Source: an optimization exercise on an open RTL-to-GDS flow (aim: small area). Production flows keep margins and buffers that such runs may drop.
The RTL was checked by simulation tests, not by an equivalence proof against the original design.
Not every run is shown, and edits may drop behaviour that the tests do not exercise.

File: config.mk
export PLATFORM = sky130hd
export DESIGN_NAME = OpdDemodulator
export DESIGN_NICKNAME = OpdDemodulator
export VERILOG_FILES = /design/flow/design.v
export SDC_FILE = /design/flow/constraint.sdc
export NUM_CORES = 4
export LEC_CHECK = 0
export CAP_MARGIN = 20
export CORE_MARGIN = 2
export CORE_UTILIZATION = 45
export PLACE_DENSITY = 0.6
export SLEW_MARGIN = 20
File: run.sh
#!/bin/bash
# synth_recipe.tcl (not shown) runs the flow's synth.tcl, then flattens the netlist and writes it again
# the make line also repeats each setting of config.mk as NAME=value (left out here)
make -C /OpenROAD-flow-scripts/flow DESIGN_CONFIG=/design/flow/config.mk WORK_HOME=/design/flow/orfs CLKGATE_MAP_FILE= SYNTH_SCRIPT=/design/flow/synth_recipe.tcl finish
File: design.v
module FIRFilter #(
    parameter int COEFF_LENGTH = 23,   
    parameter int BITWIDTH = 24,   
    parameter logic [COEFF_LENGTH*BITWIDTH-1:0] COEFFS = '0
) (
    input clk_i,
    input reset_i,
    input tick_i,
    output logic done_o,
    input logic signed [BITWIDTH-1:0] signal_i,
    output logic signed [BITWIDTH-1:0] signal_o
);
  localparam int CoeffBitwidth = $clog2(COEFF_LENGTH);
  localparam logic [CoeffBitwidth-1:0] CoeffLengthReduced = CoeffBitwidth'(COEFF_LENGTH - 1);
  localparam logic signed [2*BITWIDTH-1:0] AccMax = {2'b01, {(2 * BITWIDTH - 2) {1'b0}}};
  localparam logic signed [2*BITWIDTH-1:0] AccMin = {2'b11, {(2 * BITWIDTH - 2) {1'b0}}};
  localparam logic signed [BITWIDTH-1:0] OutMax = {1'b0, {(BITWIDTH - 1) {1'b1}}};
  localparam logic signed [BITWIDTH-1:0] OutMin = {1'b1, {(BITWIDTH - 1) {1'b0}}};
  logic signed [BITWIDTH-1:0] data[COEFF_LENGTH];
  logic [CoeffBitwidth-1:0] count;
  logic signed [2*BITWIDTH-1:0] acc;
  logic signed [BITWIDTH-1:0] coeff_sel;
  logic done;
  localparam logic IDLE = 0;
  localparam logic RUN = 1;
  logic state;
  always_comb begin
    coeff_sel = '0;
    for (int k = 0; k < COEFF_LENGTH; k++) begin
      if (count == CoeffBitwidth'(k)) coeff_sel = COEFFS[k*BITWIDTH+:BITWIDTH];
    end
  end
  always @(posedge clk_i) begin : capture
    integer i;
    if (reset_i) begin
      for (i = 0; i < COEFF_LENGTH; i = i + 1) begin
        data[i] <= '0;
      end
    end
    else if (tick_i) begin
      for (i = 0; i < COEFF_LENGTH - 1; i = i + 1) begin
        data[i+1] <= data[i];
      end
      data[0] <= signal_i;
    end
  end
  always @(posedge clk_i) begin
    if (reset_i) begin
      state <= IDLE;
      done <= 1'b0;
    end
    else begin
      case (state)
        IDLE: begin
          done <= 1'b0;
          if (tick_i) begin
            count <= CoeffLengthReduced;
            acc <= 0;
            state <= RUN;
          end
        end
        RUN: begin
          count <= count - 1'b1;
          acc <= acc + data[count] * coeff_sel;
          if (count == 0) begin
            state <= IDLE;
            done <= 1'b1;
          end
        end
        default: begin
          state <= IDLE;
        end
      endcase
    end
  end
  always @(posedge clk_i) begin
    if (reset_i) begin
      signal_o <= '0;
      done_o <= 1'b0;
    end
    else begin
      done_o <= done;
      if (done) begin
        if (acc >= AccMax) begin
          signal_o <= OutMax;
        end
        else if (acc < AccMin) begin
          signal_o <= OutMin;
        end
        else begin
          signal_o <= acc[2*BITWIDTH-2:BITWIDTH-1];
        end
      end
    end
  end
endmodule
module LockInAmplifier #(
    parameter int NUM_BITS = 24
) (
    input logic clk_i,
    input logic reset_i,
    input logic tick_i,
    input logic signed [NUM_BITS-1:0] ch1_i,   
    input logic signed [NUM_BITS-1:0] ch2_i,   
    output logic signed [NUM_BITS-1:0] x_o,
    output logic signed [NUM_BITS-1:0] y_o,
    output done_o
);
  logic signed [NUM_BITS-1:0] ch1_shifted;
  logic signed [NUM_BITS-1:0] ch1_delayed;
  logic signed [NUM_BITS-1:0] ch2_delayed;
  logic signed [NUM_BITS*2-1:0] ch1_delayed_mult_ch2;
  logic signed [NUM_BITS*2-1:0] ch1_shifted_mult_ch2;
  HilbertTransformer shift1 (
      .clk_i(clk_i),
      .reset_i(reset_i),
      .tick_i(tick_i),
      .signal_i(ch1_i),
      .signal_o(ch1_shifted),
      .done_o()
  );
  DelayLine delay1 (
      .clk_i(clk_i),
      .reset_i(reset_i),
      .tick_i(tick_i),
      .signal_i(ch1_i),
      .signal_o(ch1_delayed),
      .done_o()
  );
  DelayLine delay2 (
      .clk_i(clk_i),
      .reset_i(reset_i),
      .tick_i(tick_i),
      .signal_i(ch2_i),
      .signal_o(ch2_delayed),
      .done_o()
  );
  assign ch1_delayed_mult_ch2 = ch1_delayed * ch2_delayed;
  assign ch1_shifted_mult_ch2 = ch1_shifted * ch2_delayed;
  logic signed [NUM_BITS-1:0] filtered_1;
  logic signed [NUM_BITS-1:0] filtered_2;
  LockInLowPass lpf1 (
      .clk_i(clk_i),
      .reset_i(reset_i),
      .signal_i(ch1_delayed_mult_ch2[2*NUM_BITS-1:24]),
      .signal_o(filtered_1),
      .tick_i(tick_i),
      .done_o(done_o)
  );
  LockInLowPass lpf2 (
      .clk_i(clk_i),
      .reset_i(reset_i),
      .signal_i(ch1_shifted_mult_ch2[2*NUM_BITS-1:24]),
      .signal_o(filtered_2),
      .tick_i(tick_i),
      .done_o()
  );
  assign x_o = filtered_1;
  assign y_o = filtered_2;
endmodule
module HilbertTransformer (
    input clk_i,
    input reset_i,
    input tick_i,
    input logic signed [23:0] signal_i,
    output logic signed [23:0] signal_o,
    output logic done_o
);
  localparam int NumOfStages = 23;
  localparam logic [NumOfStages*24-1:0] Coeffs = {
      24'sd0, 24'sd0, 24'sd19348, 24'sd0, 24'sd121992, 24'sd0,
      24'sd442606, 24'sd0, 24'sd1310247, 24'sd0, 24'sd5164372, 24'sd0,
      -24'sd5164372, 24'sd0, -24'sd1310247, 24'sd0, -24'sd442606, 24'sd0,
      -24'sd121992, 24'sd0, -24'sd19348, 24'sd0, 24'sd0
  };
  FIRFilter #(
      .COEFF_LENGTH(NumOfStages),
      .COEFFS(Coeffs)
  ) shift1 (
      .clk_i(clk_i),
      .reset_i(reset_i),
      .tick_i(tick_i),
      .signal_i(signal_i),
      .signal_o(signal_o),
      .done_o(done_o)
  );
endmodule
module DelayLine (
    input clk_i,
    input reset_i,
    input tick_i,
    input logic signed [23:0] signal_i,
    output logic signed [23:0] signal_o,
    output logic done_o
);
  localparam int NumOfStages = 23;
  localparam logic [NumOfStages*24-1:0] Coeffs = {
      24'sd0, 24'sd0, 24'sd0, 24'sd0, 24'sd0, 24'sd0,
      24'sd0, 24'sd0, 24'sd0, 24'sd0, 24'sd0, 24'sd8388607,
      24'sd0, 24'sd0, 24'sd0, 24'sd0, 24'sd0, 24'sd0,
      24'sd0, 24'sd0, 24'sd0, 24'sd0, 24'sd0
  };
  FIRFilter #(
      .COEFF_LENGTH(NumOfStages),
      .COEFFS(Coeffs)
  ) shift1 (
      .clk_i(clk_i),
      .reset_i(reset_i),
      .tick_i(tick_i),
      .signal_i(signal_i),
      .signal_o(signal_o),
      .done_o(done_o)
  );
endmodule
module LockInLowPass (
    input clk_i,
    input reset_i,
    input tick_i,
    input logic signed [23:0] signal_i,
    output logic signed [23:0] signal_o,
    output logic done_o
);
  localparam int NumOfStages = 41;
  localparam logic [NumOfStages*24-1:0] Coeffs = {
      24'sd144, 24'sd797, 24'sd2561, 24'sd6017, 24'sd11095, 24'sd16239,
      24'sd17830, 24'sd10563, -24'sd10688, -24'sd47567, -24'sd94469, -24'sd136116,
      -24'sd148413, -24'sd103711, 24'sd20196, 24'sd229968, 24'sd509453, 24'sd818924,
      24'sd1102458, 24'sd1302031, 24'sd1373963, 24'sd1302031, 24'sd1102458, 24'sd818924,
      24'sd509453, 24'sd229968, 24'sd20196, -24'sd103711, -24'sd148413, -24'sd136116,
      -24'sd94469, -24'sd47567, -24'sd10688, 24'sd10563, 24'sd17830, 24'sd16239,
      24'sd11095, 24'sd6017, 24'sd2561, 24'sd797, 24'sd144
  };
  FIRFilter #(
      .COEFF_LENGTH(NumOfStages),
      .COEFFS(Coeffs)
  ) shift1 (
      .clk_i(clk_i),
      .reset_i(reset_i),
      .tick_i(tick_i),
      .signal_i(signal_i),
      .signal_o(signal_o),
      .done_o(done_o)
  );
endmodule
module CordicFSM #(
    parameter int BIT_WIDTH_IN = 24,
    parameter int BIT_WIDTH_OUT = 26,
    parameter int PI = 8388607,
    parameter logic [BIT_WIDTH_IN*BIT_WIDTH_IN-1:0] ANGLE_TABLE = '0
) (
    input logic clk_i,   
    input logic reset_i,   
    input logic start_i,   
    input logic signed [BIT_WIDTH_IN-1:0] sin_i,   
    input logic signed [BIT_WIDTH_IN-1:0] cos_i,   
    output logic signed [BIT_WIDTH_OUT-1:0] phi_o,   
    output logic signed [BIT_WIDTH_IN:0] r_o,   
    output logic done_o   
);
  parameter int ITERATOR_WIDTH = $clog2(BIT_WIDTH_IN);   
  typedef enum logic [2:0] {
    IDLE,   
    FLIP,   
    ITERATE,   
    DONE   
  } state_e;
  typedef struct packed {
    state_e state;
    logic [ITERATOR_WIDTH-1:0] i;   
    logic signed [BIT_WIDTH_IN:0] x;   
    logic signed [BIT_WIDTH_IN:0] y;   
    logic signed [BIT_WIDTH_OUT-1:0] phi;   
    logic signed [BIT_WIDTH_OUT-1:0] phi_final;   
    logic signed [BIT_WIDTH_IN:0] r_final;   
  } state_t;
  state_t state_d;
  state_t state_q;
  localparam logic signed [BIT_WIDTH_OUT-1:0] PiOut = BIT_WIDTH_OUT'(PI);
  logic signed [BIT_WIDTH_IN-1:0] angle;
  always_comb begin
    angle = '0;
    for (int k = 0; k < BIT_WIDTH_IN; k++) begin
      if (state_q.i == ITERATOR_WIDTH'(k)) angle = ANGLE_TABLE[k*BIT_WIDTH_IN+:BIT_WIDTH_IN];
    end
  end
  always_ff @(posedge clk_i) begin
    if (reset_i) state_q.state <= IDLE;
    else state_q <= state_d;
  end   
  always_comb begin
    state_d = state_q;
    case (state_q.state)
      IDLE: begin
        state_d.i = 0;
        state_d.x = (BIT_WIDTH_IN + 1)'(sin_i);
        state_d.y = (BIT_WIDTH_IN + 1)'(cos_i);
        state_d.phi = 0;
        if (start_i) state_d.state = FLIP;
      end
      FLIP: begin
        if ($signed(state_q.x) < 0) begin
          state_d.x = -state_q.x;
          state_d.y = -state_q.y;
          if ($signed(state_q.y) > 0) state_d.phi = PiOut;
          else state_d.phi = -PiOut;
        end
        state_d.state = ITERATE;
      end
      ITERATE: begin
        if (state_q.i == ITERATOR_WIDTH'(BIT_WIDTH_IN - 1)) begin
          state_d.state = DONE;
          state_d.phi_final = state_q.phi;
          state_d.r_final = state_q.x;
        end
        else begin
          if ($signed(state_q.y) >= 0) begin
            state_d.x = $signed(state_q.x) + ($signed(state_q.y) >>> state_q.i);
            state_d.y = $signed(state_q.y) - ($signed(state_q.x) >>> state_q.i);
            state_d.phi = state_q.phi + BIT_WIDTH_OUT'(angle);
          end
          else begin
            state_d.x = $signed(state_q.x) - ($signed(state_q.y) >>> state_q.i);
            state_d.y = $signed(state_q.y) + ($signed(state_q.x) >>> state_q.i);
            state_d.phi = state_q.phi - BIT_WIDTH_OUT'(angle);
          end
          state_d.i = state_q.i + 1;
        end
      end
      DONE: begin
        state_d.state = IDLE;
      end
      default: begin
        state_d.state = IDLE;
      end
    endcase
    phi_o = state_q.phi_final;
    r_o = state_q.r_final;
    done_o = (state_q.state == DONE);
  end   
endmodule
module OpdDemodulator (
    input logic clk,
    input logic reset,
    input logic tick_i,
    input logic signed [23:0] ref_i,   
    input logic signed [23:0] sig_i,   
    output logic signed [23:0] x_o,
    output logic signed [23:0] y_o,
    output logic signed [31:0] phi_o,
    output logic signed [24:0] r_o,
    output logic done_o
);
  localparam logic [24*24-1:0] AngleTable = {
    24'sd0, 24'sd0, 24'sd1, 24'sd2, 24'sd5, 24'sd10,
    24'sd20, 24'sd40, 24'sd81, 24'sd162, 24'sd325, 24'sd651,
    24'sd1303, 24'sd2607, 24'sd5215, 24'sd10430, 24'sd20860, 24'sd41718,
    24'sd83415, 24'sd166669, 24'sd332049, 24'sd654136, 24'sd1238020, 24'sd2097151
  };
  logic opd_done_o;
  logic signed [23:0] opd_x;
  logic signed [23:0] opd_y;
  LockInAmplifier opd_lockin (
      .clk_i(clk),
      .reset_i(reset),
      .tick_i(tick_i),
      .ch1_i(ref_i),
      .ch2_i(sig_i),
      .x_o(opd_x),
      .y_o(opd_y),
      .done_o(opd_done_o)
  );
  CordicFSM #(
      .BIT_WIDTH_IN(24),
      .BIT_WIDTH_OUT(32),
      .PI(8388607),
      .ANGLE_TABLE(AngleTable)
  ) cordic (
      .clk_i(clk),
      .start_i(opd_done_o),
      .reset_i(reset),
      .sin_i(opd_y),
      .cos_i(opd_x),
      .phi_o(phi_o),
      .r_o(r_o),
      .done_o(done_o)
  );
  assign x_o = opd_x;
  assign y_o = opd_y;
endmodule
File: constraint.sdc
create_clock -name core_clock -period 15.0 [get_ports {clk}]
set_input_delay 3.0000 -clock core_clock [delete_from_list [all_inputs] [get_ports {clk}]]
set_output_delay 3.0000 -clock core_clock [all_outputs]
set_load 0.01 [all_outputs]
**Run 1: ports around the boundary**

Scale: 0.5 px per um. Pins as bars across the die edge, other pins in gray.
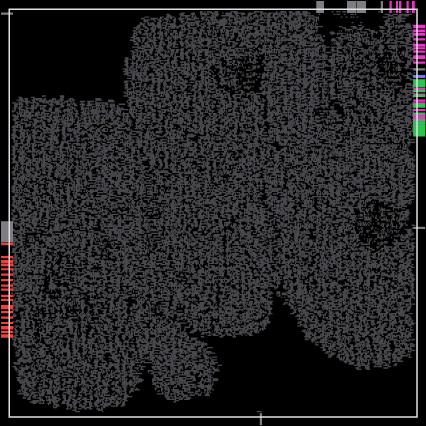
color	port	pins	direction	edge
blue	done_o	1	output	right
magenta	phi_o	32	output	26 right, 6 top
red	ref_i	24	input	left
green	r_o	25	output	right
all pins by edge	64 right, 50 left, 42 top, 1 bottom

**Run 1: supply voltage drop heat map**

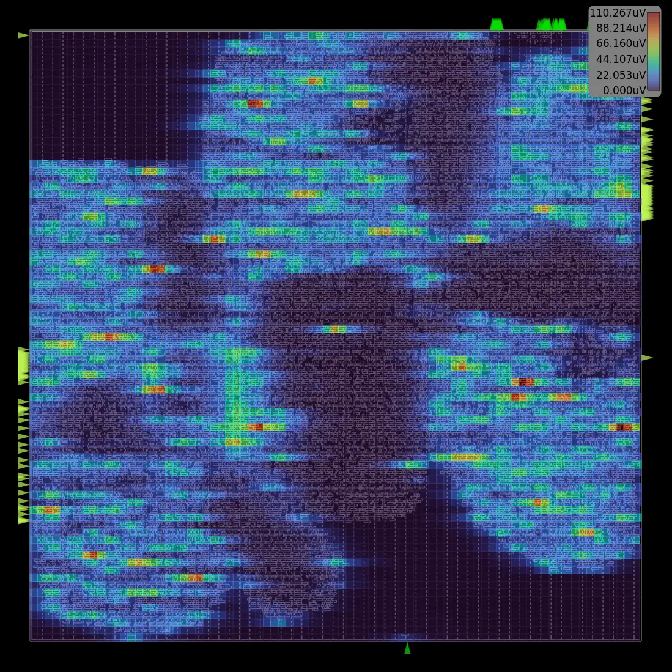

==> results.py, run 1 <==
metrics = {
    "clocking": {
        "clkTransAtPathRegs_ns": 0.06,
        "cts_buffers": 397,
        "cts_resized": 0,
        "worstSkewPairLatency_ns": 1.13,
        "cts_sinks": 3616,
        "cts_hold_buf": 0,
        "cts_tree": "built",
        "htreeDepth": 5,
        "post-cts-setup-buffers": 0,
        "cts.path.max_buffers": 4,
        "root_buffer": "clkbuf_16",
    },
    "cells_and_area": {
        "dominant_cells": "multi-input gates",
        "largest_registers": "opd_lockin.lpf1.shift1.data: 984 flops, opd_lockin.lpf2.shift1.data: 984 flops, opd_lockin.delay2.shift1.data: 552 flops",
        "syn_to_final_growth_pct": 8.21,
        "sh_seq_area": 0.240,
        "multi_input_area_mm2": 0.196,
        "bufAreaShareNonClock": 0.0182,
        "seq_cells": 3616,
        "multi_input_gates": 21100,
        "inverters_excl_clock": 4322,
        "fin_cells": 39100,
        "final_common_cell": "inv_1",
        "design_area_mm2": 0.318,
        "drive_gt1_frac": 0.0536,
        "antenna_cells": 6,
        "seqCellArea_mm2": 0.0765,
        "clk_share": 0.0424,
        "nClkBuffers": 573,
        "buffers": 680,
        "nFillCells": 61000,
        "multi_input_area_share": 0.614,
        "nets": 35200,
        "post-route-util": 0.488,
        "layout_common_cells": "inv_1, fa_1, nor2_1",
    },
    "global_routing": {
        "grtUsageMet2": 0.438,
        "grt_pass1_wl_um": 1390000,
        "grt-busiest-layer": "met2",
        "antenna_found_initial": 11,
        "grt_usage": 0.270,
        "use_met1": 0.367,
        "overflow": 0,
        "grt_pass1_vias": 227000,
        "grt_max_degree": 231,
        "grtUsageMet3": 0.0400,
    },
    "placed_design": {
        "dpl_worst_slack_ns": 2.13,
        "dpl-instance-area_mm2": 0.305,
        "hpwl_um": 634000,
        "io_buffers": 156,
        "gp_congestion": 0.934,
        "dp_cells": 38400,
    },
    "worst_hold_path": {
        "worstHoldPathCells": 2,
        "hold_end": "opd_lockin.lpf1.shift1.data[36][3]",
        "min_from": "opd_lockin.lpf1.shift1.data[35][3]",
        "hold_path_class": "reg2reg",
    },
    "routing": {
        "viasPerCell": 5.67,
        "drt_first_pass_iters": 11,
        "met1_length_um": 386000,
        "wl_per_cell_um": 23.1,
        "postRouteAntennaNets": 0,
        "wl_met2_um": 415000,
        "top_layer": "met5",
        "drc": 0,
        "route.vias.total": 222000,
        "drtIter0Drc": 22600,
        "dr_wl_met3_um": 64600,
        "wirelength_um": 905000,
    },
    "critical_path": {
        "reg2reg_depth": 36,
        "end_kind": "register",
        "critPathCapture": "opd_lockin.lpf2.shift1.acc[43]",
        "critPathMaxStageDelay_ns": 0.90,
        "r2r_end": "opd_lockin.lpf2.shift1.acc[43]",
        "cp.required_ns": 15.73,
        "crit_path_top_delay_cell": "nand2_1",
        "cp-startpoint": "opd_lockin.lpf2.shift1.count[2]",
        "arrival_ns": 13.73,
        "reg2reg_setup_slack_ns": 2.00,
        "cp_top_family": "adder cells",
        "crit_type": "reg2reg",
        "crit_path_start_kind": "register",
        "cp_common_cell": "fa_1",
        "worst-path-buf-inv": 7,
        "crit_cells": 36,
        "crit_path_max_fanout": 29,
        "r2r-start": "opd_lockin.lpf2.shift1.count[2]",
    },
    "synthesis": {
        "netlist_instances": 30900,
        "yosysSeqAreaShare": 0.260,
        "synth_common_cells": "inv_1, fa_1, nor2_1",
        "ys.warnings.count": 7,
        "synth-compound-area-share": 0.0884,
        "synth_ff_type": "dfxtp_1",
        "synth-edff-count": 411,
        "ys_types": 113,
        "netlist_top_cells_area": "fa_1, dfxtp_1, mux2i_1",
        "synth_top_family_by_area": "adder cells",
        "yosys.area.top_type": "fa_1",
        "yosys_register_bits": 3616,
        "synth_top_area_frac": 0.264,
        "yosysMostFrequentCell": "inv_1",
        "yosys.area_share.simple": 0.130,
        "synth_fa_ha_area_frac": 0.313,
        "syn-cell-area_mm2": 0.294,
        "synth_xor_area_frac": 0.0160,
        "synth.mux.area_fraction": 0.112,
        "syn_area_per_cell_um2": 9.51,
        "synth-async-reset-ratio": 0,
    },
    "timing": {
        "period_share": 0.867,
        "hold_ws_ns": 0.422,
        "rsz0062_at_grt": "no",
        "finalWorstSetupSlack_ns": 2.00,
        "fmax_mhz": 76.9,
        "fin_setup_tns_ns": 0,
        "worst_pin_slew_ns": 1.25,
        "finalCriticalPeriod_ns": 13.00,
        "fin_skew_ns": 0.143,
        "setup_violations": 0,
        "slew_headroom": 0.156,
        "slew_viol_final": 0,
        "hold_viol": 0,
    },
    "floorplanning": {
        "dieHeight_um": 813,
        "die_x_um": 813,
        "tapCellCount": 8671,
        "io_pins": 157,
        "rows": 297,
        "dieArea_mm2": 0.660,
        "fp.coreArea_mm2": 0.653,
        "initial_core_util": 0.451,
    },
    "job": {
        "maxCapViolCount": 0,
    },
    "run_status": {
        "status": "timing/DRC/antenna clean",
    },
}
**Run 1: placement density heat map**

Scale: 0.5 px per um. The die is cut into 20 by 20 equal tiles; white is low, dark blue is high, 0 to 100% covered.
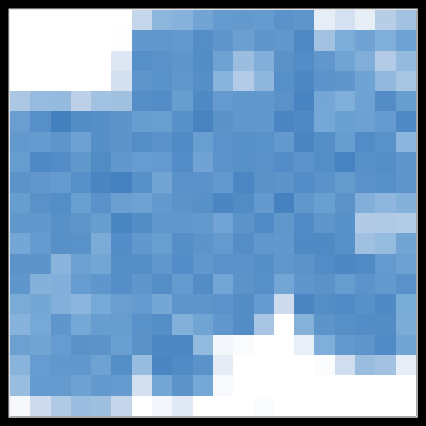
fullest tile	68%
nearly empty tiles	13%
mean over tiles	47%
emptiest ninth of the die	upper left

--- run 2 (changed files replaced; the others as in run 1) ---
==> design.v <==
module OpdDemodulator (
    input logic clk,
    input logic reset,
    input logic tick_i,
    input logic signed [23:0] ref_i,   
    input logic signed [23:0] sig_i,   
    output logic signed [23:0] x_o,
    output logic signed [23:0] y_o,
    output logic signed [31:0] phi_o,
    output logic signed [24:0] r_o,
    output logic done_o
);
  localparam int W = 29;
  function automatic logic [2:0] ldig(input logic [5:0] k, input logic [3:0] j);
    case ({k, j})
      {6'd0, 4'd2}: ldig = 3'b010;
      {6'd0, 4'd3}: ldig = 3'b101;
      {6'd0, 4'd4}: ldig = 3'b010;
      {6'd1, 4'd0}: ldig = 3'b010;
      {6'd1, 4'd1}: ldig = 3'b110;
      {6'd1, 4'd2}: ldig = 3'b001;
      {6'd1, 4'd4}: ldig = 3'b110;
      {6'd1, 4'd5}: ldig = 3'b010;
      {6'd2, 4'd0}: ldig = 3'b010;
      {6'd2, 4'd4}: ldig = 3'b101;
      {6'd2, 4'd5}: ldig = 3'b110;
      {6'd2, 4'd6}: ldig = 3'b010;
      {6'd3, 4'd0}: ldig = 3'b010;
      {6'd3, 4'd3}: ldig = 3'b101;
      {6'd3, 4'd5}: ldig = 3'b001;
      {6'd3, 4'd6}: ldig = 3'b010;
      {6'd4, 4'd0}: ldig = 3'b110;
      {6'd4, 4'd1}: ldig = 3'b001;
      {6'd4, 4'd2}: ldig = 3'b010;
      {6'd4, 4'd3}: ldig = 3'b010;
      {6'd4, 4'd4}: ldig = 3'b110;
      {6'd4, 4'd5}: ldig = 3'b110;
      {6'd4, 4'd6}: ldig = 3'b110;
      {6'd4, 4'd7}: ldig = 3'b010;
      {6'd5, 4'd0}: ldig = 3'b110;
      {6'd5, 4'd2}: ldig = 3'b110;
      {6'd5, 4'd3}: ldig = 3'b001;
      {6'd5, 4'd4}: ldig = 3'b110;
      {6'd5, 4'd7}: ldig = 3'b010;
      {6'd6, 4'd0}: ldig = 3'b101;
      {6'd6, 4'd1}: ldig = 3'b001;
      {6'd6, 4'd2}: ldig = 3'b101;
      {6'd6, 4'd3}: ldig = 3'b110;
      {6'd6, 4'd4}: ldig = 3'b001;
      {6'd6, 4'd5}: ldig = 3'b010;
      {6'd6, 4'd7}: ldig = 3'b010;
      {6'd7, 4'd0}: ldig = 3'b110;
      {6'd7, 4'd1}: ldig = 3'b010;
      {6'd7, 4'd3}: ldig = 3'b010;
      {6'd7, 4'd4}: ldig = 3'b010;
      {6'd7, 4'd5}: ldig = 3'b101;
      {6'd7, 4'd6}: ldig = 3'b110;
      {6'd7, 4'd7}: ldig = 3'b010;
      {6'd8, 4'd3}: ldig = 3'b010;
      {6'd8, 4'd4}: ldig = 3'b101;
      {6'd8, 4'd5}: ldig = 3'b001;
      {6'd8, 4'd6}: ldig = 3'b010;
      {6'd8, 4'd7}: ldig = 3'b110;
      {6'd9, 4'd0}: ldig = 3'b010;
      {6'd9, 4'd2}: ldig = 3'b110;
      {6'd9, 4'd3}: ldig = 3'b010;
      {6'd9, 4'd4}: ldig = 3'b101;
      {6'd9, 4'd5}: ldig = 3'b001;
      {6'd9, 4'd7}: ldig = 3'b010;
      {6'd9, 4'd8}: ldig = 3'b110;
      {6'd10, 4'd0}: ldig = 3'b110;
      {6'd10, 4'd1}: ldig = 3'b110;
      {6'd10, 4'd4}: ldig = 3'b110;
      {6'd10, 4'd6}: ldig = 3'b010;
      {6'd10, 4'd7}: ldig = 3'b101;
      {6'd10, 4'd8}: ldig = 3'b110;
      {6'd11, 4'd1}: ldig = 3'b110;
      {6'd11, 4'd2}: ldig = 3'b010;
      {6'd11, 4'd3}: ldig = 3'b010;
      {6'd11, 4'd5}: ldig = 3'b110;
      {6'd11, 4'd6}: ldig = 3'b110;
      {6'd11, 4'd8}: ldig = 3'b001;
      {6'd11, 4'd9}: ldig = 3'b110;
      {6'd12, 4'd0}: ldig = 3'b110;
      {6'd12, 4'd1}: ldig = 3'b010;
      {6'd12, 4'd3}: ldig = 3'b010;
      {6'd12, 4'd5}: ldig = 3'b110;
      {6'd12, 4'd7}: ldig = 3'b110;
      {6'd12, 4'd8}: ldig = 3'b001;
      {6'd12, 4'd9}: ldig = 3'b110;
      {6'd13, 4'd0}: ldig = 3'b010;
      {6'd13, 4'd2}: ldig = 3'b101;
      {6'd13, 4'd4}: ldig = 3'b110;
      {6'd13, 4'd5}: ldig = 3'b110;
      {6'd13, 4'd6}: ldig = 3'b110;
      {6'd13, 4'd7}: ldig = 3'b001;
      {6'd13, 4'd8}: ldig = 3'b101;
      {6'd14, 4'd1}: ldig = 3'b010;
      {6'd14, 4'd2}: ldig = 3'b101;
      {6'd14, 4'd4}: ldig = 3'b110;
      {6'd14, 4'd6}: ldig = 3'b010;
      {6'd14, 4'd7}: ldig = 3'b010;
      {6'd15, 4'd2}: ldig = 3'b010;
      {6'd15, 4'd3}: ldig = 3'b010;
      {6'd15, 4'd4}: ldig = 3'b101;
      {6'd15, 4'd5}: ldig = 3'b010;
      {6'd15, 4'd7}: ldig = 3'b101;
      {6'd15, 4'd9}: ldig = 3'b010;
      {6'd16, 4'd0}: ldig = 3'b010;
      {6'd16, 4'd1}: ldig = 3'b110;
      {6'd16, 4'd2}: ldig = 3'b010;
      {6'd16, 4'd4}: ldig = 3'b101;
      {6'd16, 4'd5}: ldig = 3'b001;
      {6'd16, 4'd7}: ldig = 3'b110;
      {6'd16, 4'd9}: ldig = 3'b001;
      {6'd17, 4'd1}: ldig = 3'b110;
      {6'd17, 4'd2}: ldig = 3'b110;
      {6'd17, 4'd4}: ldig = 3'b110;
      {6'd17, 4'd7}: ldig = 3'b001;
      {6'd17, 4'd9}: ldig = 3'b110;
      {6'd17, 4'd10}: ldig = 3'b010;
      {6'd18, 4'd0}: ldig = 3'b101;
      {6'd18, 4'd1}: ldig = 3'b110;
      {6'd18, 4'd3}: ldig = 3'b001;
      {6'd18, 4'd4}: ldig = 3'b101;
      {6'd18, 4'd5}: ldig = 3'b010;
      {6'd18, 4'd6}: ldig = 3'b010;
      {6'd18, 4'd7}: ldig = 3'b110;
      {6'd18, 4'd8}: ldig = 3'b010;
      {6'd18, 4'd10}: ldig = 3'b010;
      {6'd19, 4'd0}: ldig = 3'b110;
      {6'd19, 4'd2}: ldig = 3'b010;
      {6'd19, 4'd4}: ldig = 3'b101;
      {6'd19, 4'd6}: ldig = 3'b001;
      {6'd19, 4'd7}: ldig = 3'b110;
      {6'd19, 4'd9}: ldig = 3'b010;
      {6'd19, 4'd10}: ldig = 3'b010;
      {6'd20, 4'd0}: ldig = 3'b110;
      {6'd20, 4'd1}: ldig = 3'b110;
      {6'd20, 4'd2}: ldig = 3'b010;
      {6'd20, 4'd4}: ldig = 3'b110;
      {6'd20, 4'd5}: ldig = 3'b001;
      {6'd20, 4'd6}: ldig = 3'b110;
      {6'd20, 4'd8}: ldig = 3'b010;
      {6'd20, 4'd9}: ldig = 3'b010;
      {6'd20, 4'd10}: ldig = 3'b010;
      {6'd21, 4'd0}: ldig = 3'b110;
      {6'd21, 4'd2}: ldig = 3'b010;
      {6'd21, 4'd4}: ldig = 3'b101;
      {6'd21, 4'd6}: ldig = 3'b001;
      {6'd21, 4'd7}: ldig = 3'b110;
      {6'd21, 4'd9}: ldig = 3'b010;
      {6'd21, 4'd10}: ldig = 3'b010;
      {6'd22, 4'd0}: ldig = 3'b101;
      {6'd22, 4'd1}: ldig = 3'b110;
      {6'd22, 4'd3}: ldig = 3'b001;
      {6'd22, 4'd4}: ldig = 3'b101;
      {6'd22, 4'd5}: ldig = 3'b010;
      {6'd22, 4'd6}: ldig = 3'b010;
      {6'd22, 4'd7}: ldig = 3'b110;
      {6'd22, 4'd8}: ldig = 3'b010;
      {6'd22, 4'd10}: ldig = 3'b010;
      {6'd23, 4'd1}: ldig = 3'b110;
      {6'd23, 4'd2}: ldig = 3'b110;
      {6'd23, 4'd4}: ldig = 3'b110;
      {6'd23, 4'd7}: ldig = 3'b001;
      {6'd23, 4'd9}: ldig = 3'b110;
      {6'd23, 4'd10}: ldig = 3'b010;
      {6'd24, 4'd0}: ldig = 3'b010;
      {6'd24, 4'd1}: ldig = 3'b110;
      {6'd24, 4'd2}: ldig = 3'b010;
      {6'd24, 4'd4}: ldig = 3'b101;
      {6'd24, 4'd5}: ldig = 3'b001;
      {6'd24, 4'd7}: ldig = 3'b110;
      {6'd24, 4'd9}: ldig = 3'b001;
      {6'd25, 4'd2}: ldig = 3'b010;
      {6'd25, 4'd3}: ldig = 3'b010;
      {6'd25, 4'd4}: ldig = 3'b101;
      {6'd25, 4'd5}: ldig = 3'b010;
      {6'd25, 4'd7}: ldig = 3'b101;
      {6'd25, 4'd9}: ldig = 3'b010;
      {6'd26, 4'd1}: ldig = 3'b010;
      {6'd26, 4'd2}: ldig = 3'b101;
      {6'd26, 4'd4}: ldig = 3'b110;
      {6'd26, 4'd6}: ldig = 3'b010;
      {6'd26, 4'd7}: ldig = 3'b010;
      {6'd27, 4'd0}: ldig = 3'b010;
      {6'd27, 4'd2}: ldig = 3'b101;
      {6'd27, 4'd4}: ldig = 3'b110;
      {6'd27, 4'd5}: ldig = 3'b110;
      {6'd27, 4'd6}: ldig = 3'b110;
      {6'd27, 4'd7}: ldig = 3'b001;
      {6'd27, 4'd8}: ldig = 3'b101;
      {6'd28, 4'd0}: ldig = 3'b110;
      {6'd28, 4'd1}: ldig = 3'b010;
      {6'd28, 4'd3}: ldig = 3'b010;
      {6'd28, 4'd5}: ldig = 3'b110;
      {6'd28, 4'd7}: ldig = 3'b110;
      {6'd28, 4'd8}: ldig = 3'b001;
      {6'd28, 4'd9}: ldig = 3'b110;
      {6'd29, 4'd1}: ldig = 3'b110;
      {6'd29, 4'd2}: ldig = 3'b010;
      {6'd29, 4'd3}: ldig = 3'b010;
      {6'd29, 4'd5}: ldig = 3'b110;
      {6'd29, 4'd6}: ldig = 3'b110;
      {6'd29, 4'd8}: ldig = 3'b001;
      {6'd29, 4'd9}: ldig = 3'b110;
      {6'd30, 4'd0}: ldig = 3'b110;
      {6'd30, 4'd1}: ldig = 3'b110;
      {6'd30, 4'd4}: ldig = 3'b110;
      {6'd30, 4'd6}: ldig = 3'b010;
      {6'd30, 4'd7}: ldig = 3'b101;
      {6'd30, 4'd8}: ldig = 3'b110;
      {6'd31, 4'd0}: ldig = 3'b010;
      {6'd31, 4'd2}: ldig = 3'b110;
      {6'd31, 4'd3}: ldig = 3'b010;
      {6'd31, 4'd4}: ldig = 3'b101;
      {6'd31, 4'd5}: ldig = 3'b001;
      {6'd31, 4'd7}: ldig = 3'b010;
      {6'd31, 4'd8}: ldig = 3'b110;
      {6'd32, 4'd3}: ldig = 3'b010;
      {6'd32, 4'd4}: ldig = 3'b101;
      {6'd32, 4'd5}: ldig = 3'b001;
      {6'd32, 4'd6}: ldig = 3'b010;
      {6'd32, 4'd7}: ldig = 3'b110;
      {6'd33, 4'd0}: ldig = 3'b110;
      {6'd33, 4'd1}: ldig = 3'b010;
      {6'd33, 4'd3}: ldig = 3'b010;
      {6'd33, 4'd4}: ldig = 3'b010;
      {6'd33, 4'd5}: ldig = 3'b101;
      {6'd33, 4'd6}: ldig = 3'b110;
      {6'd33, 4'd7}: ldig = 3'b010;
      {6'd34, 4'd0}: ldig = 3'b101;
      {6'd34, 4'd1}: ldig = 3'b001;
      {6'd34, 4'd2}: ldig = 3'b101;
      {6'd34, 4'd3}: ldig = 3'b110;
      {6'd34, 4'd4}: ldig = 3'b001;
      {6'd34, 4'd5}: ldig = 3'b010;
      {6'd34, 4'd7}: ldig = 3'b010;
      {6'd35, 4'd0}: ldig = 3'b110;
      {6'd35, 4'd2}: ldig = 3'b110;
      {6'd35, 4'd3}: ldig = 3'b001;
      {6'd35, 4'd4}: ldig = 3'b110;
      {6'd35, 4'd7}: ldig = 3'b010;
      {6'd36, 4'd0}: ldig = 3'b110;
      {6'd36, 4'd1}: ldig = 3'b001;
      {6'd36, 4'd2}: ldig = 3'b010;
      {6'd36, 4'd3}: ldig = 3'b010;
      {6'd36, 4'd4}: ldig = 3'b110;
      {6'd36, 4'd5}: ldig = 3'b110;
      {6'd36, 4'd6}: ldig = 3'b110;
      {6'd36, 4'd7}: ldig = 3'b010;
      {6'd37, 4'd0}: ldig = 3'b010;
      {6'd37, 4'd3}: ldig = 3'b101;
      {6'd37, 4'd5}: ldig = 3'b001;
      {6'd37, 4'd6}: ldig = 3'b010;
      {6'd38, 4'd0}: ldig = 3'b010;
      {6'd38, 4'd4}: ldig = 3'b101;
      {6'd38, 4'd5}: ldig = 3'b110;
      {6'd38, 4'd6}: ldig = 3'b010;
      {6'd39, 4'd0}: ldig = 3'b010;
      {6'd39, 4'd1}: ldig = 3'b110;
      {6'd39, 4'd2}: ldig = 3'b001;
      {6'd39, 4'd4}: ldig = 3'b110;
      {6'd39, 4'd5}: ldig = 3'b010;
      {6'd40, 4'd2}: ldig = 3'b010;
      {6'd40, 4'd3}: ldig = 3'b101;
      {6'd40, 4'd4}: ldig = 3'b010;
      default: ldig = 3'b000;
    endcase
  endfunction
  function automatic logic [2:0] hdig(input logic [3:0] k, input logic [3:0] j);
    case ({k, j})
      {4'd1, 4'd1}: hdig = 3'b110;
      {4'd1, 4'd2}: hdig = 3'b110;
      {4'd1, 4'd3}: hdig = 3'b001;
      {4'd1, 4'd5}: hdig = 3'b010;
      {4'd1, 4'd6}: hdig = 3'b110;
      {4'd1, 4'd7}: hdig = 3'b110;
      {4'd2, 4'd1}: hdig = 3'b101;
      {4'd2, 4'd3}: hdig = 3'b001;
      {4'd2, 4'd4}: hdig = 3'b110;
      {4'd2, 4'd5}: hdig = 3'b010;
      {4'd2, 4'd6}: hdig = 3'b101;
      {4'd2, 4'd7}: hdig = 3'b010;
      {4'd2, 4'd8}: hdig = 3'b101;
      {4'd3, 4'd0}: hdig = 3'b101;
      {4'd3, 4'd1}: hdig = 3'b010;
      {4'd3, 4'd2}: hdig = 3'b010;
      {4'd3, 4'd4}: hdig = 3'b110;
      {4'd3, 4'd7}: hdig = 3'b010;
      {4'd3, 4'd8}: hdig = 3'b010;
      {4'd3, 4'd9}: hdig = 3'b101;
      {4'd4, 4'd0}: hdig = 3'b010;
      {4'd4, 4'd1}: hdig = 3'b101;
      {4'd4, 4'd2}: hdig = 3'b001;
      {4'd4, 4'd3}: hdig = 3'b110;
      {4'd4, 4'd4}: hdig = 3'b001;
      {4'd4, 4'd9}: hdig = 3'b110;
      {4'd4, 4'd10}: hdig = 3'b110;
      {4'd5, 4'd1}: hdig = 3'b110;
      {4'd5, 4'd2}: hdig = 3'b110;
      {4'd5, 4'd3}: hdig = 3'b110;
      {4'd5, 4'd4}: hdig = 3'b110;
      {4'd5, 4'd5}: hdig = 3'b010;
      {4'd5, 4'd6}: hdig = 3'b110;
      {4'd5, 4'd7}: hdig = 3'b010;
      {4'd5, 4'd8}: hdig = 3'b010;
      {4'd5, 4'd10}: hdig = 3'b110;
      {4'd5, 4'd11}: hdig = 3'b110;
      {4'd6, 4'd1}: hdig = 3'b010;
      {4'd6, 4'd2}: hdig = 3'b010;
      {4'd6, 4'd3}: hdig = 3'b010;
      {4'd6, 4'd4}: hdig = 3'b010;
      {4'd6, 4'd5}: hdig = 3'b110;
      {4'd6, 4'd6}: hdig = 3'b010;
      {4'd6, 4'd7}: hdig = 3'b110;
      {4'd6, 4'd8}: hdig = 3'b110;
      {4'd6, 4'd10}: hdig = 3'b010;
      {4'd6, 4'd11}: hdig = 3'b010;
      {4'd7, 4'd0}: hdig = 3'b110;
      {4'd7, 4'd1}: hdig = 3'b001;
      {4'd7, 4'd2}: hdig = 3'b101;
      {4'd7, 4'd3}: hdig = 3'b010;
      {4'd7, 4'd4}: hdig = 3'b101;
      {4'd7, 4'd9}: hdig = 3'b010;
      {4'd7, 4'd10}: hdig = 3'b010;
      {4'd8, 4'd0}: hdig = 3'b101;
      {4'd8, 4'd2}: hdig = 3'b110;
      {4'd8, 4'd4}: hdig = 3'b010;
      {4'd8, 4'd7}: hdig = 3'b110;
      {4'd8, 4'd8}: hdig = 3'b110;
      {4'd8, 4'd9}: hdig = 3'b001;
      {4'd9, 4'd1}: hdig = 3'b101;
      {4'd9, 4'd2}: hdig = 3'b010;
      {4'd9, 4'd3}: hdig = 3'b101;
      {4'd9, 4'd4}: hdig = 3'b010;
      {4'd9, 4'd5}: hdig = 3'b110;
      {4'd9, 4'd6}: hdig = 3'b001;
      {4'd9, 4'd7}: hdig = 3'b110;
      {4'd9, 4'd8}: hdig = 3'b001;
      {4'd10, 4'd1}: hdig = 3'b010;
      {4'd10, 4'd2}: hdig = 3'b010;
      {4'd10, 4'd3}: hdig = 3'b101;
      {4'd10, 4'd5}: hdig = 3'b110;
      {4'd10, 4'd6}: hdig = 3'b010;
      {4'd10, 4'd7}: hdig = 3'b010;
      default: hdig = 3'b000;
    endcase
  endfunction
  function automatic logic [23:0] fdel(input logic [23:0] v);
    if (!v[23] && (|v[22:0])) fdel = v - 24'd1;
    else if (v[23] && !(|v[22:0])) fdel = v + 24'd1;
    else fdel = v;
  endfunction
  function automatic logic [24:0] angle(input logic [4:0] i);
    case (i)
      5'd0: angle = 25'd2097151;
      5'd1: angle = 25'd1238020;
      5'd2: angle = 25'd654136;
      5'd3: angle = 25'd332049;
      5'd4: angle = 25'd166669;
      5'd5: angle = 25'd83415;
      5'd6: angle = 25'd41718;
      5'd7: angle = 25'd20860;
      5'd8: angle = 25'd10430;
      5'd9: angle = 25'd5215;
      5'd10: angle = 25'd2607;
      5'd11: angle = 25'd1303;
      5'd12: angle = 25'd651;
      5'd13: angle = 25'd325;
      5'd14: angle = 25'd162;
      5'd15: angle = 25'd81;
      5'd16: angle = 25'd40;
      5'd17: angle = 25'd20;
      5'd18: angle = 25'd10;
      5'd19: angle = 25'd5;
      5'd20: angle = 25'd2;
      5'd21: angle = 25'd1;
      default: angle = 25'd0;
    endcase
  endfunction
  typedef enum logic [3:0] {
    S_IDLE, S_INS, S_CLOAD, S_CITER, S_DONE, S_HIL, S_HSAT, S_PROD, S_PQ, S_LP, S_LPF
  } st_e;
  st_e st;
  logic [5:0] m;   
  logic [3:0] j;   
  logic [5:0] K;   
  logic par;   
  logic ins_r, ins_s, ins_pq, cap_a, cap_b;
  logic [5:0] cp;   
  logic [3:0] cr0, cr1;   
  logic [3:0] cs;   
  logic [39:0][22:0] pring, qring;
  logic [10:0][23:0] rring0, rring1;
  logic [11:0][23:0] sring;
  logic signed [W-1:0] accx, accy;
  logic [23:0] T, U;
  logic [24:0] PHI;
  wire [22:0] ptap = pring[39];
  wire [22:0] qtap = qring[39];
  wire [23:0] r0tap = rring0[10];
  wire [23:0] r1tap = rring1[10];
  wire [23:0] stap = sring[11];
  wire ins_p_now = ins_pq && (cp == 6'd39);
  wire ins_r0_now = ins_r && !par && (cr0 == 4'd10);
  wire ins_r1_now = ins_r && par && (cr1 == 4'd10);
  wire ins_s_now = ins_s && (cs == 4'd11);
  always_ff @(posedge clk) begin
    pring <= {pring[38:0], ins_p_now ? T[22:0] : ptap};
    qring <= {qring[38:0], ins_p_now ? U[22:0] : qtap};
    rring0 <= {rring0[9:0], ins_r0_now ? T : r0tap};
    rring1 <= {rring1[9:0], ins_r1_now ? T : r1tap};
    sring <= {sring[10:0], ins_s_now ? fdel(U) : stap};
  end
  always_ff @(posedge clk) begin
    if (reset) begin
      cp <= '0;
      cr0 <= '0;
      cr1 <= '0;
      cs <= '0;
    end else begin
      cp <= (cp == 6'd39) ? (ins_p_now ? 6'd1 : 6'd0) : cp + 6'd1;
      cr0 <= (cr0 == 4'd10) ? (ins_r0_now ? 4'd1 : 4'd0) : cr0 + 4'd1;
      cr1 <= (cr1 == 4'd10) ? (ins_r1_now ? 4'd1 : 4'd0) : cr1 + 4'd1;
      cs <= (cs == 4'd11) ? (ins_s_now ? 4'd1 : 4'd0) : cs + 4'd1;
    end
  end
  logic [1:0] asel;   
  logic signed [W-1:0] bx, by;
  logic [2:0] dx, dy;   
  wire signed [24:0] shx = $signed(accy[24:0]) >>> m[4:0];   
  wire signed [24:0] shy = $signed(accx[24:0]) >>> m[4:0];
  wire [23:0] rtap_h = par ? r1tap : r0tap;   
  wire [23:0] rtap_a = par ? r0tap : r1tap;   
  wire [3:0] cr_h = par ? cr1 : cr0;
  wire [3:0] cr_a = par ? cr0 : cr1;
  wire [5:0] kl = (m == 6'd40) ? 6'd0 : cp + 6'd1;   
  wire [2:0] ld = (kl < K) ? ldig(kl, j) : 3'b000;
  wire [2:0] hd = ({1'b0, cr_h, 1'b0} < K) ? hdig(cr_h, j) : 3'b000;
  logic [2:0] pd;
  always_comb begin
    case (PHI[2:0])
      3'b001, 3'b010: pd = 3'b010;
      3'b011: pd = 3'b001;
      3'b100: pd = 3'b101;
      3'b101, 3'b110: pd = 3'b110;
      default: pd = 3'b000;
    endcase
  end
  wire flip = accy[24];
  wire sig_c = !accy[24];   
  always_comb begin
    asel = 2'd2;
    bx = '0;
    by = '0;
    dx = 3'b000;
    dy = 3'b000;
    case (st)
      S_CLOAD: begin
        asel = 2'd0;
        bx = W'(shx);
        by = W'(shy);
        dx = {flip, 2'b10};
        dy = {flip, 2'b10};
      end
      S_CITER: begin
        bx = W'(shx);
        by = W'(shy);
        dx = {!sig_c, 2'b10};
        dy = {sig_c, 2'b10};
      end
      S_HIL: begin
        asel = (m == 6'd0) ? ((j == 4'd0) ? 2'd0 : 2'd1) : 2'd2;
        bx = W'($signed(rtap_h));
        dx = hd;
      end
      S_PROD: begin
        asel = (j == 4'd0) ? 2'd0 : 2'd1;
        bx = W'($signed(T));
        by = W'($signed(U));
        dx = (j == 4'd12) ? 3'b000 : pd;
        dy = (j == 4'd12) ? 3'b000 : pd;
      end
      S_LP: begin
        asel = (m == 6'd0) ? ((j == 4'd0) ? 2'd0 : 2'd1) : 2'd2;
        bx = (m == 6'd40) ? W'($signed(T[22:0])) : W'($signed(ptap));
        by = (m == 6'd40) ? W'($signed(U[22:0])) : W'($signed(qtap));
        dx = ld;
        dy = ld;
      end
      S_LPF: asel = 2'd1;
      default: ;
    endcase
  end
  function automatic logic signed [W-1:0] lane(input logic [1:0] as, input logic signed [W-1:0] acc,
                                               input logic signed [W-1:0] b, input logic [2:0] d);
    logic signed [W-1:0] a, bs, sh;
    sh = acc >>> 2;
    a = (as == 2'd0) ? '0 : (as == 2'd1) ? sh : acc;
    bs = d[0] ? (b <<< 1) : (d[1] ? b : '0);
    lane = a + (d[2] ? ~bs : bs) + W'(d[2]);
  endfunction
  wire signed [W-1:0] nx = lane(asel, accx, bx, dx);
  wire signed [W-1:0] ny = lane(asel, accy, by, dy);
  wire hpos = !accx[W-1] && (|accx[W-2:24]);
  wire hneg = accx[W-1] && !(&accx[W-2:24]);
  wire [23:0] hsat = hpos ? 24'h7fffff : hneg ? 24'h800000 : accx[24:1];
  wire xpos = !accx[24] && (|accx[23:1]);
  always_ff @(posedge clk) begin
    if (reset) begin
      accx <= '0;
      accy <= '0;
    end else begin
      accx <= nx;
      accy <= ny;
    end
  end
  always_ff @(posedge clk) begin
    if (reset) begin
      st <= S_IDLE;
      K <= '0;
      par <= 1'b0;
      ins_r <= 1'b0;
      ins_s <= 1'b0;
      ins_pq <= 1'b0;
      cap_a <= 1'b0;
      cap_b <= 1'b0;
      m <= '0;
      j <= '0;
    end else begin
      if (ins_p_now) ins_pq <= 1'b0;
      if (ins_r0_now || ins_r1_now) ins_r <= 1'b0;
      if (ins_s_now) ins_s <= 1'b0;
      case (st)
        S_IDLE: begin
          if (tick_i) begin
            T <= ref_i;
            U <= sig_i;
            m <= 6'd1;
            ins_r <= 1'b1;
            ins_s <= 1'b1;
            par <= !par;
            if (K != 6'd63) K <= K + 6'd1;
            st <= S_INS;
          end
        end
        S_INS: begin
          if (!ins_r && !ins_s) st <= S_CLOAD;
        end
        S_CLOAD: begin
          T <= accx[24:1];
          U <= accy[24:1];
          PHI <= flip ? (xpos ? 25'sd8388607 : -25'sd8388607) : 25'sd0;
          m <= '0;
          st <= S_CITER;
        end
        S_CITER: begin
          PHI <= sig_c ? PHI + angle(m[4:0]) : PHI - angle(m[4:0]);
          m <= m + 6'd1;
          if (m == 6'd22) st <= S_DONE;
        end
        S_DONE: begin
          cap_a <= 1'b1;
          cap_b <= 1'b1;
          m <= '0;
          j <= '0;
          st <= S_HIL;
        end
        S_HIL: begin
          if (m == 6'd10) begin
            m <= '0;
            j <= j + 4'd1;
            if (j == 4'd11) st <= S_HSAT;
          end else m <= m + 6'd1;
        end
        S_HSAT: begin
          U <= hsat;
          j <= '0;
          st <= S_PROD;
        end
        S_PROD: begin
          PHI <= $signed(PHI) >>> 2;
          j <= j + 4'd1;
          if (j == 4'd12) st <= S_PQ;
        end
        S_PQ: begin
          T <= 24'($signed(accx[22:0]));
          U <= 24'($signed(accy[22:0]));
          m <= '0;
          j <= '0;
          st <= S_LP;
        end
        S_LP: begin
          if (m == 6'd40) begin
            m <= '0;
            j <= j + 4'd1;
            if (j == 4'd10) st <= S_LPF;
          end else m <= m + 6'd1;
        end
        S_LPF: begin
          ins_pq <= 1'b1;
          st <= S_IDLE;
        end
        default: st <= S_IDLE;
      endcase
      if (st == S_HIL) begin
        if (cap_a && cr_a == 4'd5) begin
          T <= (K > 6'd11) ? fdel(rtap_a) : 24'd0;
          cap_a <= 1'b0;
        end
        if (cap_b && cs == 4'd11) begin
          PHI <= {(K > 6'd11) ? stap : 24'd0, 1'b0};
          cap_b <= 1'b0;
        end
      end
    end
  end
  assign done_o = (st == S_DONE);
  assign x_o = T;
  assign y_o = U;
  assign r_o = accx[24:0];
  assign phi_o = 32'($signed(PHI));
endmodule
**Run 2: ports around the boundary**

Scale: 1 px per um. Pins as bars across the die edge, other pins in gray.
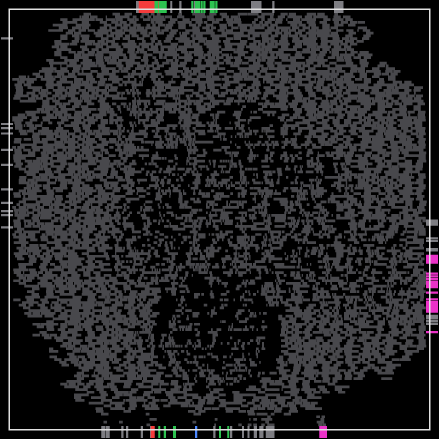
color	port	pins	direction	edge
magenta	phi_o	32	output	25 right, 7 bottom
red	ref_i	24	input	21 top, 3 bottom
blue	done_o	1	output	bottom
green	r_o	25	output	19 top, 6 bottom
all pins by edge	66 top, 42 bottom, 38 right, 11 left

**Run 2: supply voltage drop heat map**

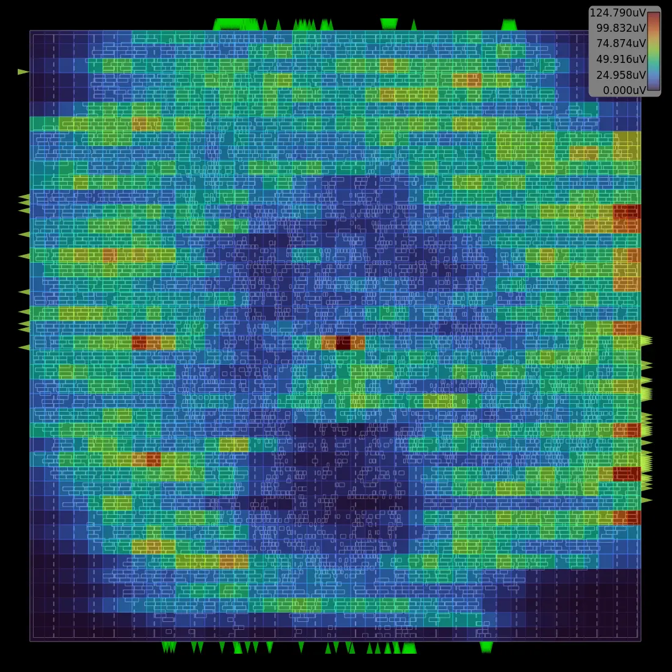

==> run 2 against run 1 <==
Against the previous run: maximum frequency is 49% higher; wire length is 80% lower; non-clock buffer count is 442 lower; cell area is 72% lower; register-to-register slack better by 4.3 ns; flip-flop and latch count is 764 lower; count of clock-buffer cells in the layout is 179 lower; area after synthesis is 74% lower.
==> results.py, run 2 <==
metrics = {
    "floorplanning": {
        "dieArea_mm2": 0.176,
        "tapCellCount": 2310,
    },
    "synthesis": {
        "synth_ff_type": "dfxtp_1",
        "yosys.area.top_type": "dfxtp_1",
        "synth-async-reset-ratio": 0,
        "synth_xor_area_frac": 0.0219,
        "synth-edff-count": 73,
        "synth_top_area_frac": 0.718,
        "syn_area_per_cell_um2": 13.3,
        "yosysMostFrequentCell": "dfxtp_1",
        "synth_fa_ha_area_frac": 0.0200,
        "synth-compound-area-share": 0.0909,
        "synth_common_cells": "dfxtp_1, nand2_1, nor2_1",
        "netlist_top_cells_area": "dfxtp_1, edfxtp_1, ha_1",
    },
    "global_routing": {
        "grt_max_degree": 69,
        "grt-busiest-layer": "met2",
        "use_met1": 0.272,
        "overflow": 0,
        "grt_pass1_vias": 42100,
        "grtUsageMet3": 0.0378,
    },
    "critical_path": {
        "cp_common_cell": "nand2_1",
        "r2r-start": "m[1]",
        "critPathCapture": "accy[28]",
        "crit_cells": 31,
        "cp.required_ns": 15.73,
        "critPathMaxStageDelay_ns": 0.60,
        "cp_top_family": "compound AO/OA/AOI/OAI gates",
        "reg2reg_setup_slack_ns": 6.25,
        "end_kind": "register",
        "arrival_ns": 9.48,
        "worst-path-buf-inv": 3,
        "cp-startpoint": "m[1]",
        "crit_path_max_fanout": 61,
        "r2r_end": "accy[28]",
    },
    "cells_and_area": {
        "buffers": 238,
        "sh_seq_area": 0.640,
        "clk_share": 0.0983,
        "layout_common_cells": "dfxtp_1, nand2_1, clkbuf_16",
        "multi_input_gates": 2606,
        "design_area_mm2": 0.0904,
        "post-route-util": 0.527,
        "nClkBuffers": 394,
        "drive_gt1_frac": 0.116,
        "antenna_cells": 3,
        "dominant_cells": "sequential cells",
        "seq_cells": 2852,
        "syn_to_final_growth_pct": 16.6,
        "multi_input_area_mm2": 0.0183,
        "fin_cells": 8556,
        "final_common_cell": "dfxtp_1",
        "nFillCells": 14300,
    },
    "placed_design": {
        "hpwl_um": 121000,
        "gp_congestion": 0.919,
        "io_buffers": 156,
    },
    "timing": {
        "fin_setup_tns_ns": 0,
        "worst_pin_slew_ns": 1.19,
        "slew_viol_final": 0,
        "finalWorstSetupSlack_ns": 6.25,
        "fmax_mhz": 114,
        "hold_ws_ns": 0.273,
        "slew_headroom": 0.207,
    },
    "clocking": {
        "clkTransAtPathRegs_ns": 0.06,
        "cts_tree": "built",
        "post-cts-setup-buffers": 0,
        "cts_buffers": 278,
        "cts_hold_buf": 0,
        "cts.path.max_buffers": 4,
    },
    "job": {
        "maxCapViolCount": 0,
    },
    "run_status": {
        "status": "timing/DRC/antenna clean",
    },
    "routing": {
        "viasPerCell": 5.06,
        "wirelength_um": 182000,
        "route.vias.total": 43300,
        "drtIter0Drc": 3755,
    },
}
==> run 3: a larger rewrite; changed files in full <==
==> design.v <==
module OpdDemodulator (
    input logic clk,
    input logic reset,
    input logic tick_i,
    input logic signed [23:0] ref_i,   
    input logic signed [23:0] sig_i,   
    output logic signed [23:0] x_o,
    output logic signed [23:0] y_o,
    output logic signed [31:0] phi_o,
    output logic signed [24:0] r_o,
    output logic done_o
);
  localparam int W = 29;
  function automatic logic [2:0] ldig(input logic [4:0] k, input logic [3:0] j);
    case ({k, j})
      {5'd0, 4'd2}: ldig = 3'b010;
      {5'd0, 4'd3}: ldig = 3'b101;
      {5'd0, 4'd4}: ldig = 3'b010;
      {5'd1, 4'd0}: ldig = 3'b010;
      {5'd1, 4'd1}: ldig = 3'b110;
      {5'd1, 4'd2}: ldig = 3'b001;
      {5'd1, 4'd4}: ldig = 3'b110;
      {5'd1, 4'd5}: ldig = 3'b010;
      {5'd2, 4'd0}: ldig = 3'b010;
      {5'd2, 4'd4}: ldig = 3'b101;
      {5'd2, 4'd5}: ldig = 3'b110;
      {5'd2, 4'd6}: ldig = 3'b010;
      {5'd3, 4'd0}: ldig = 3'b010;
      {5'd3, 4'd3}: ldig = 3'b101;
      {5'd3, 4'd5}: ldig = 3'b001;
      {5'd3, 4'd6}: ldig = 3'b010;
      {5'd4, 4'd0}: ldig = 3'b110;
      {5'd4, 4'd1}: ldig = 3'b001;
      {5'd4, 4'd2}: ldig = 3'b010;
      {5'd4, 4'd3}: ldig = 3'b010;
      {5'd4, 4'd4}: ldig = 3'b110;
      {5'd4, 4'd5}: ldig = 3'b110;
      {5'd4, 4'd6}: ldig = 3'b110;
      {5'd4, 4'd7}: ldig = 3'b010;
      {5'd5, 4'd0}: ldig = 3'b110;
      {5'd5, 4'd2}: ldig = 3'b110;
      {5'd5, 4'd3}: ldig = 3'b001;
      {5'd5, 4'd4}: ldig = 3'b110;
      {5'd5, 4'd7}: ldig = 3'b010;
      {5'd6, 4'd0}: ldig = 3'b101;
      {5'd6, 4'd1}: ldig = 3'b001;
      {5'd6, 4'd2}: ldig = 3'b101;
      {5'd6, 4'd3}: ldig = 3'b110;
      {5'd6, 4'd4}: ldig = 3'b001;
      {5'd6, 4'd5}: ldig = 3'b010;
      {5'd6, 4'd7}: ldig = 3'b010;
      {5'd7, 4'd0}: ldig = 3'b110;
      {5'd7, 4'd1}: ldig = 3'b010;
      {5'd7, 4'd3}: ldig = 3'b010;
      {5'd7, 4'd4}: ldig = 3'b010;
      {5'd7, 4'd5}: ldig = 3'b101;
      {5'd7, 4'd6}: ldig = 3'b110;
      {5'd7, 4'd7}: ldig = 3'b010;
      {5'd8, 4'd3}: ldig = 3'b010;
      {5'd8, 4'd4}: ldig = 3'b101;
      {5'd8, 4'd5}: ldig = 3'b001;
      {5'd8, 4'd6}: ldig = 3'b010;
      {5'd8, 4'd7}: ldig = 3'b110;
      {5'd9, 4'd0}: ldig = 3'b010;
      {5'd9, 4'd2}: ldig = 3'b110;
      {5'd9, 4'd3}: ldig = 3'b010;
      {5'd9, 4'd4}: ldig = 3'b101;
      {5'd9, 4'd5}: ldig = 3'b001;
      {5'd9, 4'd7}: ldig = 3'b010;
      {5'd9, 4'd8}: ldig = 3'b110;
      {5'd10, 4'd0}: ldig = 3'b110;
      {5'd10, 4'd1}: ldig = 3'b110;
      {5'd10, 4'd4}: ldig = 3'b110;
      {5'd10, 4'd6}: ldig = 3'b010;
      {5'd10, 4'd7}: ldig = 3'b101;
      {5'd10, 4'd8}: ldig = 3'b110;
      {5'd11, 4'd1}: ldig = 3'b110;
      {5'd11, 4'd2}: ldig = 3'b010;
      {5'd11, 4'd3}: ldig = 3'b010;
      {5'd11, 4'd5}: ldig = 3'b110;
      {5'd11, 4'd6}: ldig = 3'b110;
      {5'd11, 4'd8}: ldig = 3'b001;
      {5'd11, 4'd9}: ldig = 3'b110;
      {5'd12, 4'd0}: ldig = 3'b110;
      {5'd12, 4'd1}: ldig = 3'b010;
      {5'd12, 4'd3}: ldig = 3'b010;
      {5'd12, 4'd5}: ldig = 3'b110;
      {5'd12, 4'd7}: ldig = 3'b110;
      {5'd12, 4'd8}: ldig = 3'b001;
      {5'd12, 4'd9}: ldig = 3'b110;
      {5'd13, 4'd0}: ldig = 3'b010;
      {5'd13, 4'd2}: ldig = 3'b101;
      {5'd13, 4'd4}: ldig = 3'b110;
      {5'd13, 4'd5}: ldig = 3'b110;
      {5'd13, 4'd6}: ldig = 3'b110;
      {5'd13, 4'd7}: ldig = 3'b001;
      {5'd13, 4'd8}: ldig = 3'b101;
      {5'd14, 4'd1}: ldig = 3'b010;
      {5'd14, 4'd2}: ldig = 3'b101;
      {5'd14, 4'd4}: ldig = 3'b110;
      {5'd14, 4'd6}: ldig = 3'b010;
      {5'd14, 4'd7}: ldig = 3'b010;
      {5'd15, 4'd2}: ldig = 3'b010;
      {5'd15, 4'd3}: ldig = 3'b010;
      {5'd15, 4'd4}: ldig = 3'b101;
      {5'd15, 4'd5}: ldig = 3'b010;
      {5'd15, 4'd7}: ldig = 3'b101;
      {5'd15, 4'd9}: ldig = 3'b010;
      {5'd16, 4'd0}: ldig = 3'b010;
      {5'd16, 4'd1}: ldig = 3'b110;
      {5'd16, 4'd2}: ldig = 3'b010;
      {5'd16, 4'd4}: ldig = 3'b101;
      {5'd16, 4'd5}: ldig = 3'b001;
      {5'd16, 4'd7}: ldig = 3'b110;
      {5'd16, 4'd9}: ldig = 3'b001;
      {5'd17, 4'd1}: ldig = 3'b110;
      {5'd17, 4'd2}: ldig = 3'b110;
      {5'd17, 4'd4}: ldig = 3'b110;
      {5'd17, 4'd7}: ldig = 3'b001;
      {5'd17, 4'd9}: ldig = 3'b110;
      {5'd17, 4'd10}: ldig = 3'b010;
      {5'd18, 4'd0}: ldig = 3'b101;
      {5'd18, 4'd1}: ldig = 3'b110;
      {5'd18, 4'd3}: ldig = 3'b001;
      {5'd18, 4'd4}: ldig = 3'b101;
      {5'd18, 4'd5}: ldig = 3'b010;
      {5'd18, 4'd6}: ldig = 3'b010;
      {5'd18, 4'd7}: ldig = 3'b110;
      {5'd18, 4'd8}: ldig = 3'b010;
      {5'd18, 4'd10}: ldig = 3'b010;
      {5'd19, 4'd0}: ldig = 3'b110;
      {5'd19, 4'd2}: ldig = 3'b010;
      {5'd19, 4'd4}: ldig = 3'b101;
      {5'd19, 4'd6}: ldig = 3'b001;
      {5'd19, 4'd7}: ldig = 3'b110;
      {5'd19, 4'd9}: ldig = 3'b010;
      {5'd19, 4'd10}: ldig = 3'b010;
      {5'd20, 4'd0}: ldig = 3'b110;
      {5'd20, 4'd1}: ldig = 3'b110;
      {5'd20, 4'd2}: ldig = 3'b010;
      {5'd20, 4'd4}: ldig = 3'b110;
      {5'd20, 4'd5}: ldig = 3'b001;
      {5'd20, 4'd6}: ldig = 3'b110;
      {5'd20, 4'd8}: ldig = 3'b010;
      {5'd20, 4'd9}: ldig = 3'b010;
      {5'd20, 4'd10}: ldig = 3'b010;
      default: ldig = 3'b000;
    endcase
  endfunction
  function automatic logic [2:0] hdig(input logic [3:0] k, input logic [3:0] j);
    case ({k, j})
      {4'd1, 4'd1}: hdig = 3'b110;
      {4'd1, 4'd2}: hdig = 3'b110;
      {4'd1, 4'd3}: hdig = 3'b001;
      {4'd1, 4'd5}: hdig = 3'b010;
      {4'd1, 4'd6}: hdig = 3'b110;
      {4'd1, 4'd7}: hdig = 3'b110;
      {4'd2, 4'd1}: hdig = 3'b101;
      {4'd2, 4'd3}: hdig = 3'b001;
      {4'd2, 4'd4}: hdig = 3'b110;
      {4'd2, 4'd5}: hdig = 3'b010;
      {4'd2, 4'd6}: hdig = 3'b101;
      {4'd2, 4'd7}: hdig = 3'b010;
      {4'd2, 4'd8}: hdig = 3'b101;
      {4'd3, 4'd0}: hdig = 3'b101;
      {4'd3, 4'd1}: hdig = 3'b010;
      {4'd3, 4'd2}: hdig = 3'b010;
      {4'd3, 4'd4}: hdig = 3'b110;
      {4'd3, 4'd7}: hdig = 3'b010;
      {4'd3, 4'd8}: hdig = 3'b010;
      {4'd3, 4'd9}: hdig = 3'b101;
      {4'd4, 4'd0}: hdig = 3'b010;
      {4'd4, 4'd1}: hdig = 3'b101;
      {4'd4, 4'd2}: hdig = 3'b001;
      {4'd4, 4'd3}: hdig = 3'b110;
      {4'd4, 4'd4}: hdig = 3'b001;
      {4'd4, 4'd9}: hdig = 3'b110;
      {4'd4, 4'd10}: hdig = 3'b110;
      {4'd5, 4'd1}: hdig = 3'b110;
      {4'd5, 4'd2}: hdig = 3'b110;
      {4'd5, 4'd3}: hdig = 3'b110;
      {4'd5, 4'd4}: hdig = 3'b110;
      {4'd5, 4'd5}: hdig = 3'b010;
      {4'd5, 4'd6}: hdig = 3'b110;
      {4'd5, 4'd7}: hdig = 3'b010;
      {4'd5, 4'd8}: hdig = 3'b010;
      {4'd5, 4'd10}: hdig = 3'b110;
      {4'd5, 4'd11}: hdig = 3'b110;
      {4'd6, 4'd1}: hdig = 3'b010;
      {4'd6, 4'd2}: hdig = 3'b010;
      {4'd6, 4'd3}: hdig = 3'b010;
      {4'd6, 4'd4}: hdig = 3'b010;
      {4'd6, 4'd5}: hdig = 3'b110;
      {4'd6, 4'd6}: hdig = 3'b010;
      {4'd6, 4'd7}: hdig = 3'b110;
      {4'd6, 4'd8}: hdig = 3'b110;
      {4'd6, 4'd10}: hdig = 3'b010;
      {4'd6, 4'd11}: hdig = 3'b010;
      {4'd7, 4'd0}: hdig = 3'b110;
      {4'd7, 4'd1}: hdig = 3'b001;
      {4'd7, 4'd2}: hdig = 3'b101;
      {4'd7, 4'd3}: hdig = 3'b010;
      {4'd7, 4'd4}: hdig = 3'b101;
      {4'd7, 4'd9}: hdig = 3'b010;
      {4'd7, 4'd10}: hdig = 3'b010;
      {4'd8, 4'd0}: hdig = 3'b101;
      {4'd8, 4'd2}: hdig = 3'b110;
      {4'd8, 4'd4}: hdig = 3'b010;
      {4'd8, 4'd7}: hdig = 3'b110;
      {4'd8, 4'd8}: hdig = 3'b110;
      {4'd8, 4'd9}: hdig = 3'b001;
      {4'd9, 4'd1}: hdig = 3'b101;
      {4'd9, 4'd2}: hdig = 3'b010;
      {4'd9, 4'd3}: hdig = 3'b101;
      {4'd9, 4'd4}: hdig = 3'b010;
      {4'd9, 4'd5}: hdig = 3'b110;
      {4'd9, 4'd6}: hdig = 3'b001;
      {4'd9, 4'd7}: hdig = 3'b110;
      {4'd9, 4'd8}: hdig = 3'b001;
      {4'd10, 4'd1}: hdig = 3'b010;
      {4'd10, 4'd2}: hdig = 3'b010;
      {4'd10, 4'd3}: hdig = 3'b101;
      {4'd10, 4'd5}: hdig = 3'b110;
      {4'd10, 4'd6}: hdig = 3'b010;
      {4'd10, 4'd7}: hdig = 3'b010;
      default: hdig = 3'b000;
    endcase
  endfunction
  function automatic logic [23:0] fdel(input logic [23:0] v);
    if (!v[23] && (|v[22:0])) fdel = v - 24'd1;
    else if (v[23] && !(|v[22:0])) fdel = v + 24'd1;
    else fdel = v;
  endfunction
  function automatic logic [24:0] angle(input logic [4:0] i);   
    case (i)
      5'd1: angle = 25'd2097151;
      5'd2: angle = 25'd1238020;
      5'd3: angle = 25'd654136;
      5'd4: angle = 25'd332049;
      5'd5: angle = 25'd166669;
      5'd6: angle = 25'd83415;
      5'd7: angle = 25'd41718;
      5'd8: angle = 25'd20860;
      5'd9: angle = 25'd10430;
      5'd10: angle = 25'd5215;
      5'd11: angle = 25'd2607;
      5'd12: angle = 25'd1303;
      5'd13: angle = 25'd651;
      5'd14: angle = 25'd325;
      5'd15: angle = 25'd162;
      5'd16: angle = 25'd81;
      5'd17: angle = 25'd40;
      5'd18: angle = 25'd20;
      5'd19: angle = 25'd10;
      5'd20: angle = 25'd5;
      5'd21: angle = 25'd2;
      5'd22: angle = 25'd1;
      default: angle = 25'd0;
    endcase
  endfunction
  typedef enum logic [3:0] {
    S_IDLE, S_INS, S_CLOAD, S_CITER, S_DONE, S_HIL, S_HSAT, S_PROD, S_PQ, S_LP, S_LPF
  } st_e;
  st_e st;
  logic [5:0] m;   
  logic [3:0] j;   
  logic [5:0] K;   
  logic par;   
  logic ins_r, ins_s, ins_pq, cap_a, cap_b;
  logic [5:0] cp;   
  logic [3:0] cr0, cr1;   
  logic [3:0] cs;   
  logic [39:0][22:0] pring, qring;
  logic [10:0][23:0] rring0, rring1;
  logic [11:0][23:0] sring;
  logic signed [W-1:0] accx, accy;
  logic [23:0] T, U;
  logic [24:0] PHI;
  wire [22:0] ptap = pring[39];
  wire [22:0] qtap = qring[39];
  wire [23:0] r0tap = rring0[10];
  wire [23:0] r1tap = rring1[10];
  wire [23:0] stap = sring[11];
  wire ins_p_now = ins_pq && (cp == 6'd39);
  wire ins_r0_now = ins_r && !par && (cr0 == 4'd10);
  wire ins_r1_now = ins_r && par && (cr1 == 4'd10);
  wire ins_s_now = ins_s && (cs == 4'd11);
  always_ff @(posedge clk) begin
    pring <= {pring[38:0], ins_p_now ? T[22:0] : ptap};
    qring <= {qring[38:0], ins_p_now ? U[22:0] : qtap};
    rring0 <= {rring0[9:0], ins_r0_now ? T : r0tap};
    rring1 <= {rring1[9:0], ins_r1_now ? T : r1tap};
    sring <= {sring[10:0], ins_s_now ? fdel(U) : stap};
  end
  always_ff @(posedge clk) begin
    if (reset) begin
      cp <= '0;
      cr0 <= '0;
      cr1 <= '0;
      cs <= '0;
    end else begin
      cp <= (cp == 6'd39) ? (ins_p_now ? 6'd1 : 6'd0) : cp + 6'd1;
      cr0 <= (cr0 == 4'd10) ? (ins_r0_now ? 4'd1 : 4'd0) : cr0 + 4'd1;
      cr1 <= (cr1 == 4'd10) ? (ins_r1_now ? 4'd1 : 4'd0) : cr1 + 4'd1;
      cs <= (cs == 4'd11) ? (ins_s_now ? 4'd1 : 4'd0) : cs + 4'd1;
    end
  end
  logic [1:0] asel;   
  logic signed [24:0] srcx, srcy;
  logic [4:0] sa;
  logic [2:0] dx, dy;   
  wire [23:0] rtap_h = par ? r1tap : r0tap;   
  wire [23:0] rtap_a = par ? r0tap : r1tap;   
  wire [3:0] cr_h = par ? cr1 : cr0;
  wire [3:0] cr_a = par ? cr0 : cr1;
  wire [5:0] kl = (m == 6'd40) ? 6'd0 : cp + 6'd1;   
  wire [5:0] klf = (kl > 6'd20) ? 6'd40 - kl : kl;   
  wire [2:0] ld = (kl < K) ? ldig(klf[4:0], j) : 3'b000;
  wire [2:0] hd = ({1'b0, cr_h, 1'b0} < K) ? hdig(cr_h, j) : 3'b000;
  logic [2:0] pd;
  always_comb begin
    case (PHI[2:0])
      3'b001, 3'b010: pd = 3'b010;
      3'b011: pd = 3'b001;
      3'b100: pd = 3'b101;
      3'b101, 3'b110: pd = 3'b110;
      default: pd = 3'b000;
    endcase
  end
  wire flip = accy[24];
  wire sig_c = !accy[24];   
  always_comb begin
    asel = 2'd2;
    srcx = '0;
    srcy = '0;
    dx = 3'b000;
    dy = 3'b000;
    sa = 5'd0;
    case (st)
      S_CLOAD: begin
        asel = 2'd0;
        srcx = accy[24:0];
        srcy = accx[24:0];
        dx = {flip, 2'b10};
        dy = {flip, 2'b10};
        sa = m[4:0];
      end
      S_CITER: begin
        srcx = accy[24:0];
        srcy = accx[24:0];
        dx = {!sig_c, 2'b10};
        dy = {sig_c, 2'b10};
        sa = m[4:0];
      end
      S_HIL: begin
        asel = (m == 6'd0) ? ((j == 4'd0) ? 2'd0 : 2'd1) : 2'd2;
        srcx = 25'($signed(rtap_h));
        dx = hd;
      end
      S_PROD: begin
        asel = (j == 4'd0) ? 2'd0 : 2'd1;
        srcx = 25'($signed(T));
        srcy = 25'($signed(U));
        dx = (j == 4'd12) ? 3'b000 : pd;
        dy = (j == 4'd12) ? 3'b000 : pd;
      end
      S_LP: begin
        asel = (m == 6'd0) ? ((j == 4'd0) ? 2'd0 : 2'd1) : 2'd2;
        srcx = (m == 6'd40) ? 25'($signed(T[22:0])) : 25'($signed(ptap));
        srcy = (m == 6'd40) ? 25'($signed(U[22:0])) : 25'($signed(qtap));
        dx = ld;
        dy = ld;
      end
      S_LPF: asel = 2'd1;
      default: ;
    endcase
    if (st != S_CLOAD && st != S_CITER) sa = {4'd0, !dx[0]};   
  end
  function automatic logic [W-1:0] rca(input logic [W-1:0] a, input logic [W-1:0] b, input logic cin);
    logic c;
    c = cin;
    for (int i = 0; i < W; i++) begin
      rca[i] = a[i] ^ b[i] ^ c;
      c = (a[i] & b[i]) | (c & (a[i] ^ b[i]));
    end
  endfunction
  function automatic logic [24:0] rca25(input logic [24:0] a, input logic [24:0] b, input logic cin);
    logic c;
    c = cin;
    for (int i = 0; i < 25; i++) begin
      rca25[i] = a[i] ^ b[i] ^ c;
      c = (a[i] & b[i]) | (c & (a[i] ^ b[i]));
    end
  endfunction
  function automatic logic signed [W-1:0] lane(input logic [1:0] as, input logic signed [W-1:0] acc,
                                               input logic signed [24:0] src, input logic [4:0] sa,
                                               input logic z, input logic neg);
    logic signed [W-1:0] a, b, sh;
    logic signed [25:0] v;
    sh = acc >>> 2;
    a = (as == 2'd0) ? '0 : (as == 2'd1) ? sh : acc;
    v = $signed({src, 1'b0}) >>> sa;   
    b = z ? '0 : W'(v);
    lane = rca(a, neg ? ~b : b, neg);
  endfunction
  wire signed [W-1:0] nx = lane(asel, accx, srcx, sa, dx[2:1] == 2'b00 && !dx[0], dx[2]);
  wire signed [W-1:0] ny = lane(asel, accy, srcy, sa, dy[2:1] == 2'b00 && !dy[0], dy[2]);
  wire hpos = !accx[W-1] && (|accx[W-2:24]);
  wire hneg = accx[W-1] && !(&accx[W-2:24]);
  wire [23:0] hsat = hpos ? 24'h7fffff : hneg ? 24'h800000 : accx[24:1];
  wire xpos = !accx[24] && (|accx[23:1]);
  always_ff @(posedge clk) begin
    if (reset) begin
      accx <= '0;
      accy <= '0;
    end else begin
      accx <= nx;
      accy <= ny;
    end
  end
  always_ff @(posedge clk) begin
    if (reset) begin
      st <= S_IDLE;
      K <= '0;
      par <= 1'b0;
      ins_r <= 1'b0;
      ins_s <= 1'b0;
      ins_pq <= 1'b0;
      cap_a <= 1'b0;
      cap_b <= 1'b0;
      m <= '0;
      j <= '0;
    end else begin
      if (ins_p_now) ins_pq <= 1'b0;
      if (ins_r0_now || ins_r1_now) ins_r <= 1'b0;
      if (ins_s_now) ins_s <= 1'b0;
      case (st)
        S_IDLE: begin
          if (tick_i) begin
            T <= ref_i;
            U <= sig_i;
            m <= 6'd2;
            ins_r <= 1'b1;
            ins_s <= 1'b1;
            par <= !par;
            if (K != 6'd63) K <= K + 6'd1;
            st <= S_INS;
          end
        end
        S_INS: begin
          if (!ins_r && !ins_s) st <= S_CLOAD;
        end
        S_CLOAD: begin
          T <= accx[24:1];
          U <= accy[24:1];
          PHI <= flip ? (xpos ? 25'sd8388607 : -25'sd8388607) : 25'sd0;
          m <= 6'd1;
          st <= S_CITER;
        end
        S_CITER: begin
          PHI <= rca25(PHI, sig_c ? angle(m[4:0]) : ~angle(m[4:0]), !sig_c);
          m <= m + 6'd1;
          if (m == 6'd23) st <= S_DONE;
        end
        S_DONE: begin
          cap_a <= 1'b1;
          cap_b <= 1'b1;
          m <= '0;
          j <= '0;
          st <= S_HIL;
        end
        S_HIL: begin
          if (m == 6'd10) begin
            m <= '0;
            j <= j + 4'd1;
            if (j == 4'd11) st <= S_HSAT;
          end else m <= m + 6'd1;
        end
        S_HSAT: begin
          U <= hsat;
          j <= '0;
          st <= S_PROD;
        end
        S_PROD: begin
          PHI <= $signed(PHI) >>> 2;
          j <= j + 4'd1;
          if (j == 4'd12) st <= S_PQ;
        end
        S_PQ: begin
          T <= 24'($signed(accx[22:0]));
          U <= 24'($signed(accy[22:0]));
          m <= '0;
          j <= '0;
          st <= S_LP;
        end
        S_LP: begin
          if (m == 6'd40) begin
            m <= '0;
            j <= j + 4'd1;
            if (j == 4'd10) st <= S_LPF;
          end else m <= m + 6'd1;
        end
        S_LPF: begin
          ins_pq <= 1'b1;
          st <= S_IDLE;
        end
        default: st <= S_IDLE;
      endcase
      if (st == S_HIL) begin
        if (cap_a && cr_a == 4'd5) begin
          T <= (K > 6'd11) ? fdel(rtap_a) : 24'd0;
          cap_a <= 1'b0;
        end
        if (cap_b && cs == 4'd11) begin
          PHI <= {(K > 6'd11) ? stap : 24'd0, 1'b0};
          cap_b <= 1'b0;
        end
      end
    end
  end
  assign done_o = (st == S_DONE);
  assign x_o = T;
  assign y_o = U;
  assign r_o = accx[24:0];
  assign phi_o = 32'($signed(PHI));
endmodule
==> config.mk <==
export PLATFORM = sky130hd
export DESIGN_NAME = OpdDemodulator
export DESIGN_NICKNAME = OpdDemodulator
export VERILOG_FILES = /design/flow/design.v
export SDC_FILE = /design/flow/constraint.sdc
export NUM_CORES = 4
export LEC_CHECK = 0
export CAP_MARGIN = 20
export CORE_MARGIN = 2
export CORE_UTILIZATION = 45
export CTS_BUF_LIST = sky130_fd_sc_hd__clkbuf_16
export CTS_CLUSTER_DIAMETER = 60
export CTS_CLUSTER_SIZE = 30
export PLACE_DENSITY = 0.6
export SLEW_MARGIN = 20
**Run 3: register map, names as in the netlist**

Scale: 1 px per um. Other sequential cells in the stronger gray, the rest of the logic in the fainter gray.
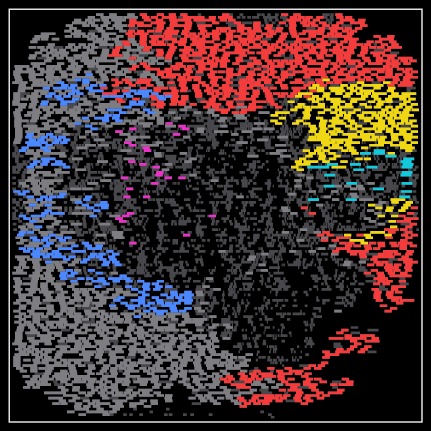
color	name in the netlist	flops
cyan	PHI	25
red	qring	920
blue	rring1	264
magenta	accx	29
yellow	sring	288
not colored	1326

**Run 3: ports around the boundary**

Scale: 1 px per um. Pins as bars across the die edge, other pins in gray.
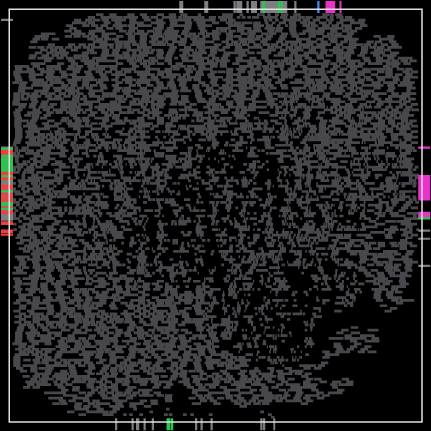
color	port	pins	direction	edge
magenta	phi_o	32	output	22 right, 10 top
blue	done_o	1	output	top
red	ref_i	24	input	left
green	r_o	25	output	17 left, 4 top, 3 bottom, 1 right
all pins by edge	60 left, 55 top, 27 right, 15 bottom

==> run 3 against run 2 <==
Against the previous run: hold slack improved by 0.025 ns; via count decreased by 8.4%; still clean; critical path type unchanged; synthesized cell count decreased by 9.1%; die area decreased by 3.6%; area after synthesis decreased by 3.6%.
==> results.py, run 3 <==
metrics = {
    "cells_and_area": {
        "inverters_excl_clock": 56,
        "multi_input_gates": 2131,
        "bufAreaShareNonClock": 0.0445,
        "design_area_mm2": 0.0856,
        "multi_input_area_mm2": 0.0159,
        "layout_common_cells": "dfxtp_1, nand2_1, buf_4",
        "buffers": 438,
        "seqCellArea_mm2": 0.0578,
        "nets": 5797,
        "seq_cells": 2852,
    },
    "floorplanning": {
        "fp.coreArea_mm2": 0.165,
        "rows": 149,
        "io_pins": 157,
        "dieArea_mm2": 0.169,
    },
    "synthesis": {
        "yosys.area_share.simple": 0.0509,
        "yosys_register_bits": 2852,
        "ys.warnings.count": 1,
        "synth_common_cells": "dfxtp_1, nand2_1, o21ai_0",
        "synth_xor_area_frac": 0.0117,
        "yosys.area.top_type": "dfxtp_1",
        "synth_top_family_by_area": "compound AO/OA/AOI/OAI gates",
        "synth.mux.area_fraction": 0.0427,
        "netlist_instances": 5278,
        "ys_types": 101,
        "synth-compound-area-share": 0.0750,
        "synth_ff_type": "dfxtp_1",
        "yosysMostFrequentCell": "dfxtp_1",
        "netlist_top_cells_area": "dfxtp_1, edfxtp_1, mux2i_1",
    },
    "global_routing": {
        "grt_usage": 0.205,
        "antenna_found_initial": 9,
        "grt_pass1_vias": 38700,
        "grtUsageMet3": 0.0433,
        "grtUsageMet2": 0.311,
        "overflow": 0,
        "grt_pass1_wl_um": 257000,
    },
    "clocking": {
        "cts.path.max_buffers": 3,
        "clkTransAtPathRegs_ns": 0.10,
        "cts_sinks": 2852,
        "htreeDepth": 4,
        "root_buffer": "clkbuf_16",
        "cts_tree": "built",
    },
    "placed_design": {
        "io_buffers": 156,
        "dpl_worst_slack_ns": -0.282,
        "dpl-instance-area_mm2": 0.0801,
        "gp_congestion": 0.961,
    },
    "critical_path": {
        "arrival_ns": 15.23,
        "reg2reg_setup_slack_ns": 0.45,
        "r2r_end": "accy[28]",
        "crit_cells": 56,
        "crit_path_top_delay_cell": "fa_1",
        "end_kind": "register",
        "cp_common_cell": "fa_2",
        "r2r-start": "m[0]",
        "cp_top_family": "adder cells",
        "worst-path-buf-inv": 9,
    },
    "timing": {
        "finalCriticalPeriod_ns": 14.55,
        "fmax_mhz": 68.7,
        "rsz0062_at_grt": "no",
        "hold_ws_ns": 0.298,
        "fin_setup_tns_ns": 0,
        "slew_headroom": 0.311,
        "worst_pin_slew_ns": 1.03,
        "hold_viol": 0,
        "slew_viol_final": 0,
    },
    "run_status": {
        "status": "timing/DRC/antenna clean",
    },
    "routing": {
        "wl_per_cell_um": 22.1,
        "top_layer": "met5",
        "met1_length_um": 81100,
        "viasPerCell": 5.01,
        "wl_met2_um": 76400,
        "drc": 0,
        "drtIter0Drc": 3830,
        "wirelength_um": 175000,
    },
    "worst_hold_path": {
        "hold_path_class": "reg2reg",
        "worstHoldPathCells": 0,
    },
    "job": {
        "maxCapViolCount": 0,
    },
}
## Run 4: large edit since run 3, in outline
design.v: 526 -> 599 lines; modules unchanged: 0
  OpdDemodulator: edited, 526 -> 599 lines
**Run 4: ports around the boundary**

Scale: 1 px per um. Pins as bars across the die edge, other pins in gray.
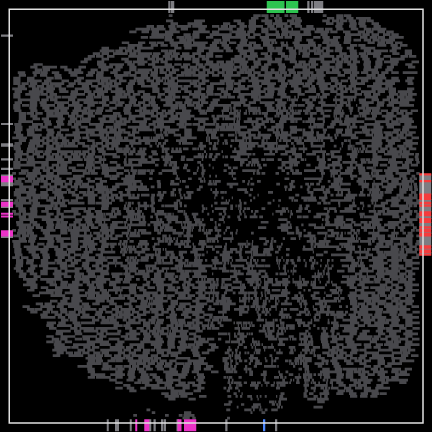
color	port	pins	direction	edge
red	ref_i	24	input	right
blue	done_o	1	output	bottom
green	r_o	25	output	top
magenta	phi_o	32	output	19 bottom, 13 left
all pins by edge	60 right, 40 top, 31 bottom, 26 left

**Run 4: supply voltage drop heat map**

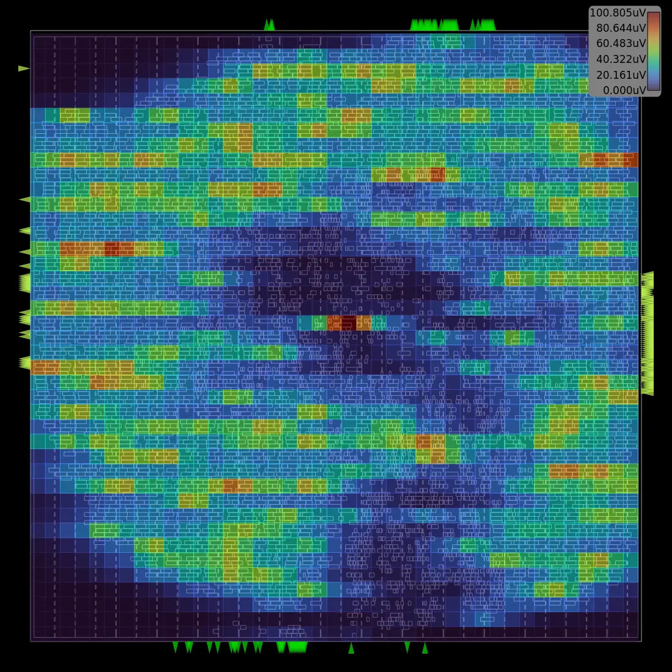

==> run 4 against run 3 <==
Against the previous run: register-to-register slack barely moved; maximum frequency barely moved; critical path depth fell by 15; area after synthesis rose by 0.41%; die area rose by 0.41%; cell area fell by 1.8%; synthesized cell count rose by 1.3%; highest routed layer unchanged.
==> results.py, run 4 <==
metrics = {
    "routing": {
        "dr_wl_met3_um": 11200,
        "wirelength_um": 167000,
        "drc": 0,
        "viasPerCell": 4.90,
        "drtIter0Drc": 3317,
        "met1_length_um": 77300,
        "wl_per_cell_um": 21.4,
        "postRouteAntennaNets": 0,
        "top_layer": "met5",
        "route.vias.total": 38200,
        "wl_met2_um": 72700,
        "drt_first_pass_iters": 9,
    },
    "timing": {
        "fmax_mhz": 68.8,
        "slew_headroom": 0.217,
        "finalWorstSetupSlack_ns": 0.462,
        "fin_skew_ns": 0.0577,
        "finalCriticalPeriod_ns": 14.54,
        "period_share": 0.969,
        "worst_pin_slew_ns": 1.17,
        "hold_viol": 0,
        "setup_violations": 0,
    },
    "placed_design": {
        "hpwl_um": 117000,
        "io_buffers": 156,
        "dp_cells": 7556,
        "dpl-instance-area_mm2": 0.0791,
    },
    "worst_hold_path": {
        "hold_path_class": "reg2reg",
        "hold_end": "qring[141]",
    },
    "cells_and_area": {
        "clk_share": 0.0587,
        "buffers": 289,
        "nets": 5657,
        "fin_cells": 7795,
        "post-route-util": 0.509,
        "largest_registers": "pring: 920 flops, qring: 920 flops, sring: 288 flops",
        "drive_gt1_frac": 0.103,
        "multi_input_area_share": 0.183,
        "final_common_cell": "dfxtp_1",
        "inverters_excl_clock": 79,
        "multi_input_gates": 2132,
        "seqCellArea_mm2": 0.0582,
        "sh_seq_area": 0.691,
        "antenna_cells": 4,
        "seq_cells": 2870,
        "dominant_cells": "sequential cells",
        "multi_input_area_mm2": 0.0154,
        "design_area_mm2": 0.0841,
        "syn_to_final_growth_pct": 12.2,
        "nFillCells": 14100,
    },
    "clocking": {
        "cts.path.max_buffers": 3,
        "root_buffer": "clkbuf_16",
        "cts_resized": 0,
        "cts_buffers": 145,
        "cts_hold_buf": 0,
        "post-cts-setup-buffers": 0,
        "cts_tree": "built",
        "htreeDepth": 4,
        "cts_sinks": 2870,
        "worstSkewPairLatency_ns": 0.82,
    },
    "synthesis": {
        "synth-edff-count": 70,
        "synth-async-reset-ratio": 0,
        "netlist_instances": 5348,
        "syn_area_per_cell_um2": 14.0,
        "ys_types": 95,
        "syn-cell-area_mm2": 0.0750,
        "synth_fa_ha_area_frac": 0.0203,
        "yosysSeqAreaShare": 0.776,
        "synth_top_area_frac": 0.748,
        "synth_common_cells": "dfxtp_1, nand2_1, nor2_1",
        "synth.mux.area_fraction": 0.0512,
        "synth-compound-area-share": 0.0615,
        "synth_top_family_by_area": "compound AO/OA/AOI/OAI gates",
        "yosys_register_bits": 2870,
        "yosys.area.top_type": "dfxtp_1",
        "netlist_top_cells_area": "dfxtp_1, edfxtp_1, mux2i_1",
        "synth_xor_area_frac": 0.0146,
        "yosys.area_share.simple": 0.0558,
    },
    "critical_path": {
        "crit_path_max_fanout": 7,
        "cp-startpoint": "c_by[0]",
        "crit_path_start_kind": "register",
        "worst-path-buf-inv": 3,
        "cp_top_family": "adder cells",
        "r2r-start": "c_by[0]",
        "critPathCapture": "accy[28]",
        "r2r_end": "accy[28]",
        "reg2reg_setup_slack_ns": 0.46,
        "cp.required_ns": 15.70,
        "arrival_ns": 15.24,
        "reg2reg_depth": 41,
        "cp_common_cell": "fa_1",
        "crit_type": "reg2reg",
    },
    "floorplanning": {
        "die_x_um": 412,
        "initial_core_util": 0.454,
        "dieArea_mm2": 0.170,
        "dieHeight_um": 412,
        "fp.coreArea_mm2": 0.165,
    },
    "run_status": {
        "status": "timing/DRC/antenna clean",
    },
    "global_routing": {
        "grt-busiest-layer": "met2",
        "grtUsageMet2": 0.296,
        "use_met1": 0.272,
        "grt_usage": 0.194,
        "overflow": 0,
        "antenna_found_initial": 8,
        "grt_pass1_wl_um": 244000,
    },
    "job": {
        "maxCapViolCount": 0,
    },
}
==> inputs of run 5 (changes only) <==
==> flow/run.sh (new file) <==
#!/bin/bash
# Own layout flow: the standard layout (standard.sh, standard synthesis included) with two
# changes to how the layout is made:
#  - the clock tree is built without dummy balancing loads (CTS -dont_use_dummy_load), with the
#    same sink clustering and buffer list as config.mk asks for;
#  - the port buffers that the standard flow puts on every input and output are buf_1 cells.
# make's full output goes to standard.log here; ORFS keeps each step's log under orfs/logs.
set -euo pipefail
cd "$(dirname "$0")/.."
cat >> config.mk <<'EOT'
export CTS_ARGS = -sink_clustering_enable -repair_clock_nets -sink_clustering_size 30 -sink_clustering_max_diameter 60 -buf_list sky130_fd_sc_hd__clkbuf_16 -dont_use_dummy_load
export BUFFER_PORTS_ARGS = -buffer_cell sky130_fd_sc_hd__buf_1
EOT
bash standard.sh finish > standard.log 2>&1
==> standard.sh (new file) <==
#!/bin/bash
# synth_recipe.tcl (not shown) runs the flow's synth.tcl, then flattens the netlist and writes it again
# the make line also repeats each setting of config.mk as NAME=value (left out here)
make -C /OpenROAD-flow-scripts/flow DESIGN_CONFIG=/design/flow/config.mk WORK_HOME=/design/flow/orfs CLKGATE_MAP_FILE= SYNTH_SCRIPT=/design/flow/synth_recipe.tcl "${@:-finish}"
--- a/config.mk
+++ b/config.mk
@@ -9,3 +9,3 @@
 export CORE_MARGIN = 2
-export CORE_UTILIZATION = 45
+export CORE_UTILIZATION = 60
 export CTS_BUF_LIST = sky130_fd_sc_hd__clkbuf_16
@@ -13,3 +13,5 @@
 export CTS_CLUSTER_SIZE = 30
-export PLACE_DENSITY = 0.6
+export PLACE_DENSITY = 0.7
 export SLEW_MARGIN = 20
+export CTS_ARGS = -sink_clustering_enable -repair_clock_nets -sink_clustering_size 30 -sink_clustering_max_diameter 60 -buf_list sky130_fd_sc_hd__clkbuf_16 -dont_use_dummy_load
+export BUFFER_PORTS_ARGS = -buffer_cell sky130_fd_sc_hd__buf_1
removed: run.sh
**Run 5: register map, names as in the netlist**

Scale: 1.5 px per um. Other sequential cells in the stronger gray, the rest of the logic in the fainter gray.
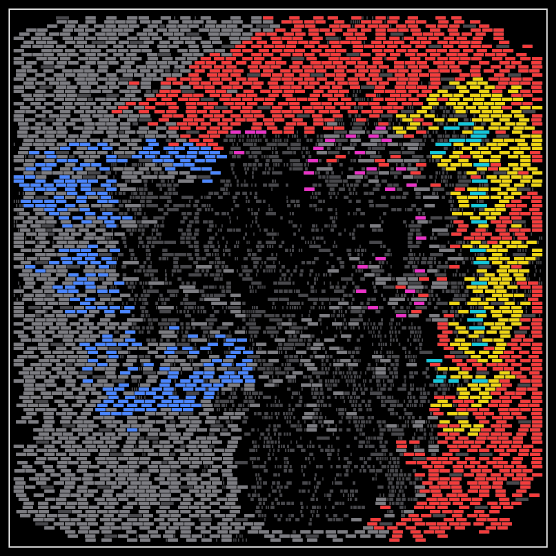
color	name in the netlist	flops
cyan	PHI	25
magenta	accx	29
yellow	sring	288
blue	rring1	264
red	qring	920
not colored	1344

**Run 5: supply voltage drop heat map**

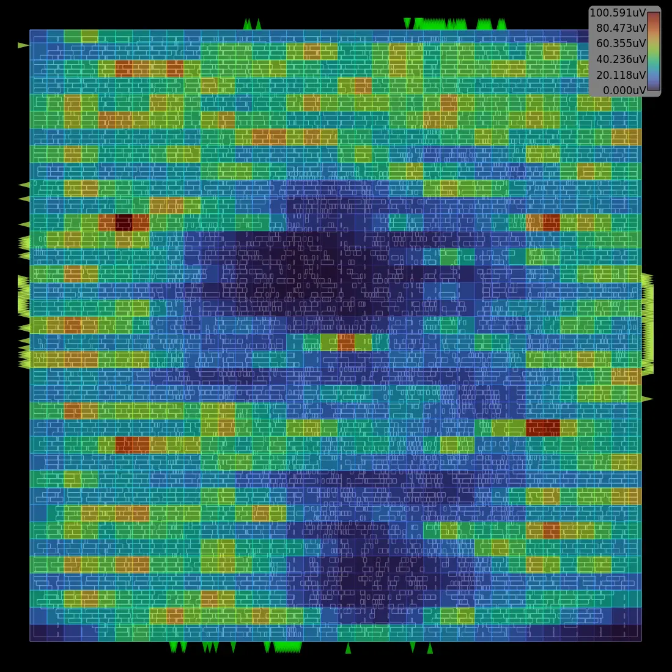

==> run 5 against run 4 <==
Against the previous run: non-clock buffer count down 18; hold slack worse by 0.033 ns; via count down 0.15%; clock skew up 0.056 ns; count of clock-buffer cells in the layout down 16; die area down 25%; synthesized cell count unchanged; area after synthesis unchanged.
==> results.py, run 5 <==
metrics = {
    "cells_and_area": {
        "multi_input_gates": 2132,
        "buffers": 271,
        "nFillCells": 8979,
        "seq_cells": 2870,
        "syn_to_final_growth_pct": 7.62,
        "largest_registers": "pring: 920 flops, qring: 920 flops, sring: 288 flops",
        "final_common_cell": "dfxtp_1",
        "design_area_mm2": 0.0807,
        "bufAreaShareNonClock": 0.0185,
        "nets": 5627,
        "multi_input_area_share": 0.190,
        "clk_share": 0.0412,
    },
    "synthesis": {
        "synth_common_cells": "dfxtp_1, nand2_1, nor2_1",
        "synth-async-reset-ratio": 0,
        "yosys_register_bits": 2870,
        "yosysMostFrequentCell": "dfxtp_1",
        "synth_top_area_frac": 0.748,
        "synth-compound-area-share": 0.0615,
        "synth_xor_area_frac": 0.0146,
        "yosysSeqAreaShare": 0.776,
        "synth_top_family_by_area": "compound AO/OA/AOI/OAI gates",
        "ys_types": 95,
        "yosys.area.top_type": "dfxtp_1",
        "netlist_instances": 5348,
        "synth_ff_type": "dfxtp_1",
    },
    "placed_design": {
        "gp_congestion": 0.980,
        "dp_cells": 6988,
        "dpl_worst_slack_ns": 0.313,
        "hpwl_um": 112000,
    },
    "routing": {
        "postRouteAntennaNets": 0,
        "drt_first_pass_iters": 9,
        "dr_wl_met3_um": 12300,
        "wl_per_cell_um": 22.8,
        "wirelength_um": 162000,
        "route.vias.total": 38100,
        "wl_met2_um": 70900,
        "drc": 0,
        "viasPerCell": 5.35,
        "top_layer": "met5",
    },
    "global_routing": {
        "use_met1": 0.356,
        "grt_usage": 0.252,
        "overflow": 0,
        "grt_pass1_wl_um": 237000,
        "antenna_found_initial": 11,
        "grt_pass1_vias": 36500,
    },
    "critical_path": {
        "cp_top_family": "adder cells",
        "cp_common_cell": "fa_1",
        "crit_path_max_fanout": 10,
        "crit_type": "reg2reg",
        "cp.required_ns": 15.61,
        "worst-path-buf-inv": 3,
        "arrival_ns": 15.05,
        "critPathMaxStageDelay_ns": 0.55,
        "crit_path_top_delay_cell": "mux4_2",
        "cp-startpoint": "c_by[0]",
        "r2r_end": "accy[28]",
        "critPathCapture": "accy[28]",
        "end_kind": "register",
        "reg2reg_depth": 41,
        "crit_path_start_kind": "register",
    },
    "timing": {
        "slew_viol_final": 0,
        "worst_pin_slew_ns": 1.17,
        "period_share": 0.963,
        "finalCriticalPeriod_ns": 14.44,
        "hold_ws_ns": 0.256,
        "rsz0062_at_grt": "no",
        "fin_skew_ns": 0.114,
        "finalWorstSetupSlack_ns": 0.556,
        "slew_headroom": 0.222,
    },
    "run_status": {
        "status": "timing/DRC/antenna clean",
    },
    "clocking": {
        "root_buffer": "clkbuf_16",
        "cts_tree": "built",
        "cts_hold_buf": 0,
        "worstSkewPairLatency_ns": 0.81,
        "post-cts-setup-buffers": 0,
        "cts_buffers": 133,
    },
    "floorplanning": {
        "tapCellCount": 1637,
        "die_x_um": 357,
        "io_pins": 157,
        "fp.coreArea_mm2": 0.124,
    },
    "worst_hold_path": {
        "worstHoldPathCells": 0,
        "min_from": "pring[405]",
    },
}
==> inputs of run 6 (changes only) <==
--- a/flow/run.sh
+++ b/flow/run.sh
@@ -10,3 +10,3 @@
 cat >> config.mk <<'EOT'
-export CTS_ARGS = -sink_clustering_enable -repair_clock_nets -sink_clustering_size 30 -sink_clustering_max_diameter 60 -buf_list sky130_fd_sc_hd__clkbuf_16 -dont_use_dummy_load
+export CTS_ARGS = -sink_clustering_enable -repair_clock_nets -sink_clustering_size 20 -sink_clustering_max_diameter 50 -buf_list sky130_fd_sc_hd__clkbuf_8 -dont_use_dummy_load
 export BUFFER_PORTS_ARGS = -buffer_cell sky130_fd_sc_hd__buf_1
==> config.mk (replaced) <==
export PLATFORM = sky130hd
export DESIGN_NAME = OpdDemodulator
export DESIGN_NICKNAME = OpdDemodulator
export VERILOG_FILES = /design/flow/design.v
export SDC_FILE = /design/flow/constraint.sdc
export NUM_CORES = 4
export LEC_CHECK = 0
export CAP_MARGIN = 20
export CORE_MARGIN = 2
export CORE_UTILIZATION = 60
export CTS_BUF_LIST = sky130_fd_sc_hd__clkbuf_8
export CTS_CLUSTER_DIAMETER = 50
export CTS_CLUSTER_SIZE = 20
export PLACE_DENSITY = 0.7
export SLEW_MARGIN = 20
export CTS_ARGS = -sink_clustering_enable -repair_clock_nets -sink_clustering_size 20 -sink_clustering_max_diameter 50 -buf_list sky130_fd_sc_hd__clkbuf_8 -dont_use_dummy_load
export BUFFER_PORTS_ARGS = -buffer_cell sky130_fd_sc_hd__buf_1
**Run 6: placement density heat map**

Scale: 1 px per um. The die is cut into 36 by 36 equal tiles; white is low, dark blue is high, 0 to 100% covered.
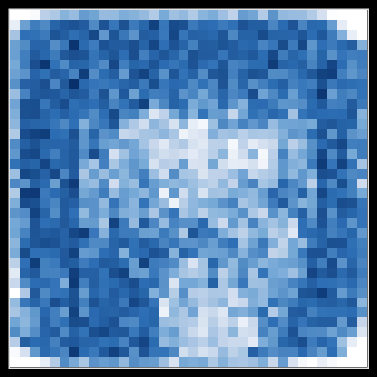
tiles over 75% full	34%
mean over tiles	61%
emptiest ninth of the die	center
nearly empty tiles	1.5%

**Run 6: supply voltage drop heat map**

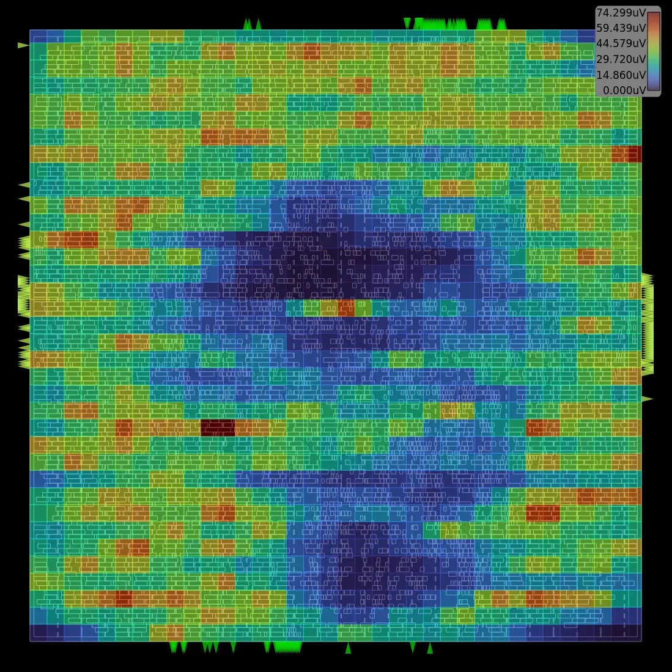

==> run 6 against run 5 <==
Against the previous run: still clean on timing, DRC and antenna; highest routed layer unchanged; flip-flop and latch count is the same; area after synthesis unchanged; core utilization down 0.66 points.
==> results.py, run 6 <==
metrics = {
    "synthesis": {
        "yosysMostFrequentCell": "dfxtp_1",
        "yosysSeqAreaShare": 0.776,
        "yosys_register_bits": 2870,
        "synth-edff-count": 70,
        "synth_common_cells": "dfxtp_1, nand2_1, nor2_1",
        "netlist_top_cells_area": "dfxtp_1, edfxtp_1, mux2i_1",
        "syn_area_per_cell_um2": 14.0,
        "synth_ff_type": "dfxtp_1",
        "syn-cell-area_mm2": 0.0750,
        "synth_fa_ha_area_frac": 0.0203,
        "synth_xor_area_frac": 0.0146,
        "yosys.area_share.simple": 0.0558,
        "synth.mux.area_fraction": 0.0512,
        "ys.warnings.count": 1,
        "yosys.area.top_type": "dfxtp_1",
        "synth-async-reset-ratio": 0,
        "netlist_instances": 5348,
        "synth_top_family_by_area": "compound AO/OA/AOI/OAI gates",
        "synth-compound-area-share": 0.0615,
        "ys_types": 95,
        "synth_top_area_frac": 0.748,
    },
    "global_routing": {
        "overflow": 0,
        "grt_pass1_wl_um": 234000,
        "grtUsageMet2": 0.374,
        "grtUsageMet3": 0.0549,
        "grt-busiest-layer": "met2",
        "grt_usage": 0.248,
        "antenna_found_initial": 12,
        "use_met1": 0.354,
        "grt_pass1_vias": 36600,
        "grt_max_degree": 75,
    },
    "routing": {
        "drc": 0,
        "wl_met2_um": 69100,
        "wirelength_um": 160000,
        "wl_per_cell_um": 22.3,
        "dr_wl_met3_um": 12500,
        "drt_first_pass_iters": 7,
        "drtIter0Drc": 3797,
        "route.vias.total": 38100,
        "viasPerCell": 5.31,
        "top_layer": "met5",
        "met1_length_um": 72600,
        "postRouteAntennaNets": 0,
    },
    "worst_hold_path": {
        "worstHoldPathCells": 0,
        "hold_end": "pring[185]",
        "min_from": "pring[162]",
        "hold_path_class": "reg2reg",
    },
    "cells_and_area": {
        "buffers": 271,
        "largest_registers": "pring: 920 flops, qring: 920 flops, sring: 288 flops",
        "inverters_excl_clock": 79,
        "nClkBuffers": 182,
        "multi_input_area_share": 0.192,
        "fin_cells": 7175,
        "design_area_mm2": 0.0799,
        "nFillCells": 9139,
        "seqCellArea_mm2": 0.0582,
        "antenna_cells": 4,
        "nets": 5676,
        "layout_common_cells": "dfxtp_1, nand2_1, nor2_1",
        "sh_seq_area": 0.728,
        "post-route-util": 0.645,
        "multi_input_gates": 2132,
        "bufAreaShareNonClock": 0.0187,
        "clk_share": 0.0314,
        "drive_gt1_frac": 0.0940,
        "final_common_cell": "dfxtp_1",
        "multi_input_area_mm2": 0.0153,
        "dominant_cells": "sequential cells",
        "syn_to_final_growth_pct": 6.53,
        "seq_cells": 2870,
    },
    "critical_path": {
        "reg2reg_depth": 41,
        "crit_type": "reg2reg",
        "critPathMaxStageDelay_ns": 0.55,
        "reg2reg_setup_slack_ns": 0.60,
        "cp.required_ns": 15.76,
        "crit_cells": 41,
        "crit_path_top_delay_cell": "mux4_2",
        "end_kind": "register",
        "cp-startpoint": "c_by[0]",
        "r2r-start": "c_by[0]",
        "crit_path_max_fanout": 10,
        "critPathCapture": "accy[28]",
        "worst-path-buf-inv": 3,
        "crit_path_start_kind": "register",
        "arrival_ns": 15.16,
        "cp_common_cell": "fa_1",
        "cp_top_family": "adder cells",
        "r2r_end": "accy[28]",
    },
    "timing": {
        "finalWorstSetupSlack_ns": 0.601,
        "finalCriticalPeriod_ns": 14.40,
        "slew_viol_final": 0,
        "setup_violations": 0,
        "fin_skew_ns": 0.102,
        "hold_viol": 0,
        "fmax_mhz": 69.4,
        "period_share": 0.960,
        "rsz0062_at_grt": "no",
        "worst_pin_slew_ns": 1.09,
        "slew_headroom": 0.272,
        "hold_ws_ns": 0.245,
        "fin_setup_tns_ns": 0,
    },
    "placed_design": {
        "dpl_worst_slack_ns": 0.313,
        "hpwl_um": 112000,
        "dpl-instance-area_mm2": 0.0773,
        "io_buffers": 156,
        "dp_cells": 6988,
        "gp_congestion": 0.980,
    },
    "clocking": {
        "cts.path.max_buffers": 3,
        "cts_buffers": 182,
        "htreeDepth": 4,
        "cts_hold_buf": 0,
        "clkTransAtPathRegs_ns": 0.11,
        "worstSkewPairLatency_ns": 0.95,
        "cts_sinks": 2870,
        "cts_tree": "built",
        "post-cts-setup-buffers": 0,
        "root_buffer": "clkbuf_8",
        "cts_resized": 0,
    },
    "run_status": {
        "status": "timing/DRC/antenna clean",
    },
    "floorplanning": {
        "io_pins": 157,
        "tapCellCount": 1637,
        "initial_core_util": 0.606,
        "dieArea_mm2": 0.128,
        "dieHeight_um": 357,
        "die_x_um": 357,
        "fp.coreArea_mm2": 0.124,
        "rows": 129,
    },
    "job": {
        "maxCapViolCount": 0,
    },
}
==> inputs of run 7 (changes only) <==
--- a/design.v
+++ b/design.v
@@ -279,2 +279,3 @@
   logic [24:0] PHI, PHI_n;
+  logic pprev, pprev_n;   
   wire [22:0] ptap = pring[39];
@@ -332,3 +333,3 @@
   always_comb begin
-    case (PHI_n[2:0])
+    case ({PHI_n[1:0], pprev_n})
       3'b001, 3'b010: pd = 3'b010;
@@ -379,3 +380,3 @@
         bys = B_TU;
-        dx = (j_n == 4'd12) ? 3'b000 : pd;
+        dx = pd;
         dy = dx;
@@ -465,2 +466,3 @@
     PHI_n = PHI;
+    pprev_n = 1'b0;
     case (st)
@@ -514,2 +516,3 @@
         PHI_n = $signed(PHI) >>> 2;
+        pprev_n = PHI[1];
         j_n = j + 4'd1;
@@ -547,2 +550,3 @@
     PHI <= PHI_n;
+    pprev <= pprev_n;
   end
@@ -578,4 +582,4 @@
         S_PQ: begin
-          T <= 24'($signed(accx[22:0]));
-          U <= 24'($signed(accy[22:0]));
+          T <= accx[24:1];
+          U <= accy[24:1];
         end
--- a/flow/run.sh
+++ b/flow/run.sh
@@ -10,3 +10,3 @@
 cat >> config.mk <<'EOT'
-export CTS_ARGS = -sink_clustering_enable -repair_clock_nets -sink_clustering_size 20 -sink_clustering_max_diameter 50 -buf_list sky130_fd_sc_hd__clkbuf_8 -dont_use_dummy_load
+export CTS_ARGS = -sink_clustering_enable -repair_clock_nets -sink_clustering_size 18 -sink_clustering_max_diameter 45 -buf_list sky130_fd_sc_hd__clkbuf_8 -dont_use_dummy_load
 export BUFFER_PORTS_ARGS = -buffer_cell sky130_fd_sc_hd__buf_1
--- a/config.mk
+++ b/config.mk
@@ -11,7 +11,7 @@
 export CTS_BUF_LIST = sky130_fd_sc_hd__clkbuf_8
-export CTS_CLUSTER_DIAMETER = 50
-export CTS_CLUSTER_SIZE = 20
+export CTS_CLUSTER_DIAMETER = 45
+export CTS_CLUSTER_SIZE = 18
 export PLACE_DENSITY = 0.7
 export SLEW_MARGIN = 20
-export CTS_ARGS = -sink_clustering_enable -repair_clock_nets -sink_clustering_size 20 -sink_clustering_max_diameter 50 -buf_list sky130_fd_sc_hd__clkbuf_8 -dont_use_dummy_load
+export CTS_ARGS = -sink_clustering_enable -repair_clock_nets -sink_clustering_size 18 -sink_clustering_max_diameter 45 -buf_list sky130_fd_sc_hd__clkbuf_8 -dont_use_dummy_load
 export BUFFER_PORTS_ARGS = -buffer_cell sky130_fd_sc_hd__buf_1
**Run 7: placement density heat map**

Scale: 1 px per um. The die is cut into 36 by 36 equal tiles; white is low, dark blue is high, 0 to 100% covered.
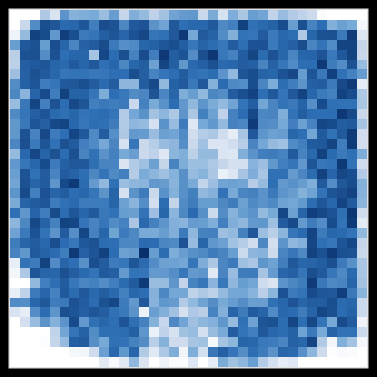
fullest tile	100%
tiles over 75% full	34%
nearly empty tiles	3.5%

**Run 7: register map, names as in the netlist**

Scale: 1.5 px per um. Other sequential cells in the stronger gray, the rest of the logic in the fainter gray.
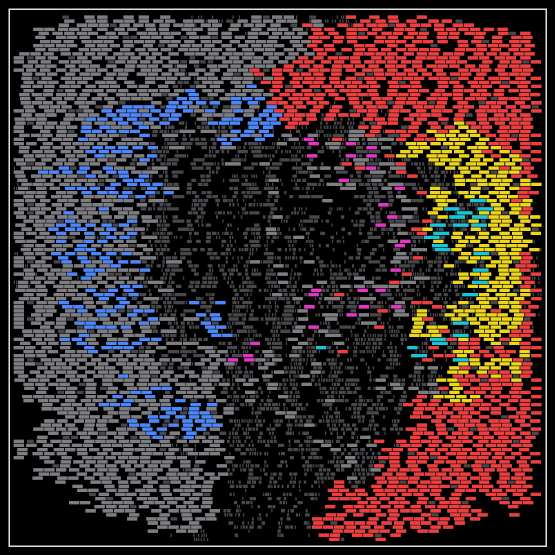
color	name in the netlist	flops
blue	rring1	264
magenta	accx	29
cyan	PHI	25
yellow	sring	288
red	qring	920
not colored	1344

==> run 7 against run 6 <==
Against the previous run: sequential share of layout area grew 0.074 points; register-to-register slack got worse by 0.02 ns; cell area barely moved; synthesized cell count down 1.1%; worst setup slack lost 0.015 ns; flip-flop and latch count unchanged; area after synthesis fell by 0.30%; core utilization about the same; via count shrank 2.3%; count of clock-buffer cells in the layout rose by 22; critical endpoint unchanged; largest cell class unchanged; highest routed layer is now met4.
==> results.py, run 7 <==
metrics = {
    "cells_and_area": {
        "multi_input_area_share": 0.189,
        "buffers": 253,
        "bufAreaShareNonClock": 0.0174,
        "seqCellArea_mm2": 0.0582,
        "dominant_cells": "sequential cells",
        "post-route-util": 0.645,
        "clk_share": 0.0352,
        "nets": 5625,
        "drive_gt1_frac": 0.0999,
        "antenna_cells": 4,
        "syn_to_final_growth_pct": 6.76,
        "nClkBuffers": 204,
        "sh_seq_area": 0.729,
        "layout_common_cells": "dfxtp_1, nand2_1, o21ai_0",
        "final_common_cell": "dfxtp_1",
        "nFillCells": 9009,
        "seq_cells": 2870,
        "multi_input_area_mm2": 0.0151,
        "design_area_mm2": 0.0798,
        "inverters_excl_clock": 80,
        "multi_input_gates": 2076,
        "fin_cells": 7124,
        "largest_registers": "pring: 920 flops, qring: 920 flops, sring: 288 flops",
    },
    "placed_design": {
        "io_buffers": 156,
        "hpwl_um": 102000,
        "dpl_worst_slack_ns": 0.244,
        "dpl-instance-area_mm2": 0.0769,
        "dp_cells": 6911,
        "gp_congestion": 0.917,
    },
    "critical_path": {
        "cp.required_ns": 15.74,
        "end_kind": "register",
        "crit_path_top_delay_cell": "mux4_2",
        "arrival_ns": 15.15,
        "crit_type": "reg2reg",
        "crit_cells": 41,
        "worst-path-buf-inv": 4,
        "crit_path_start_kind": "register",
        "reg2reg_setup_slack_ns": 0.59,
        "crit_path_max_fanout": 9,
        "cp_common_cell": "fa_1",
        "cp-startpoint": "c_by[0]",
        "critPathCapture": "accy[28]",
        "cp_top_family": "adder cells",
        "r2r-start": "c_by[0]",
        "reg2reg_depth": 41,
        "r2r_end": "accy[28]",
    },
    "synthesis": {
        "synth-compound-area-share": 0.0566,
        "syn-cell-area_mm2": 0.0747,
        "yosysSeqAreaShare": 0.778,
        "synth_xor_area_frac": 0.0137,
        "synth_top_family_by_area": "compound AO/OA/AOI/OAI gates",
        "yosysMostFrequentCell": "dfxtp_1",
        "yosys_register_bits": 2870,
        "synth-async-reset-ratio": 0,
        "synth_top_area_frac": 0.750,
        "synth_common_cells": "dfxtp_1, nand2_1, o21ai_0",
        "synth-edff-count": 71,
        "syn_area_per_cell_um2": 14.1,
        "netlist_instances": 5291,
        "synth_fa_ha_area_frac": 0.0205,
        "ys_types": 99,
        "synth.mux.area_fraction": 0.0545,
        "netlist_top_cells_area": "dfxtp_1, edfxtp_1, mux2_2",
        "yosys.area_share.simple": 0.0551,
        "yosys.area.top_type": "dfxtp_1",
    },
    "floorplanning": {
        "rows": 129,
        "die_x_um": 357,
        "io_pins": 157,
        "tapCellCount": 1637,
        "fp.coreArea_mm2": 0.124,
        "dieHeight_um": 357,
        "initial_core_util": 0.605,
    },
    "timing": {
        "hold_viol": 0,
        "finalCriticalPeriod_ns": 14.41,
        "period_share": 0.961,
        "setup_violations": 0,
        "finalWorstSetupSlack_ns": 0.585,
        "rsz0062_at_grt": "no",
        "fmax_mhz": 69.4,
        "slew_viol_final": 0,
        "hold_ws_ns": 0.260,
        "slew_headroom": 0.220,
        "fin_setup_tns_ns": 0,
        "worst_pin_slew_ns": 1.16,
        "fin_skew_ns": 0.0980,
    },
    "routing": {
        "route.vias.total": 37200,
        "wl_per_cell_um": 20.8,
        "wl_met2_um": 64700,
        "top_layer": "met4",
        "dr_wl_met3_um": 9250,
        "met1_length_um": 68800,
        "drc": 0,
        "viasPerCell": 5.23,
        "drtIter0Drc": 3103,
    },
    "global_routing": {
        "antenna_found_initial": 7,
        "overflow": 0,
        "grt-busiest-layer": "met2",
        "grtUsageMet2": 0.350,
        "grt_max_degree": 76,
        "grtUsageMet3": 0.0434,
        "grt_usage": 0.232,
        "use_met1": 0.334,
        "grt_pass1_vias": 36200,
    },
    "clocking": {
        "htreeDepth": 4,
        "worstSkewPairLatency_ns": 0.94,
        "cts_buffers": 204,
        "cts_tree": "built",
        "cts_resized": 0,
        "post-cts-setup-buffers": 0,
        "cts.path.max_buffers": 3,
        "root_buffer": "clkbuf_8",
        "cts_sinks": 2870,
        "clkTransAtPathRegs_ns": 0.11,
        "cts_hold_buf": 0,
    },
    "worst_hold_path": {
        "min_from": "sring[144]",
        "worstHoldPathCells": 0,
    },
    "run_status": {
        "status": "timing/DRC/antenna clean",
    },
}
==> inputs of run 8 (changes only) <==
--- a/config.mk
+++ b/config.mk
@@ -7,2 +7,3 @@
 export LEC_CHECK = 0
+export ABC_AREA = 1
 export CAP_MARGIN = 20
**Run 8: gate-type map**

Scale: 1.5 px per um.
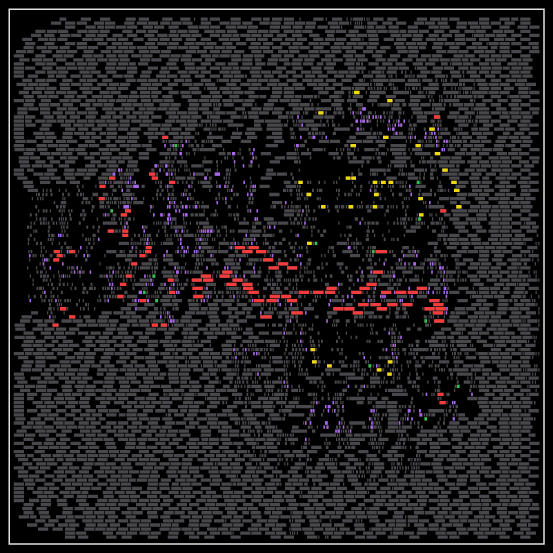
color	family	cells
yellow	mux cells	32
red	fa/ha/maj cells	89
green	and/or cells	13
purple	nor cells	332

**Run 8: register map, names as in the netlist**

Scale: 1.5 px per um. Other sequential cells in the stronger gray, the rest of the logic in the fainter gray.
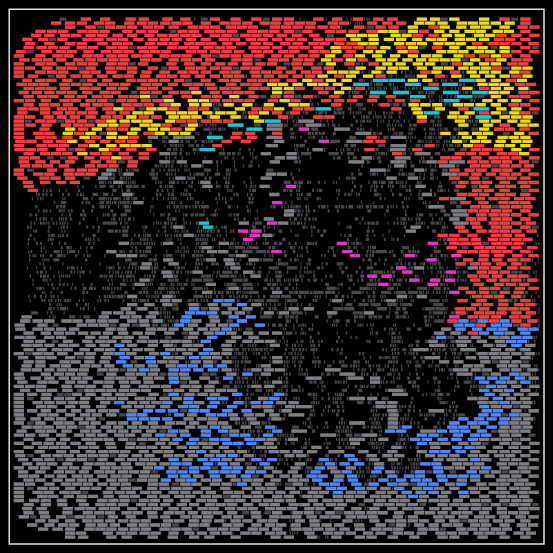
color	name in the netlist	flops
red	qring	920
yellow	sring	288
cyan	PHI	25
blue	rring1	264
magenta	accx	29

==> run 8 against run 7 <==
Against the previous run: die area is 0.78% lower; critical endpoint unchanged; clock skew is 0.013 ns higher; global-route usage is 1.8 points higher; highest routed layer is now met5; count of clock-buffer cells in the layout is 2 higher; critical path type unchanged; final cell count is 9.3% higher; largest cell class unchanged.
==> results.py, run 8 <==
metrics = {
    "run_status": {
        "status": "timing/DRC/antenna clean",
    },
    "cells_and_area": {
        "multi_input_area_share": 0.167,
        "dominant_cells": "sequential cells",
        "nClkBuffers": 206,
        "multi_input_gates": 2397,
        "seqCellArea_mm2": 0.0582,
        "nets": 6295,
        "buffers": 223,
        "nFillCells": 9201,
        "largest_registers": "pring: 920 flops, qring: 920 flops, sring: 288 flops",
        "clk_share": 0.0358,
        "bufAreaShareNonClock": 0.0143,
        "final_common_cell": "dfxtp_1",
        "inverters_excl_clock": 457,
        "design_area_mm2": 0.0791,
        "layout_common_cells": "dfxtp_1, nand2_1, inv_1",
        "post-route-util": 0.647,
        "sh_seq_area": 0.735,
        "fin_cells": 7785,
        "drive_gt1_frac": 0.0587,
        "syn_to_final_growth_pct": 6.68,
        "multi_input_area_mm2": 0.0132,
        "seq_cells": 2870,
        "antenna_cells": 7,
    },
    "global_routing": {
        "grt_usage": 0.250,
        "grtUsageMet3": 0.0624,
        "grt_pass1_wl_um": 234000,
        "antenna_found_initial": 19,
        "grtUsageMet2": 0.360,
        "overflow": 0,
        "grt_pass1_vias": 37600,
        "use_met1": 0.373,
        "grt_max_degree": 81,
        "grt-busiest-layer": "met1",
    },
    "critical_path": {
        "worst-path-buf-inv": 3,
        "critPathCapture": "accy[28]",
        "crit_path_max_fanout": 19,
        "crit_type": "reg2reg",
        "end_kind": "register",
        "arrival_ns": 15.06,
        "reg2reg_depth": 47,
        "cp_common_cell": "fa_1",
        "r2r_end": "accy[28]",
        "crit_path_start_kind": "register",
        "r2r-start": "c_by[1]",
        "cp_top_family": "adder cells",
        "critPathMaxStageDelay_ns": 0.48,
        "cp-startpoint": "c_by[1]",
        "crit_cells": 47,
        "crit_path_top_delay_cell": "fa_1",
        "reg2reg_setup_slack_ns": 0.78,
        "cp.required_ns": 15.84,
    },
    "synthesis": {
        "synth_common_cells": "dfxtp_1, nand2_1, inv_1",
        "yosysSeqAreaShare": 0.784,
        "synth_ff_type": "dfxtp_1",
        "syn-cell-area_mm2": 0.0742,
        "synth_fa_ha_area_frac": 0.0205,
        "netlist_top_cells_area": "dfxtp_1, nand2_1, edfxtp_1",
        "yosys_register_bits": 2870,
        "yosys.area.top_type": "dfxtp_1",
        "synth-async-reset-ratio": 0,
        "netlist_instances": 5950,
        "synth-compound-area-share": 0.0662,
        "synth_top_family_by_area": "simple AND/OR/NAND/NOR gates",
        "synth_top_area_frac": 0.756,
        "synth-edff-count": 71,
        "ys.warnings.count": 1,
        "syn_area_per_cell_um2": 12.5,
        "yosysMostFrequentCell": "dfxtp_1",
        "synth_xor_area_frac": 0.0102,
        "yosys.area_share.simple": 0.0760,
        "ys_types": 61,
        "synth.mux.area_fraction": 0.00452,
    },
    "placed_design": {
        "gp_congestion": 0.952,
        "dpl_worst_slack_ns": 0.195,
        "dp_cells": 7568,
        "io_buffers": 156,
        "hpwl_um": 115000,
        "dpl-instance-area_mm2": 0.0762,
    },
    "timing": {
        "finalWorstSetupSlack_ns": 0.780,
        "setup_violations": 0,
        "period_share": 0.948,
        "worst_pin_slew_ns": 1.21,
        "finalCriticalPeriod_ns": 14.22,
        "hold_ws_ns": 0.273,
        "fmax_mhz": 70.3,
        "rsz0062_at_grt": "no",
        "hold_viol": 0,
        "fin_skew_ns": 0.111,
        "slew_headroom": 0.191,
        "fin_setup_tns_ns": 0,
        "slew_viol_final": 0,
    },
    "floorplanning": {
        "dieHeight_um": 356,
        "io_pins": 157,
        "die_x_um": 356,
        "rows": 128,
        "fp.coreArea_mm2": 0.122,
        "tapCellCount": 1625,
        "dieArea_mm2": 0.126,
        "initial_core_util": 0.607,
    },
    "job": {
        "maxCapViolCount": 0,
    },
    "clocking": {
        "worstSkewPairLatency_ns": 0.93,
        "cts_hold_buf": 0,
        "cts_buffers": 206,
        "clkTransAtPathRegs_ns": 0.10,
        "post-cts-setup-buffers": 0,
        "cts_sinks": 2870,
        "cts_resized": 0,
        "cts.path.max_buffers": 3,
        "cts_tree": "built",
        "htreeDepth": 4,
        "root_buffer": "clkbuf_8",
    },
    "routing": {
        "wirelength_um": 159000,
        "postRouteAntennaNets": 0,
        "met1_length_um": 75400,
        "drt_first_pass_iters": 8,
        "wl_met2_um": 66200,
        "route.vias.total": 39800,
        "top_layer": "met5",
        "drc": 0,
        "wl_per_cell_um": 20.5,
        "viasPerCell": 5.12,
        "dr_wl_met3_um": 13200,
        "drtIter0Drc": 3893,
    },
    "worst_hold_path": {
        "hold_path_class": "reg2reg",
        "worstHoldPathCells": 0,
        "hold_end": "pring[124]",
        "min_from": "pring[101]",
    },
}

==> screenshots <==
Ports around the boundary.
Scale: 1.5 px per um. Pins as bars across the die edge, other pins in gray.
image #1
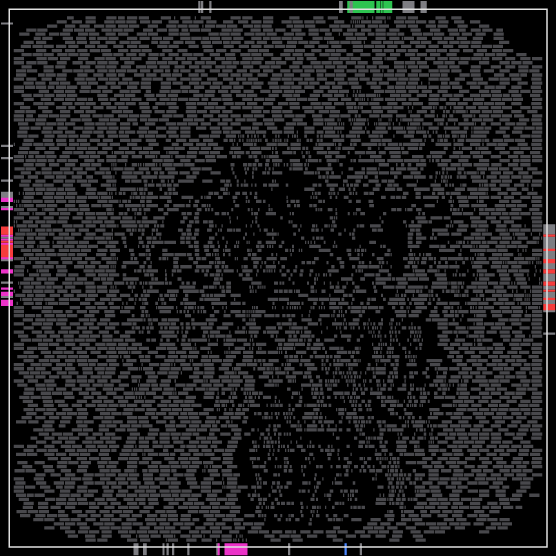
image #2
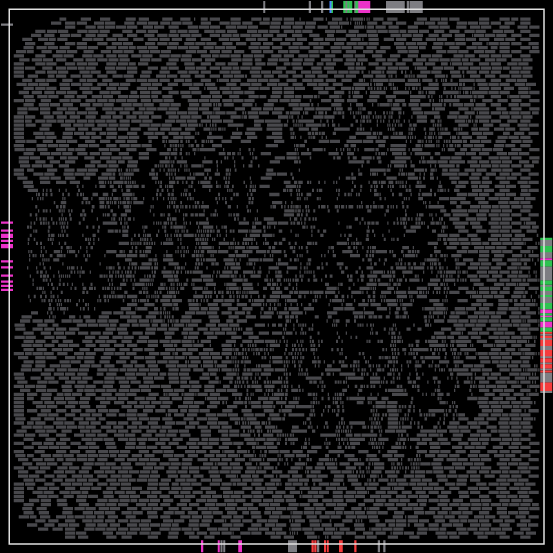
image #3
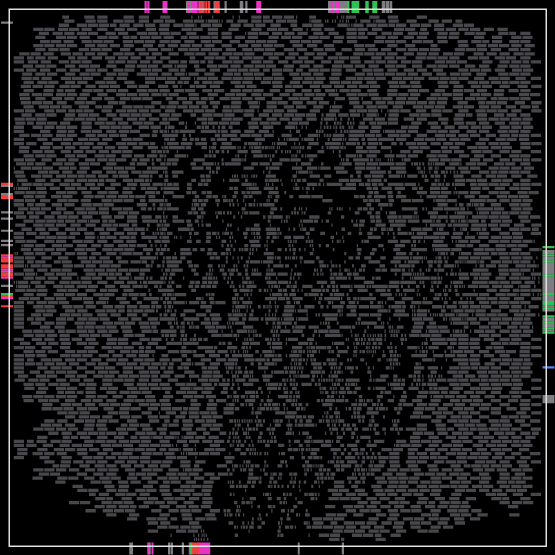
| from | picture |
|---|---|
| run 8 | image #2 |
| run 7 | image #3 |
| run 6 | image #1 |

Key to image #2:
color	port	pins	direction	edge
red	ref_i	24	input	17 right, 7 bottom
blue	done_o	1	output	top
magenta	phi_o	32	output	13 left, 8 top, 7 right, 4 bottom
green	r_o	25	output	20 right, 5 top


==> notes/layouts.md <==
Pictures saved along the way, in no particular order.

Placement density heat map.
Plate I
Scale: 1 px per um. The die is cut into 21 by 21 equal tiles; white is low, dark blue is high, 0 to 100% covered.
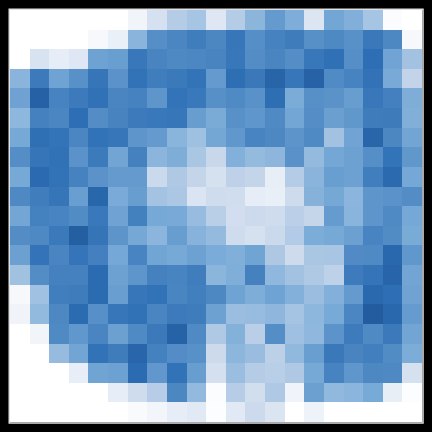
Plate II
Scale: 1 px per um. The die is cut into 21 by 21 equal tiles; white is low, dark blue is high, 0 to 100% covered.
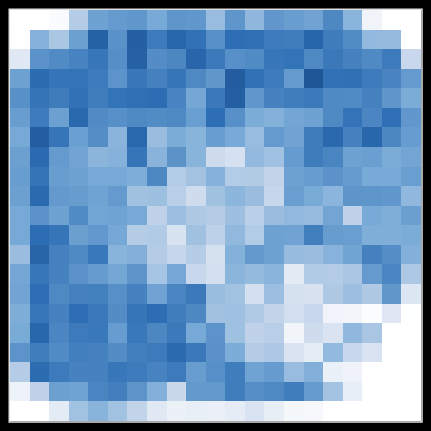
Plate III
Scale: 1 px per um. The die is cut into 21 by 21 equal tiles; white is low, dark blue is high, 0 to 100% covered.
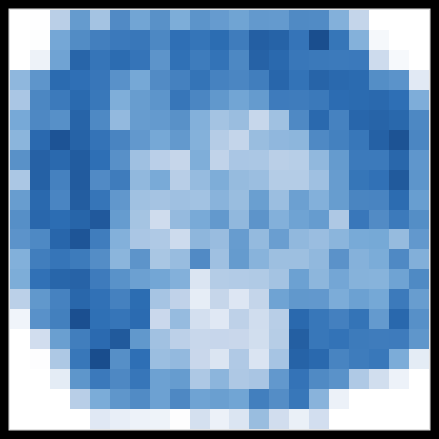
Plate IV
Scale: 1 px per um. The die is cut into 36 by 36 equal tiles; white is low, dark blue is high, 0 to 100% covered.
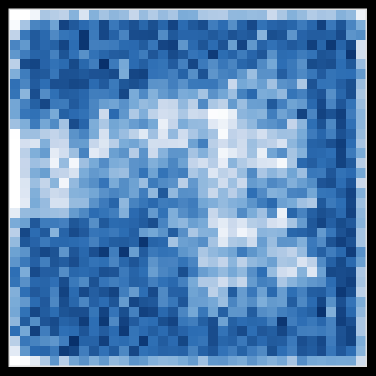
Plate V
Scale: 1 px per um. The die is cut into 36 by 36 equal tiles; white is low, dark blue is high, 0 to 100% covered.
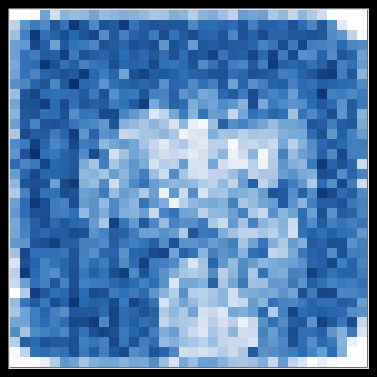
run 2 -> Plate III
run 4 -> Plate I
run 5 -> Plate V
run 8 -> Plate IV
run 3 -> Plate II

Key to Plate I:
tiles over 75% full	4.5%
fullest tile	82%
mean over tiles	48%

[static timing again, ports no longer ideal]
Ports are ideal in the flow. The routed layouts listed here were re-timed in OpenROAD. Step 1 sets driving cells, clkbuf_16 on the clock port and buf_2 on the other inputs (assumed; they add their load-dependent delay and slew). Step 2 moves the port delays by t, midway between the first and last clock arrival at a register: inputs arrive t later, outputs are due t later. That takes back most of the time a late clock gives input paths. Slacks: ideal ports / drivers / drivers and shift; pairs: ideal ports / drivers.
run	t, ns	slack for setup (ns)	cell pins on the clock port's net
run 1	1.191	1.996 / 1.996 / 1.996	1
run 2	0.970	6.250 / 6.250 / 6.250	1
run 3	0.877	0.453 / 0.453 / 0.453	1
run 4	0.871	0.462 / 0.462 / 0.462	1
run 5	0.835	0.556 / 0.556 / 0.556	1
run 6	0.972	0.601 / 0.601 / 0.601	1
run 7	0.961	0.585 / 0.585 / 0.585	1
run 8	0.948	0.780 / 0.780 / 0.780	1
After both steps every run listed still meets setup and hold.
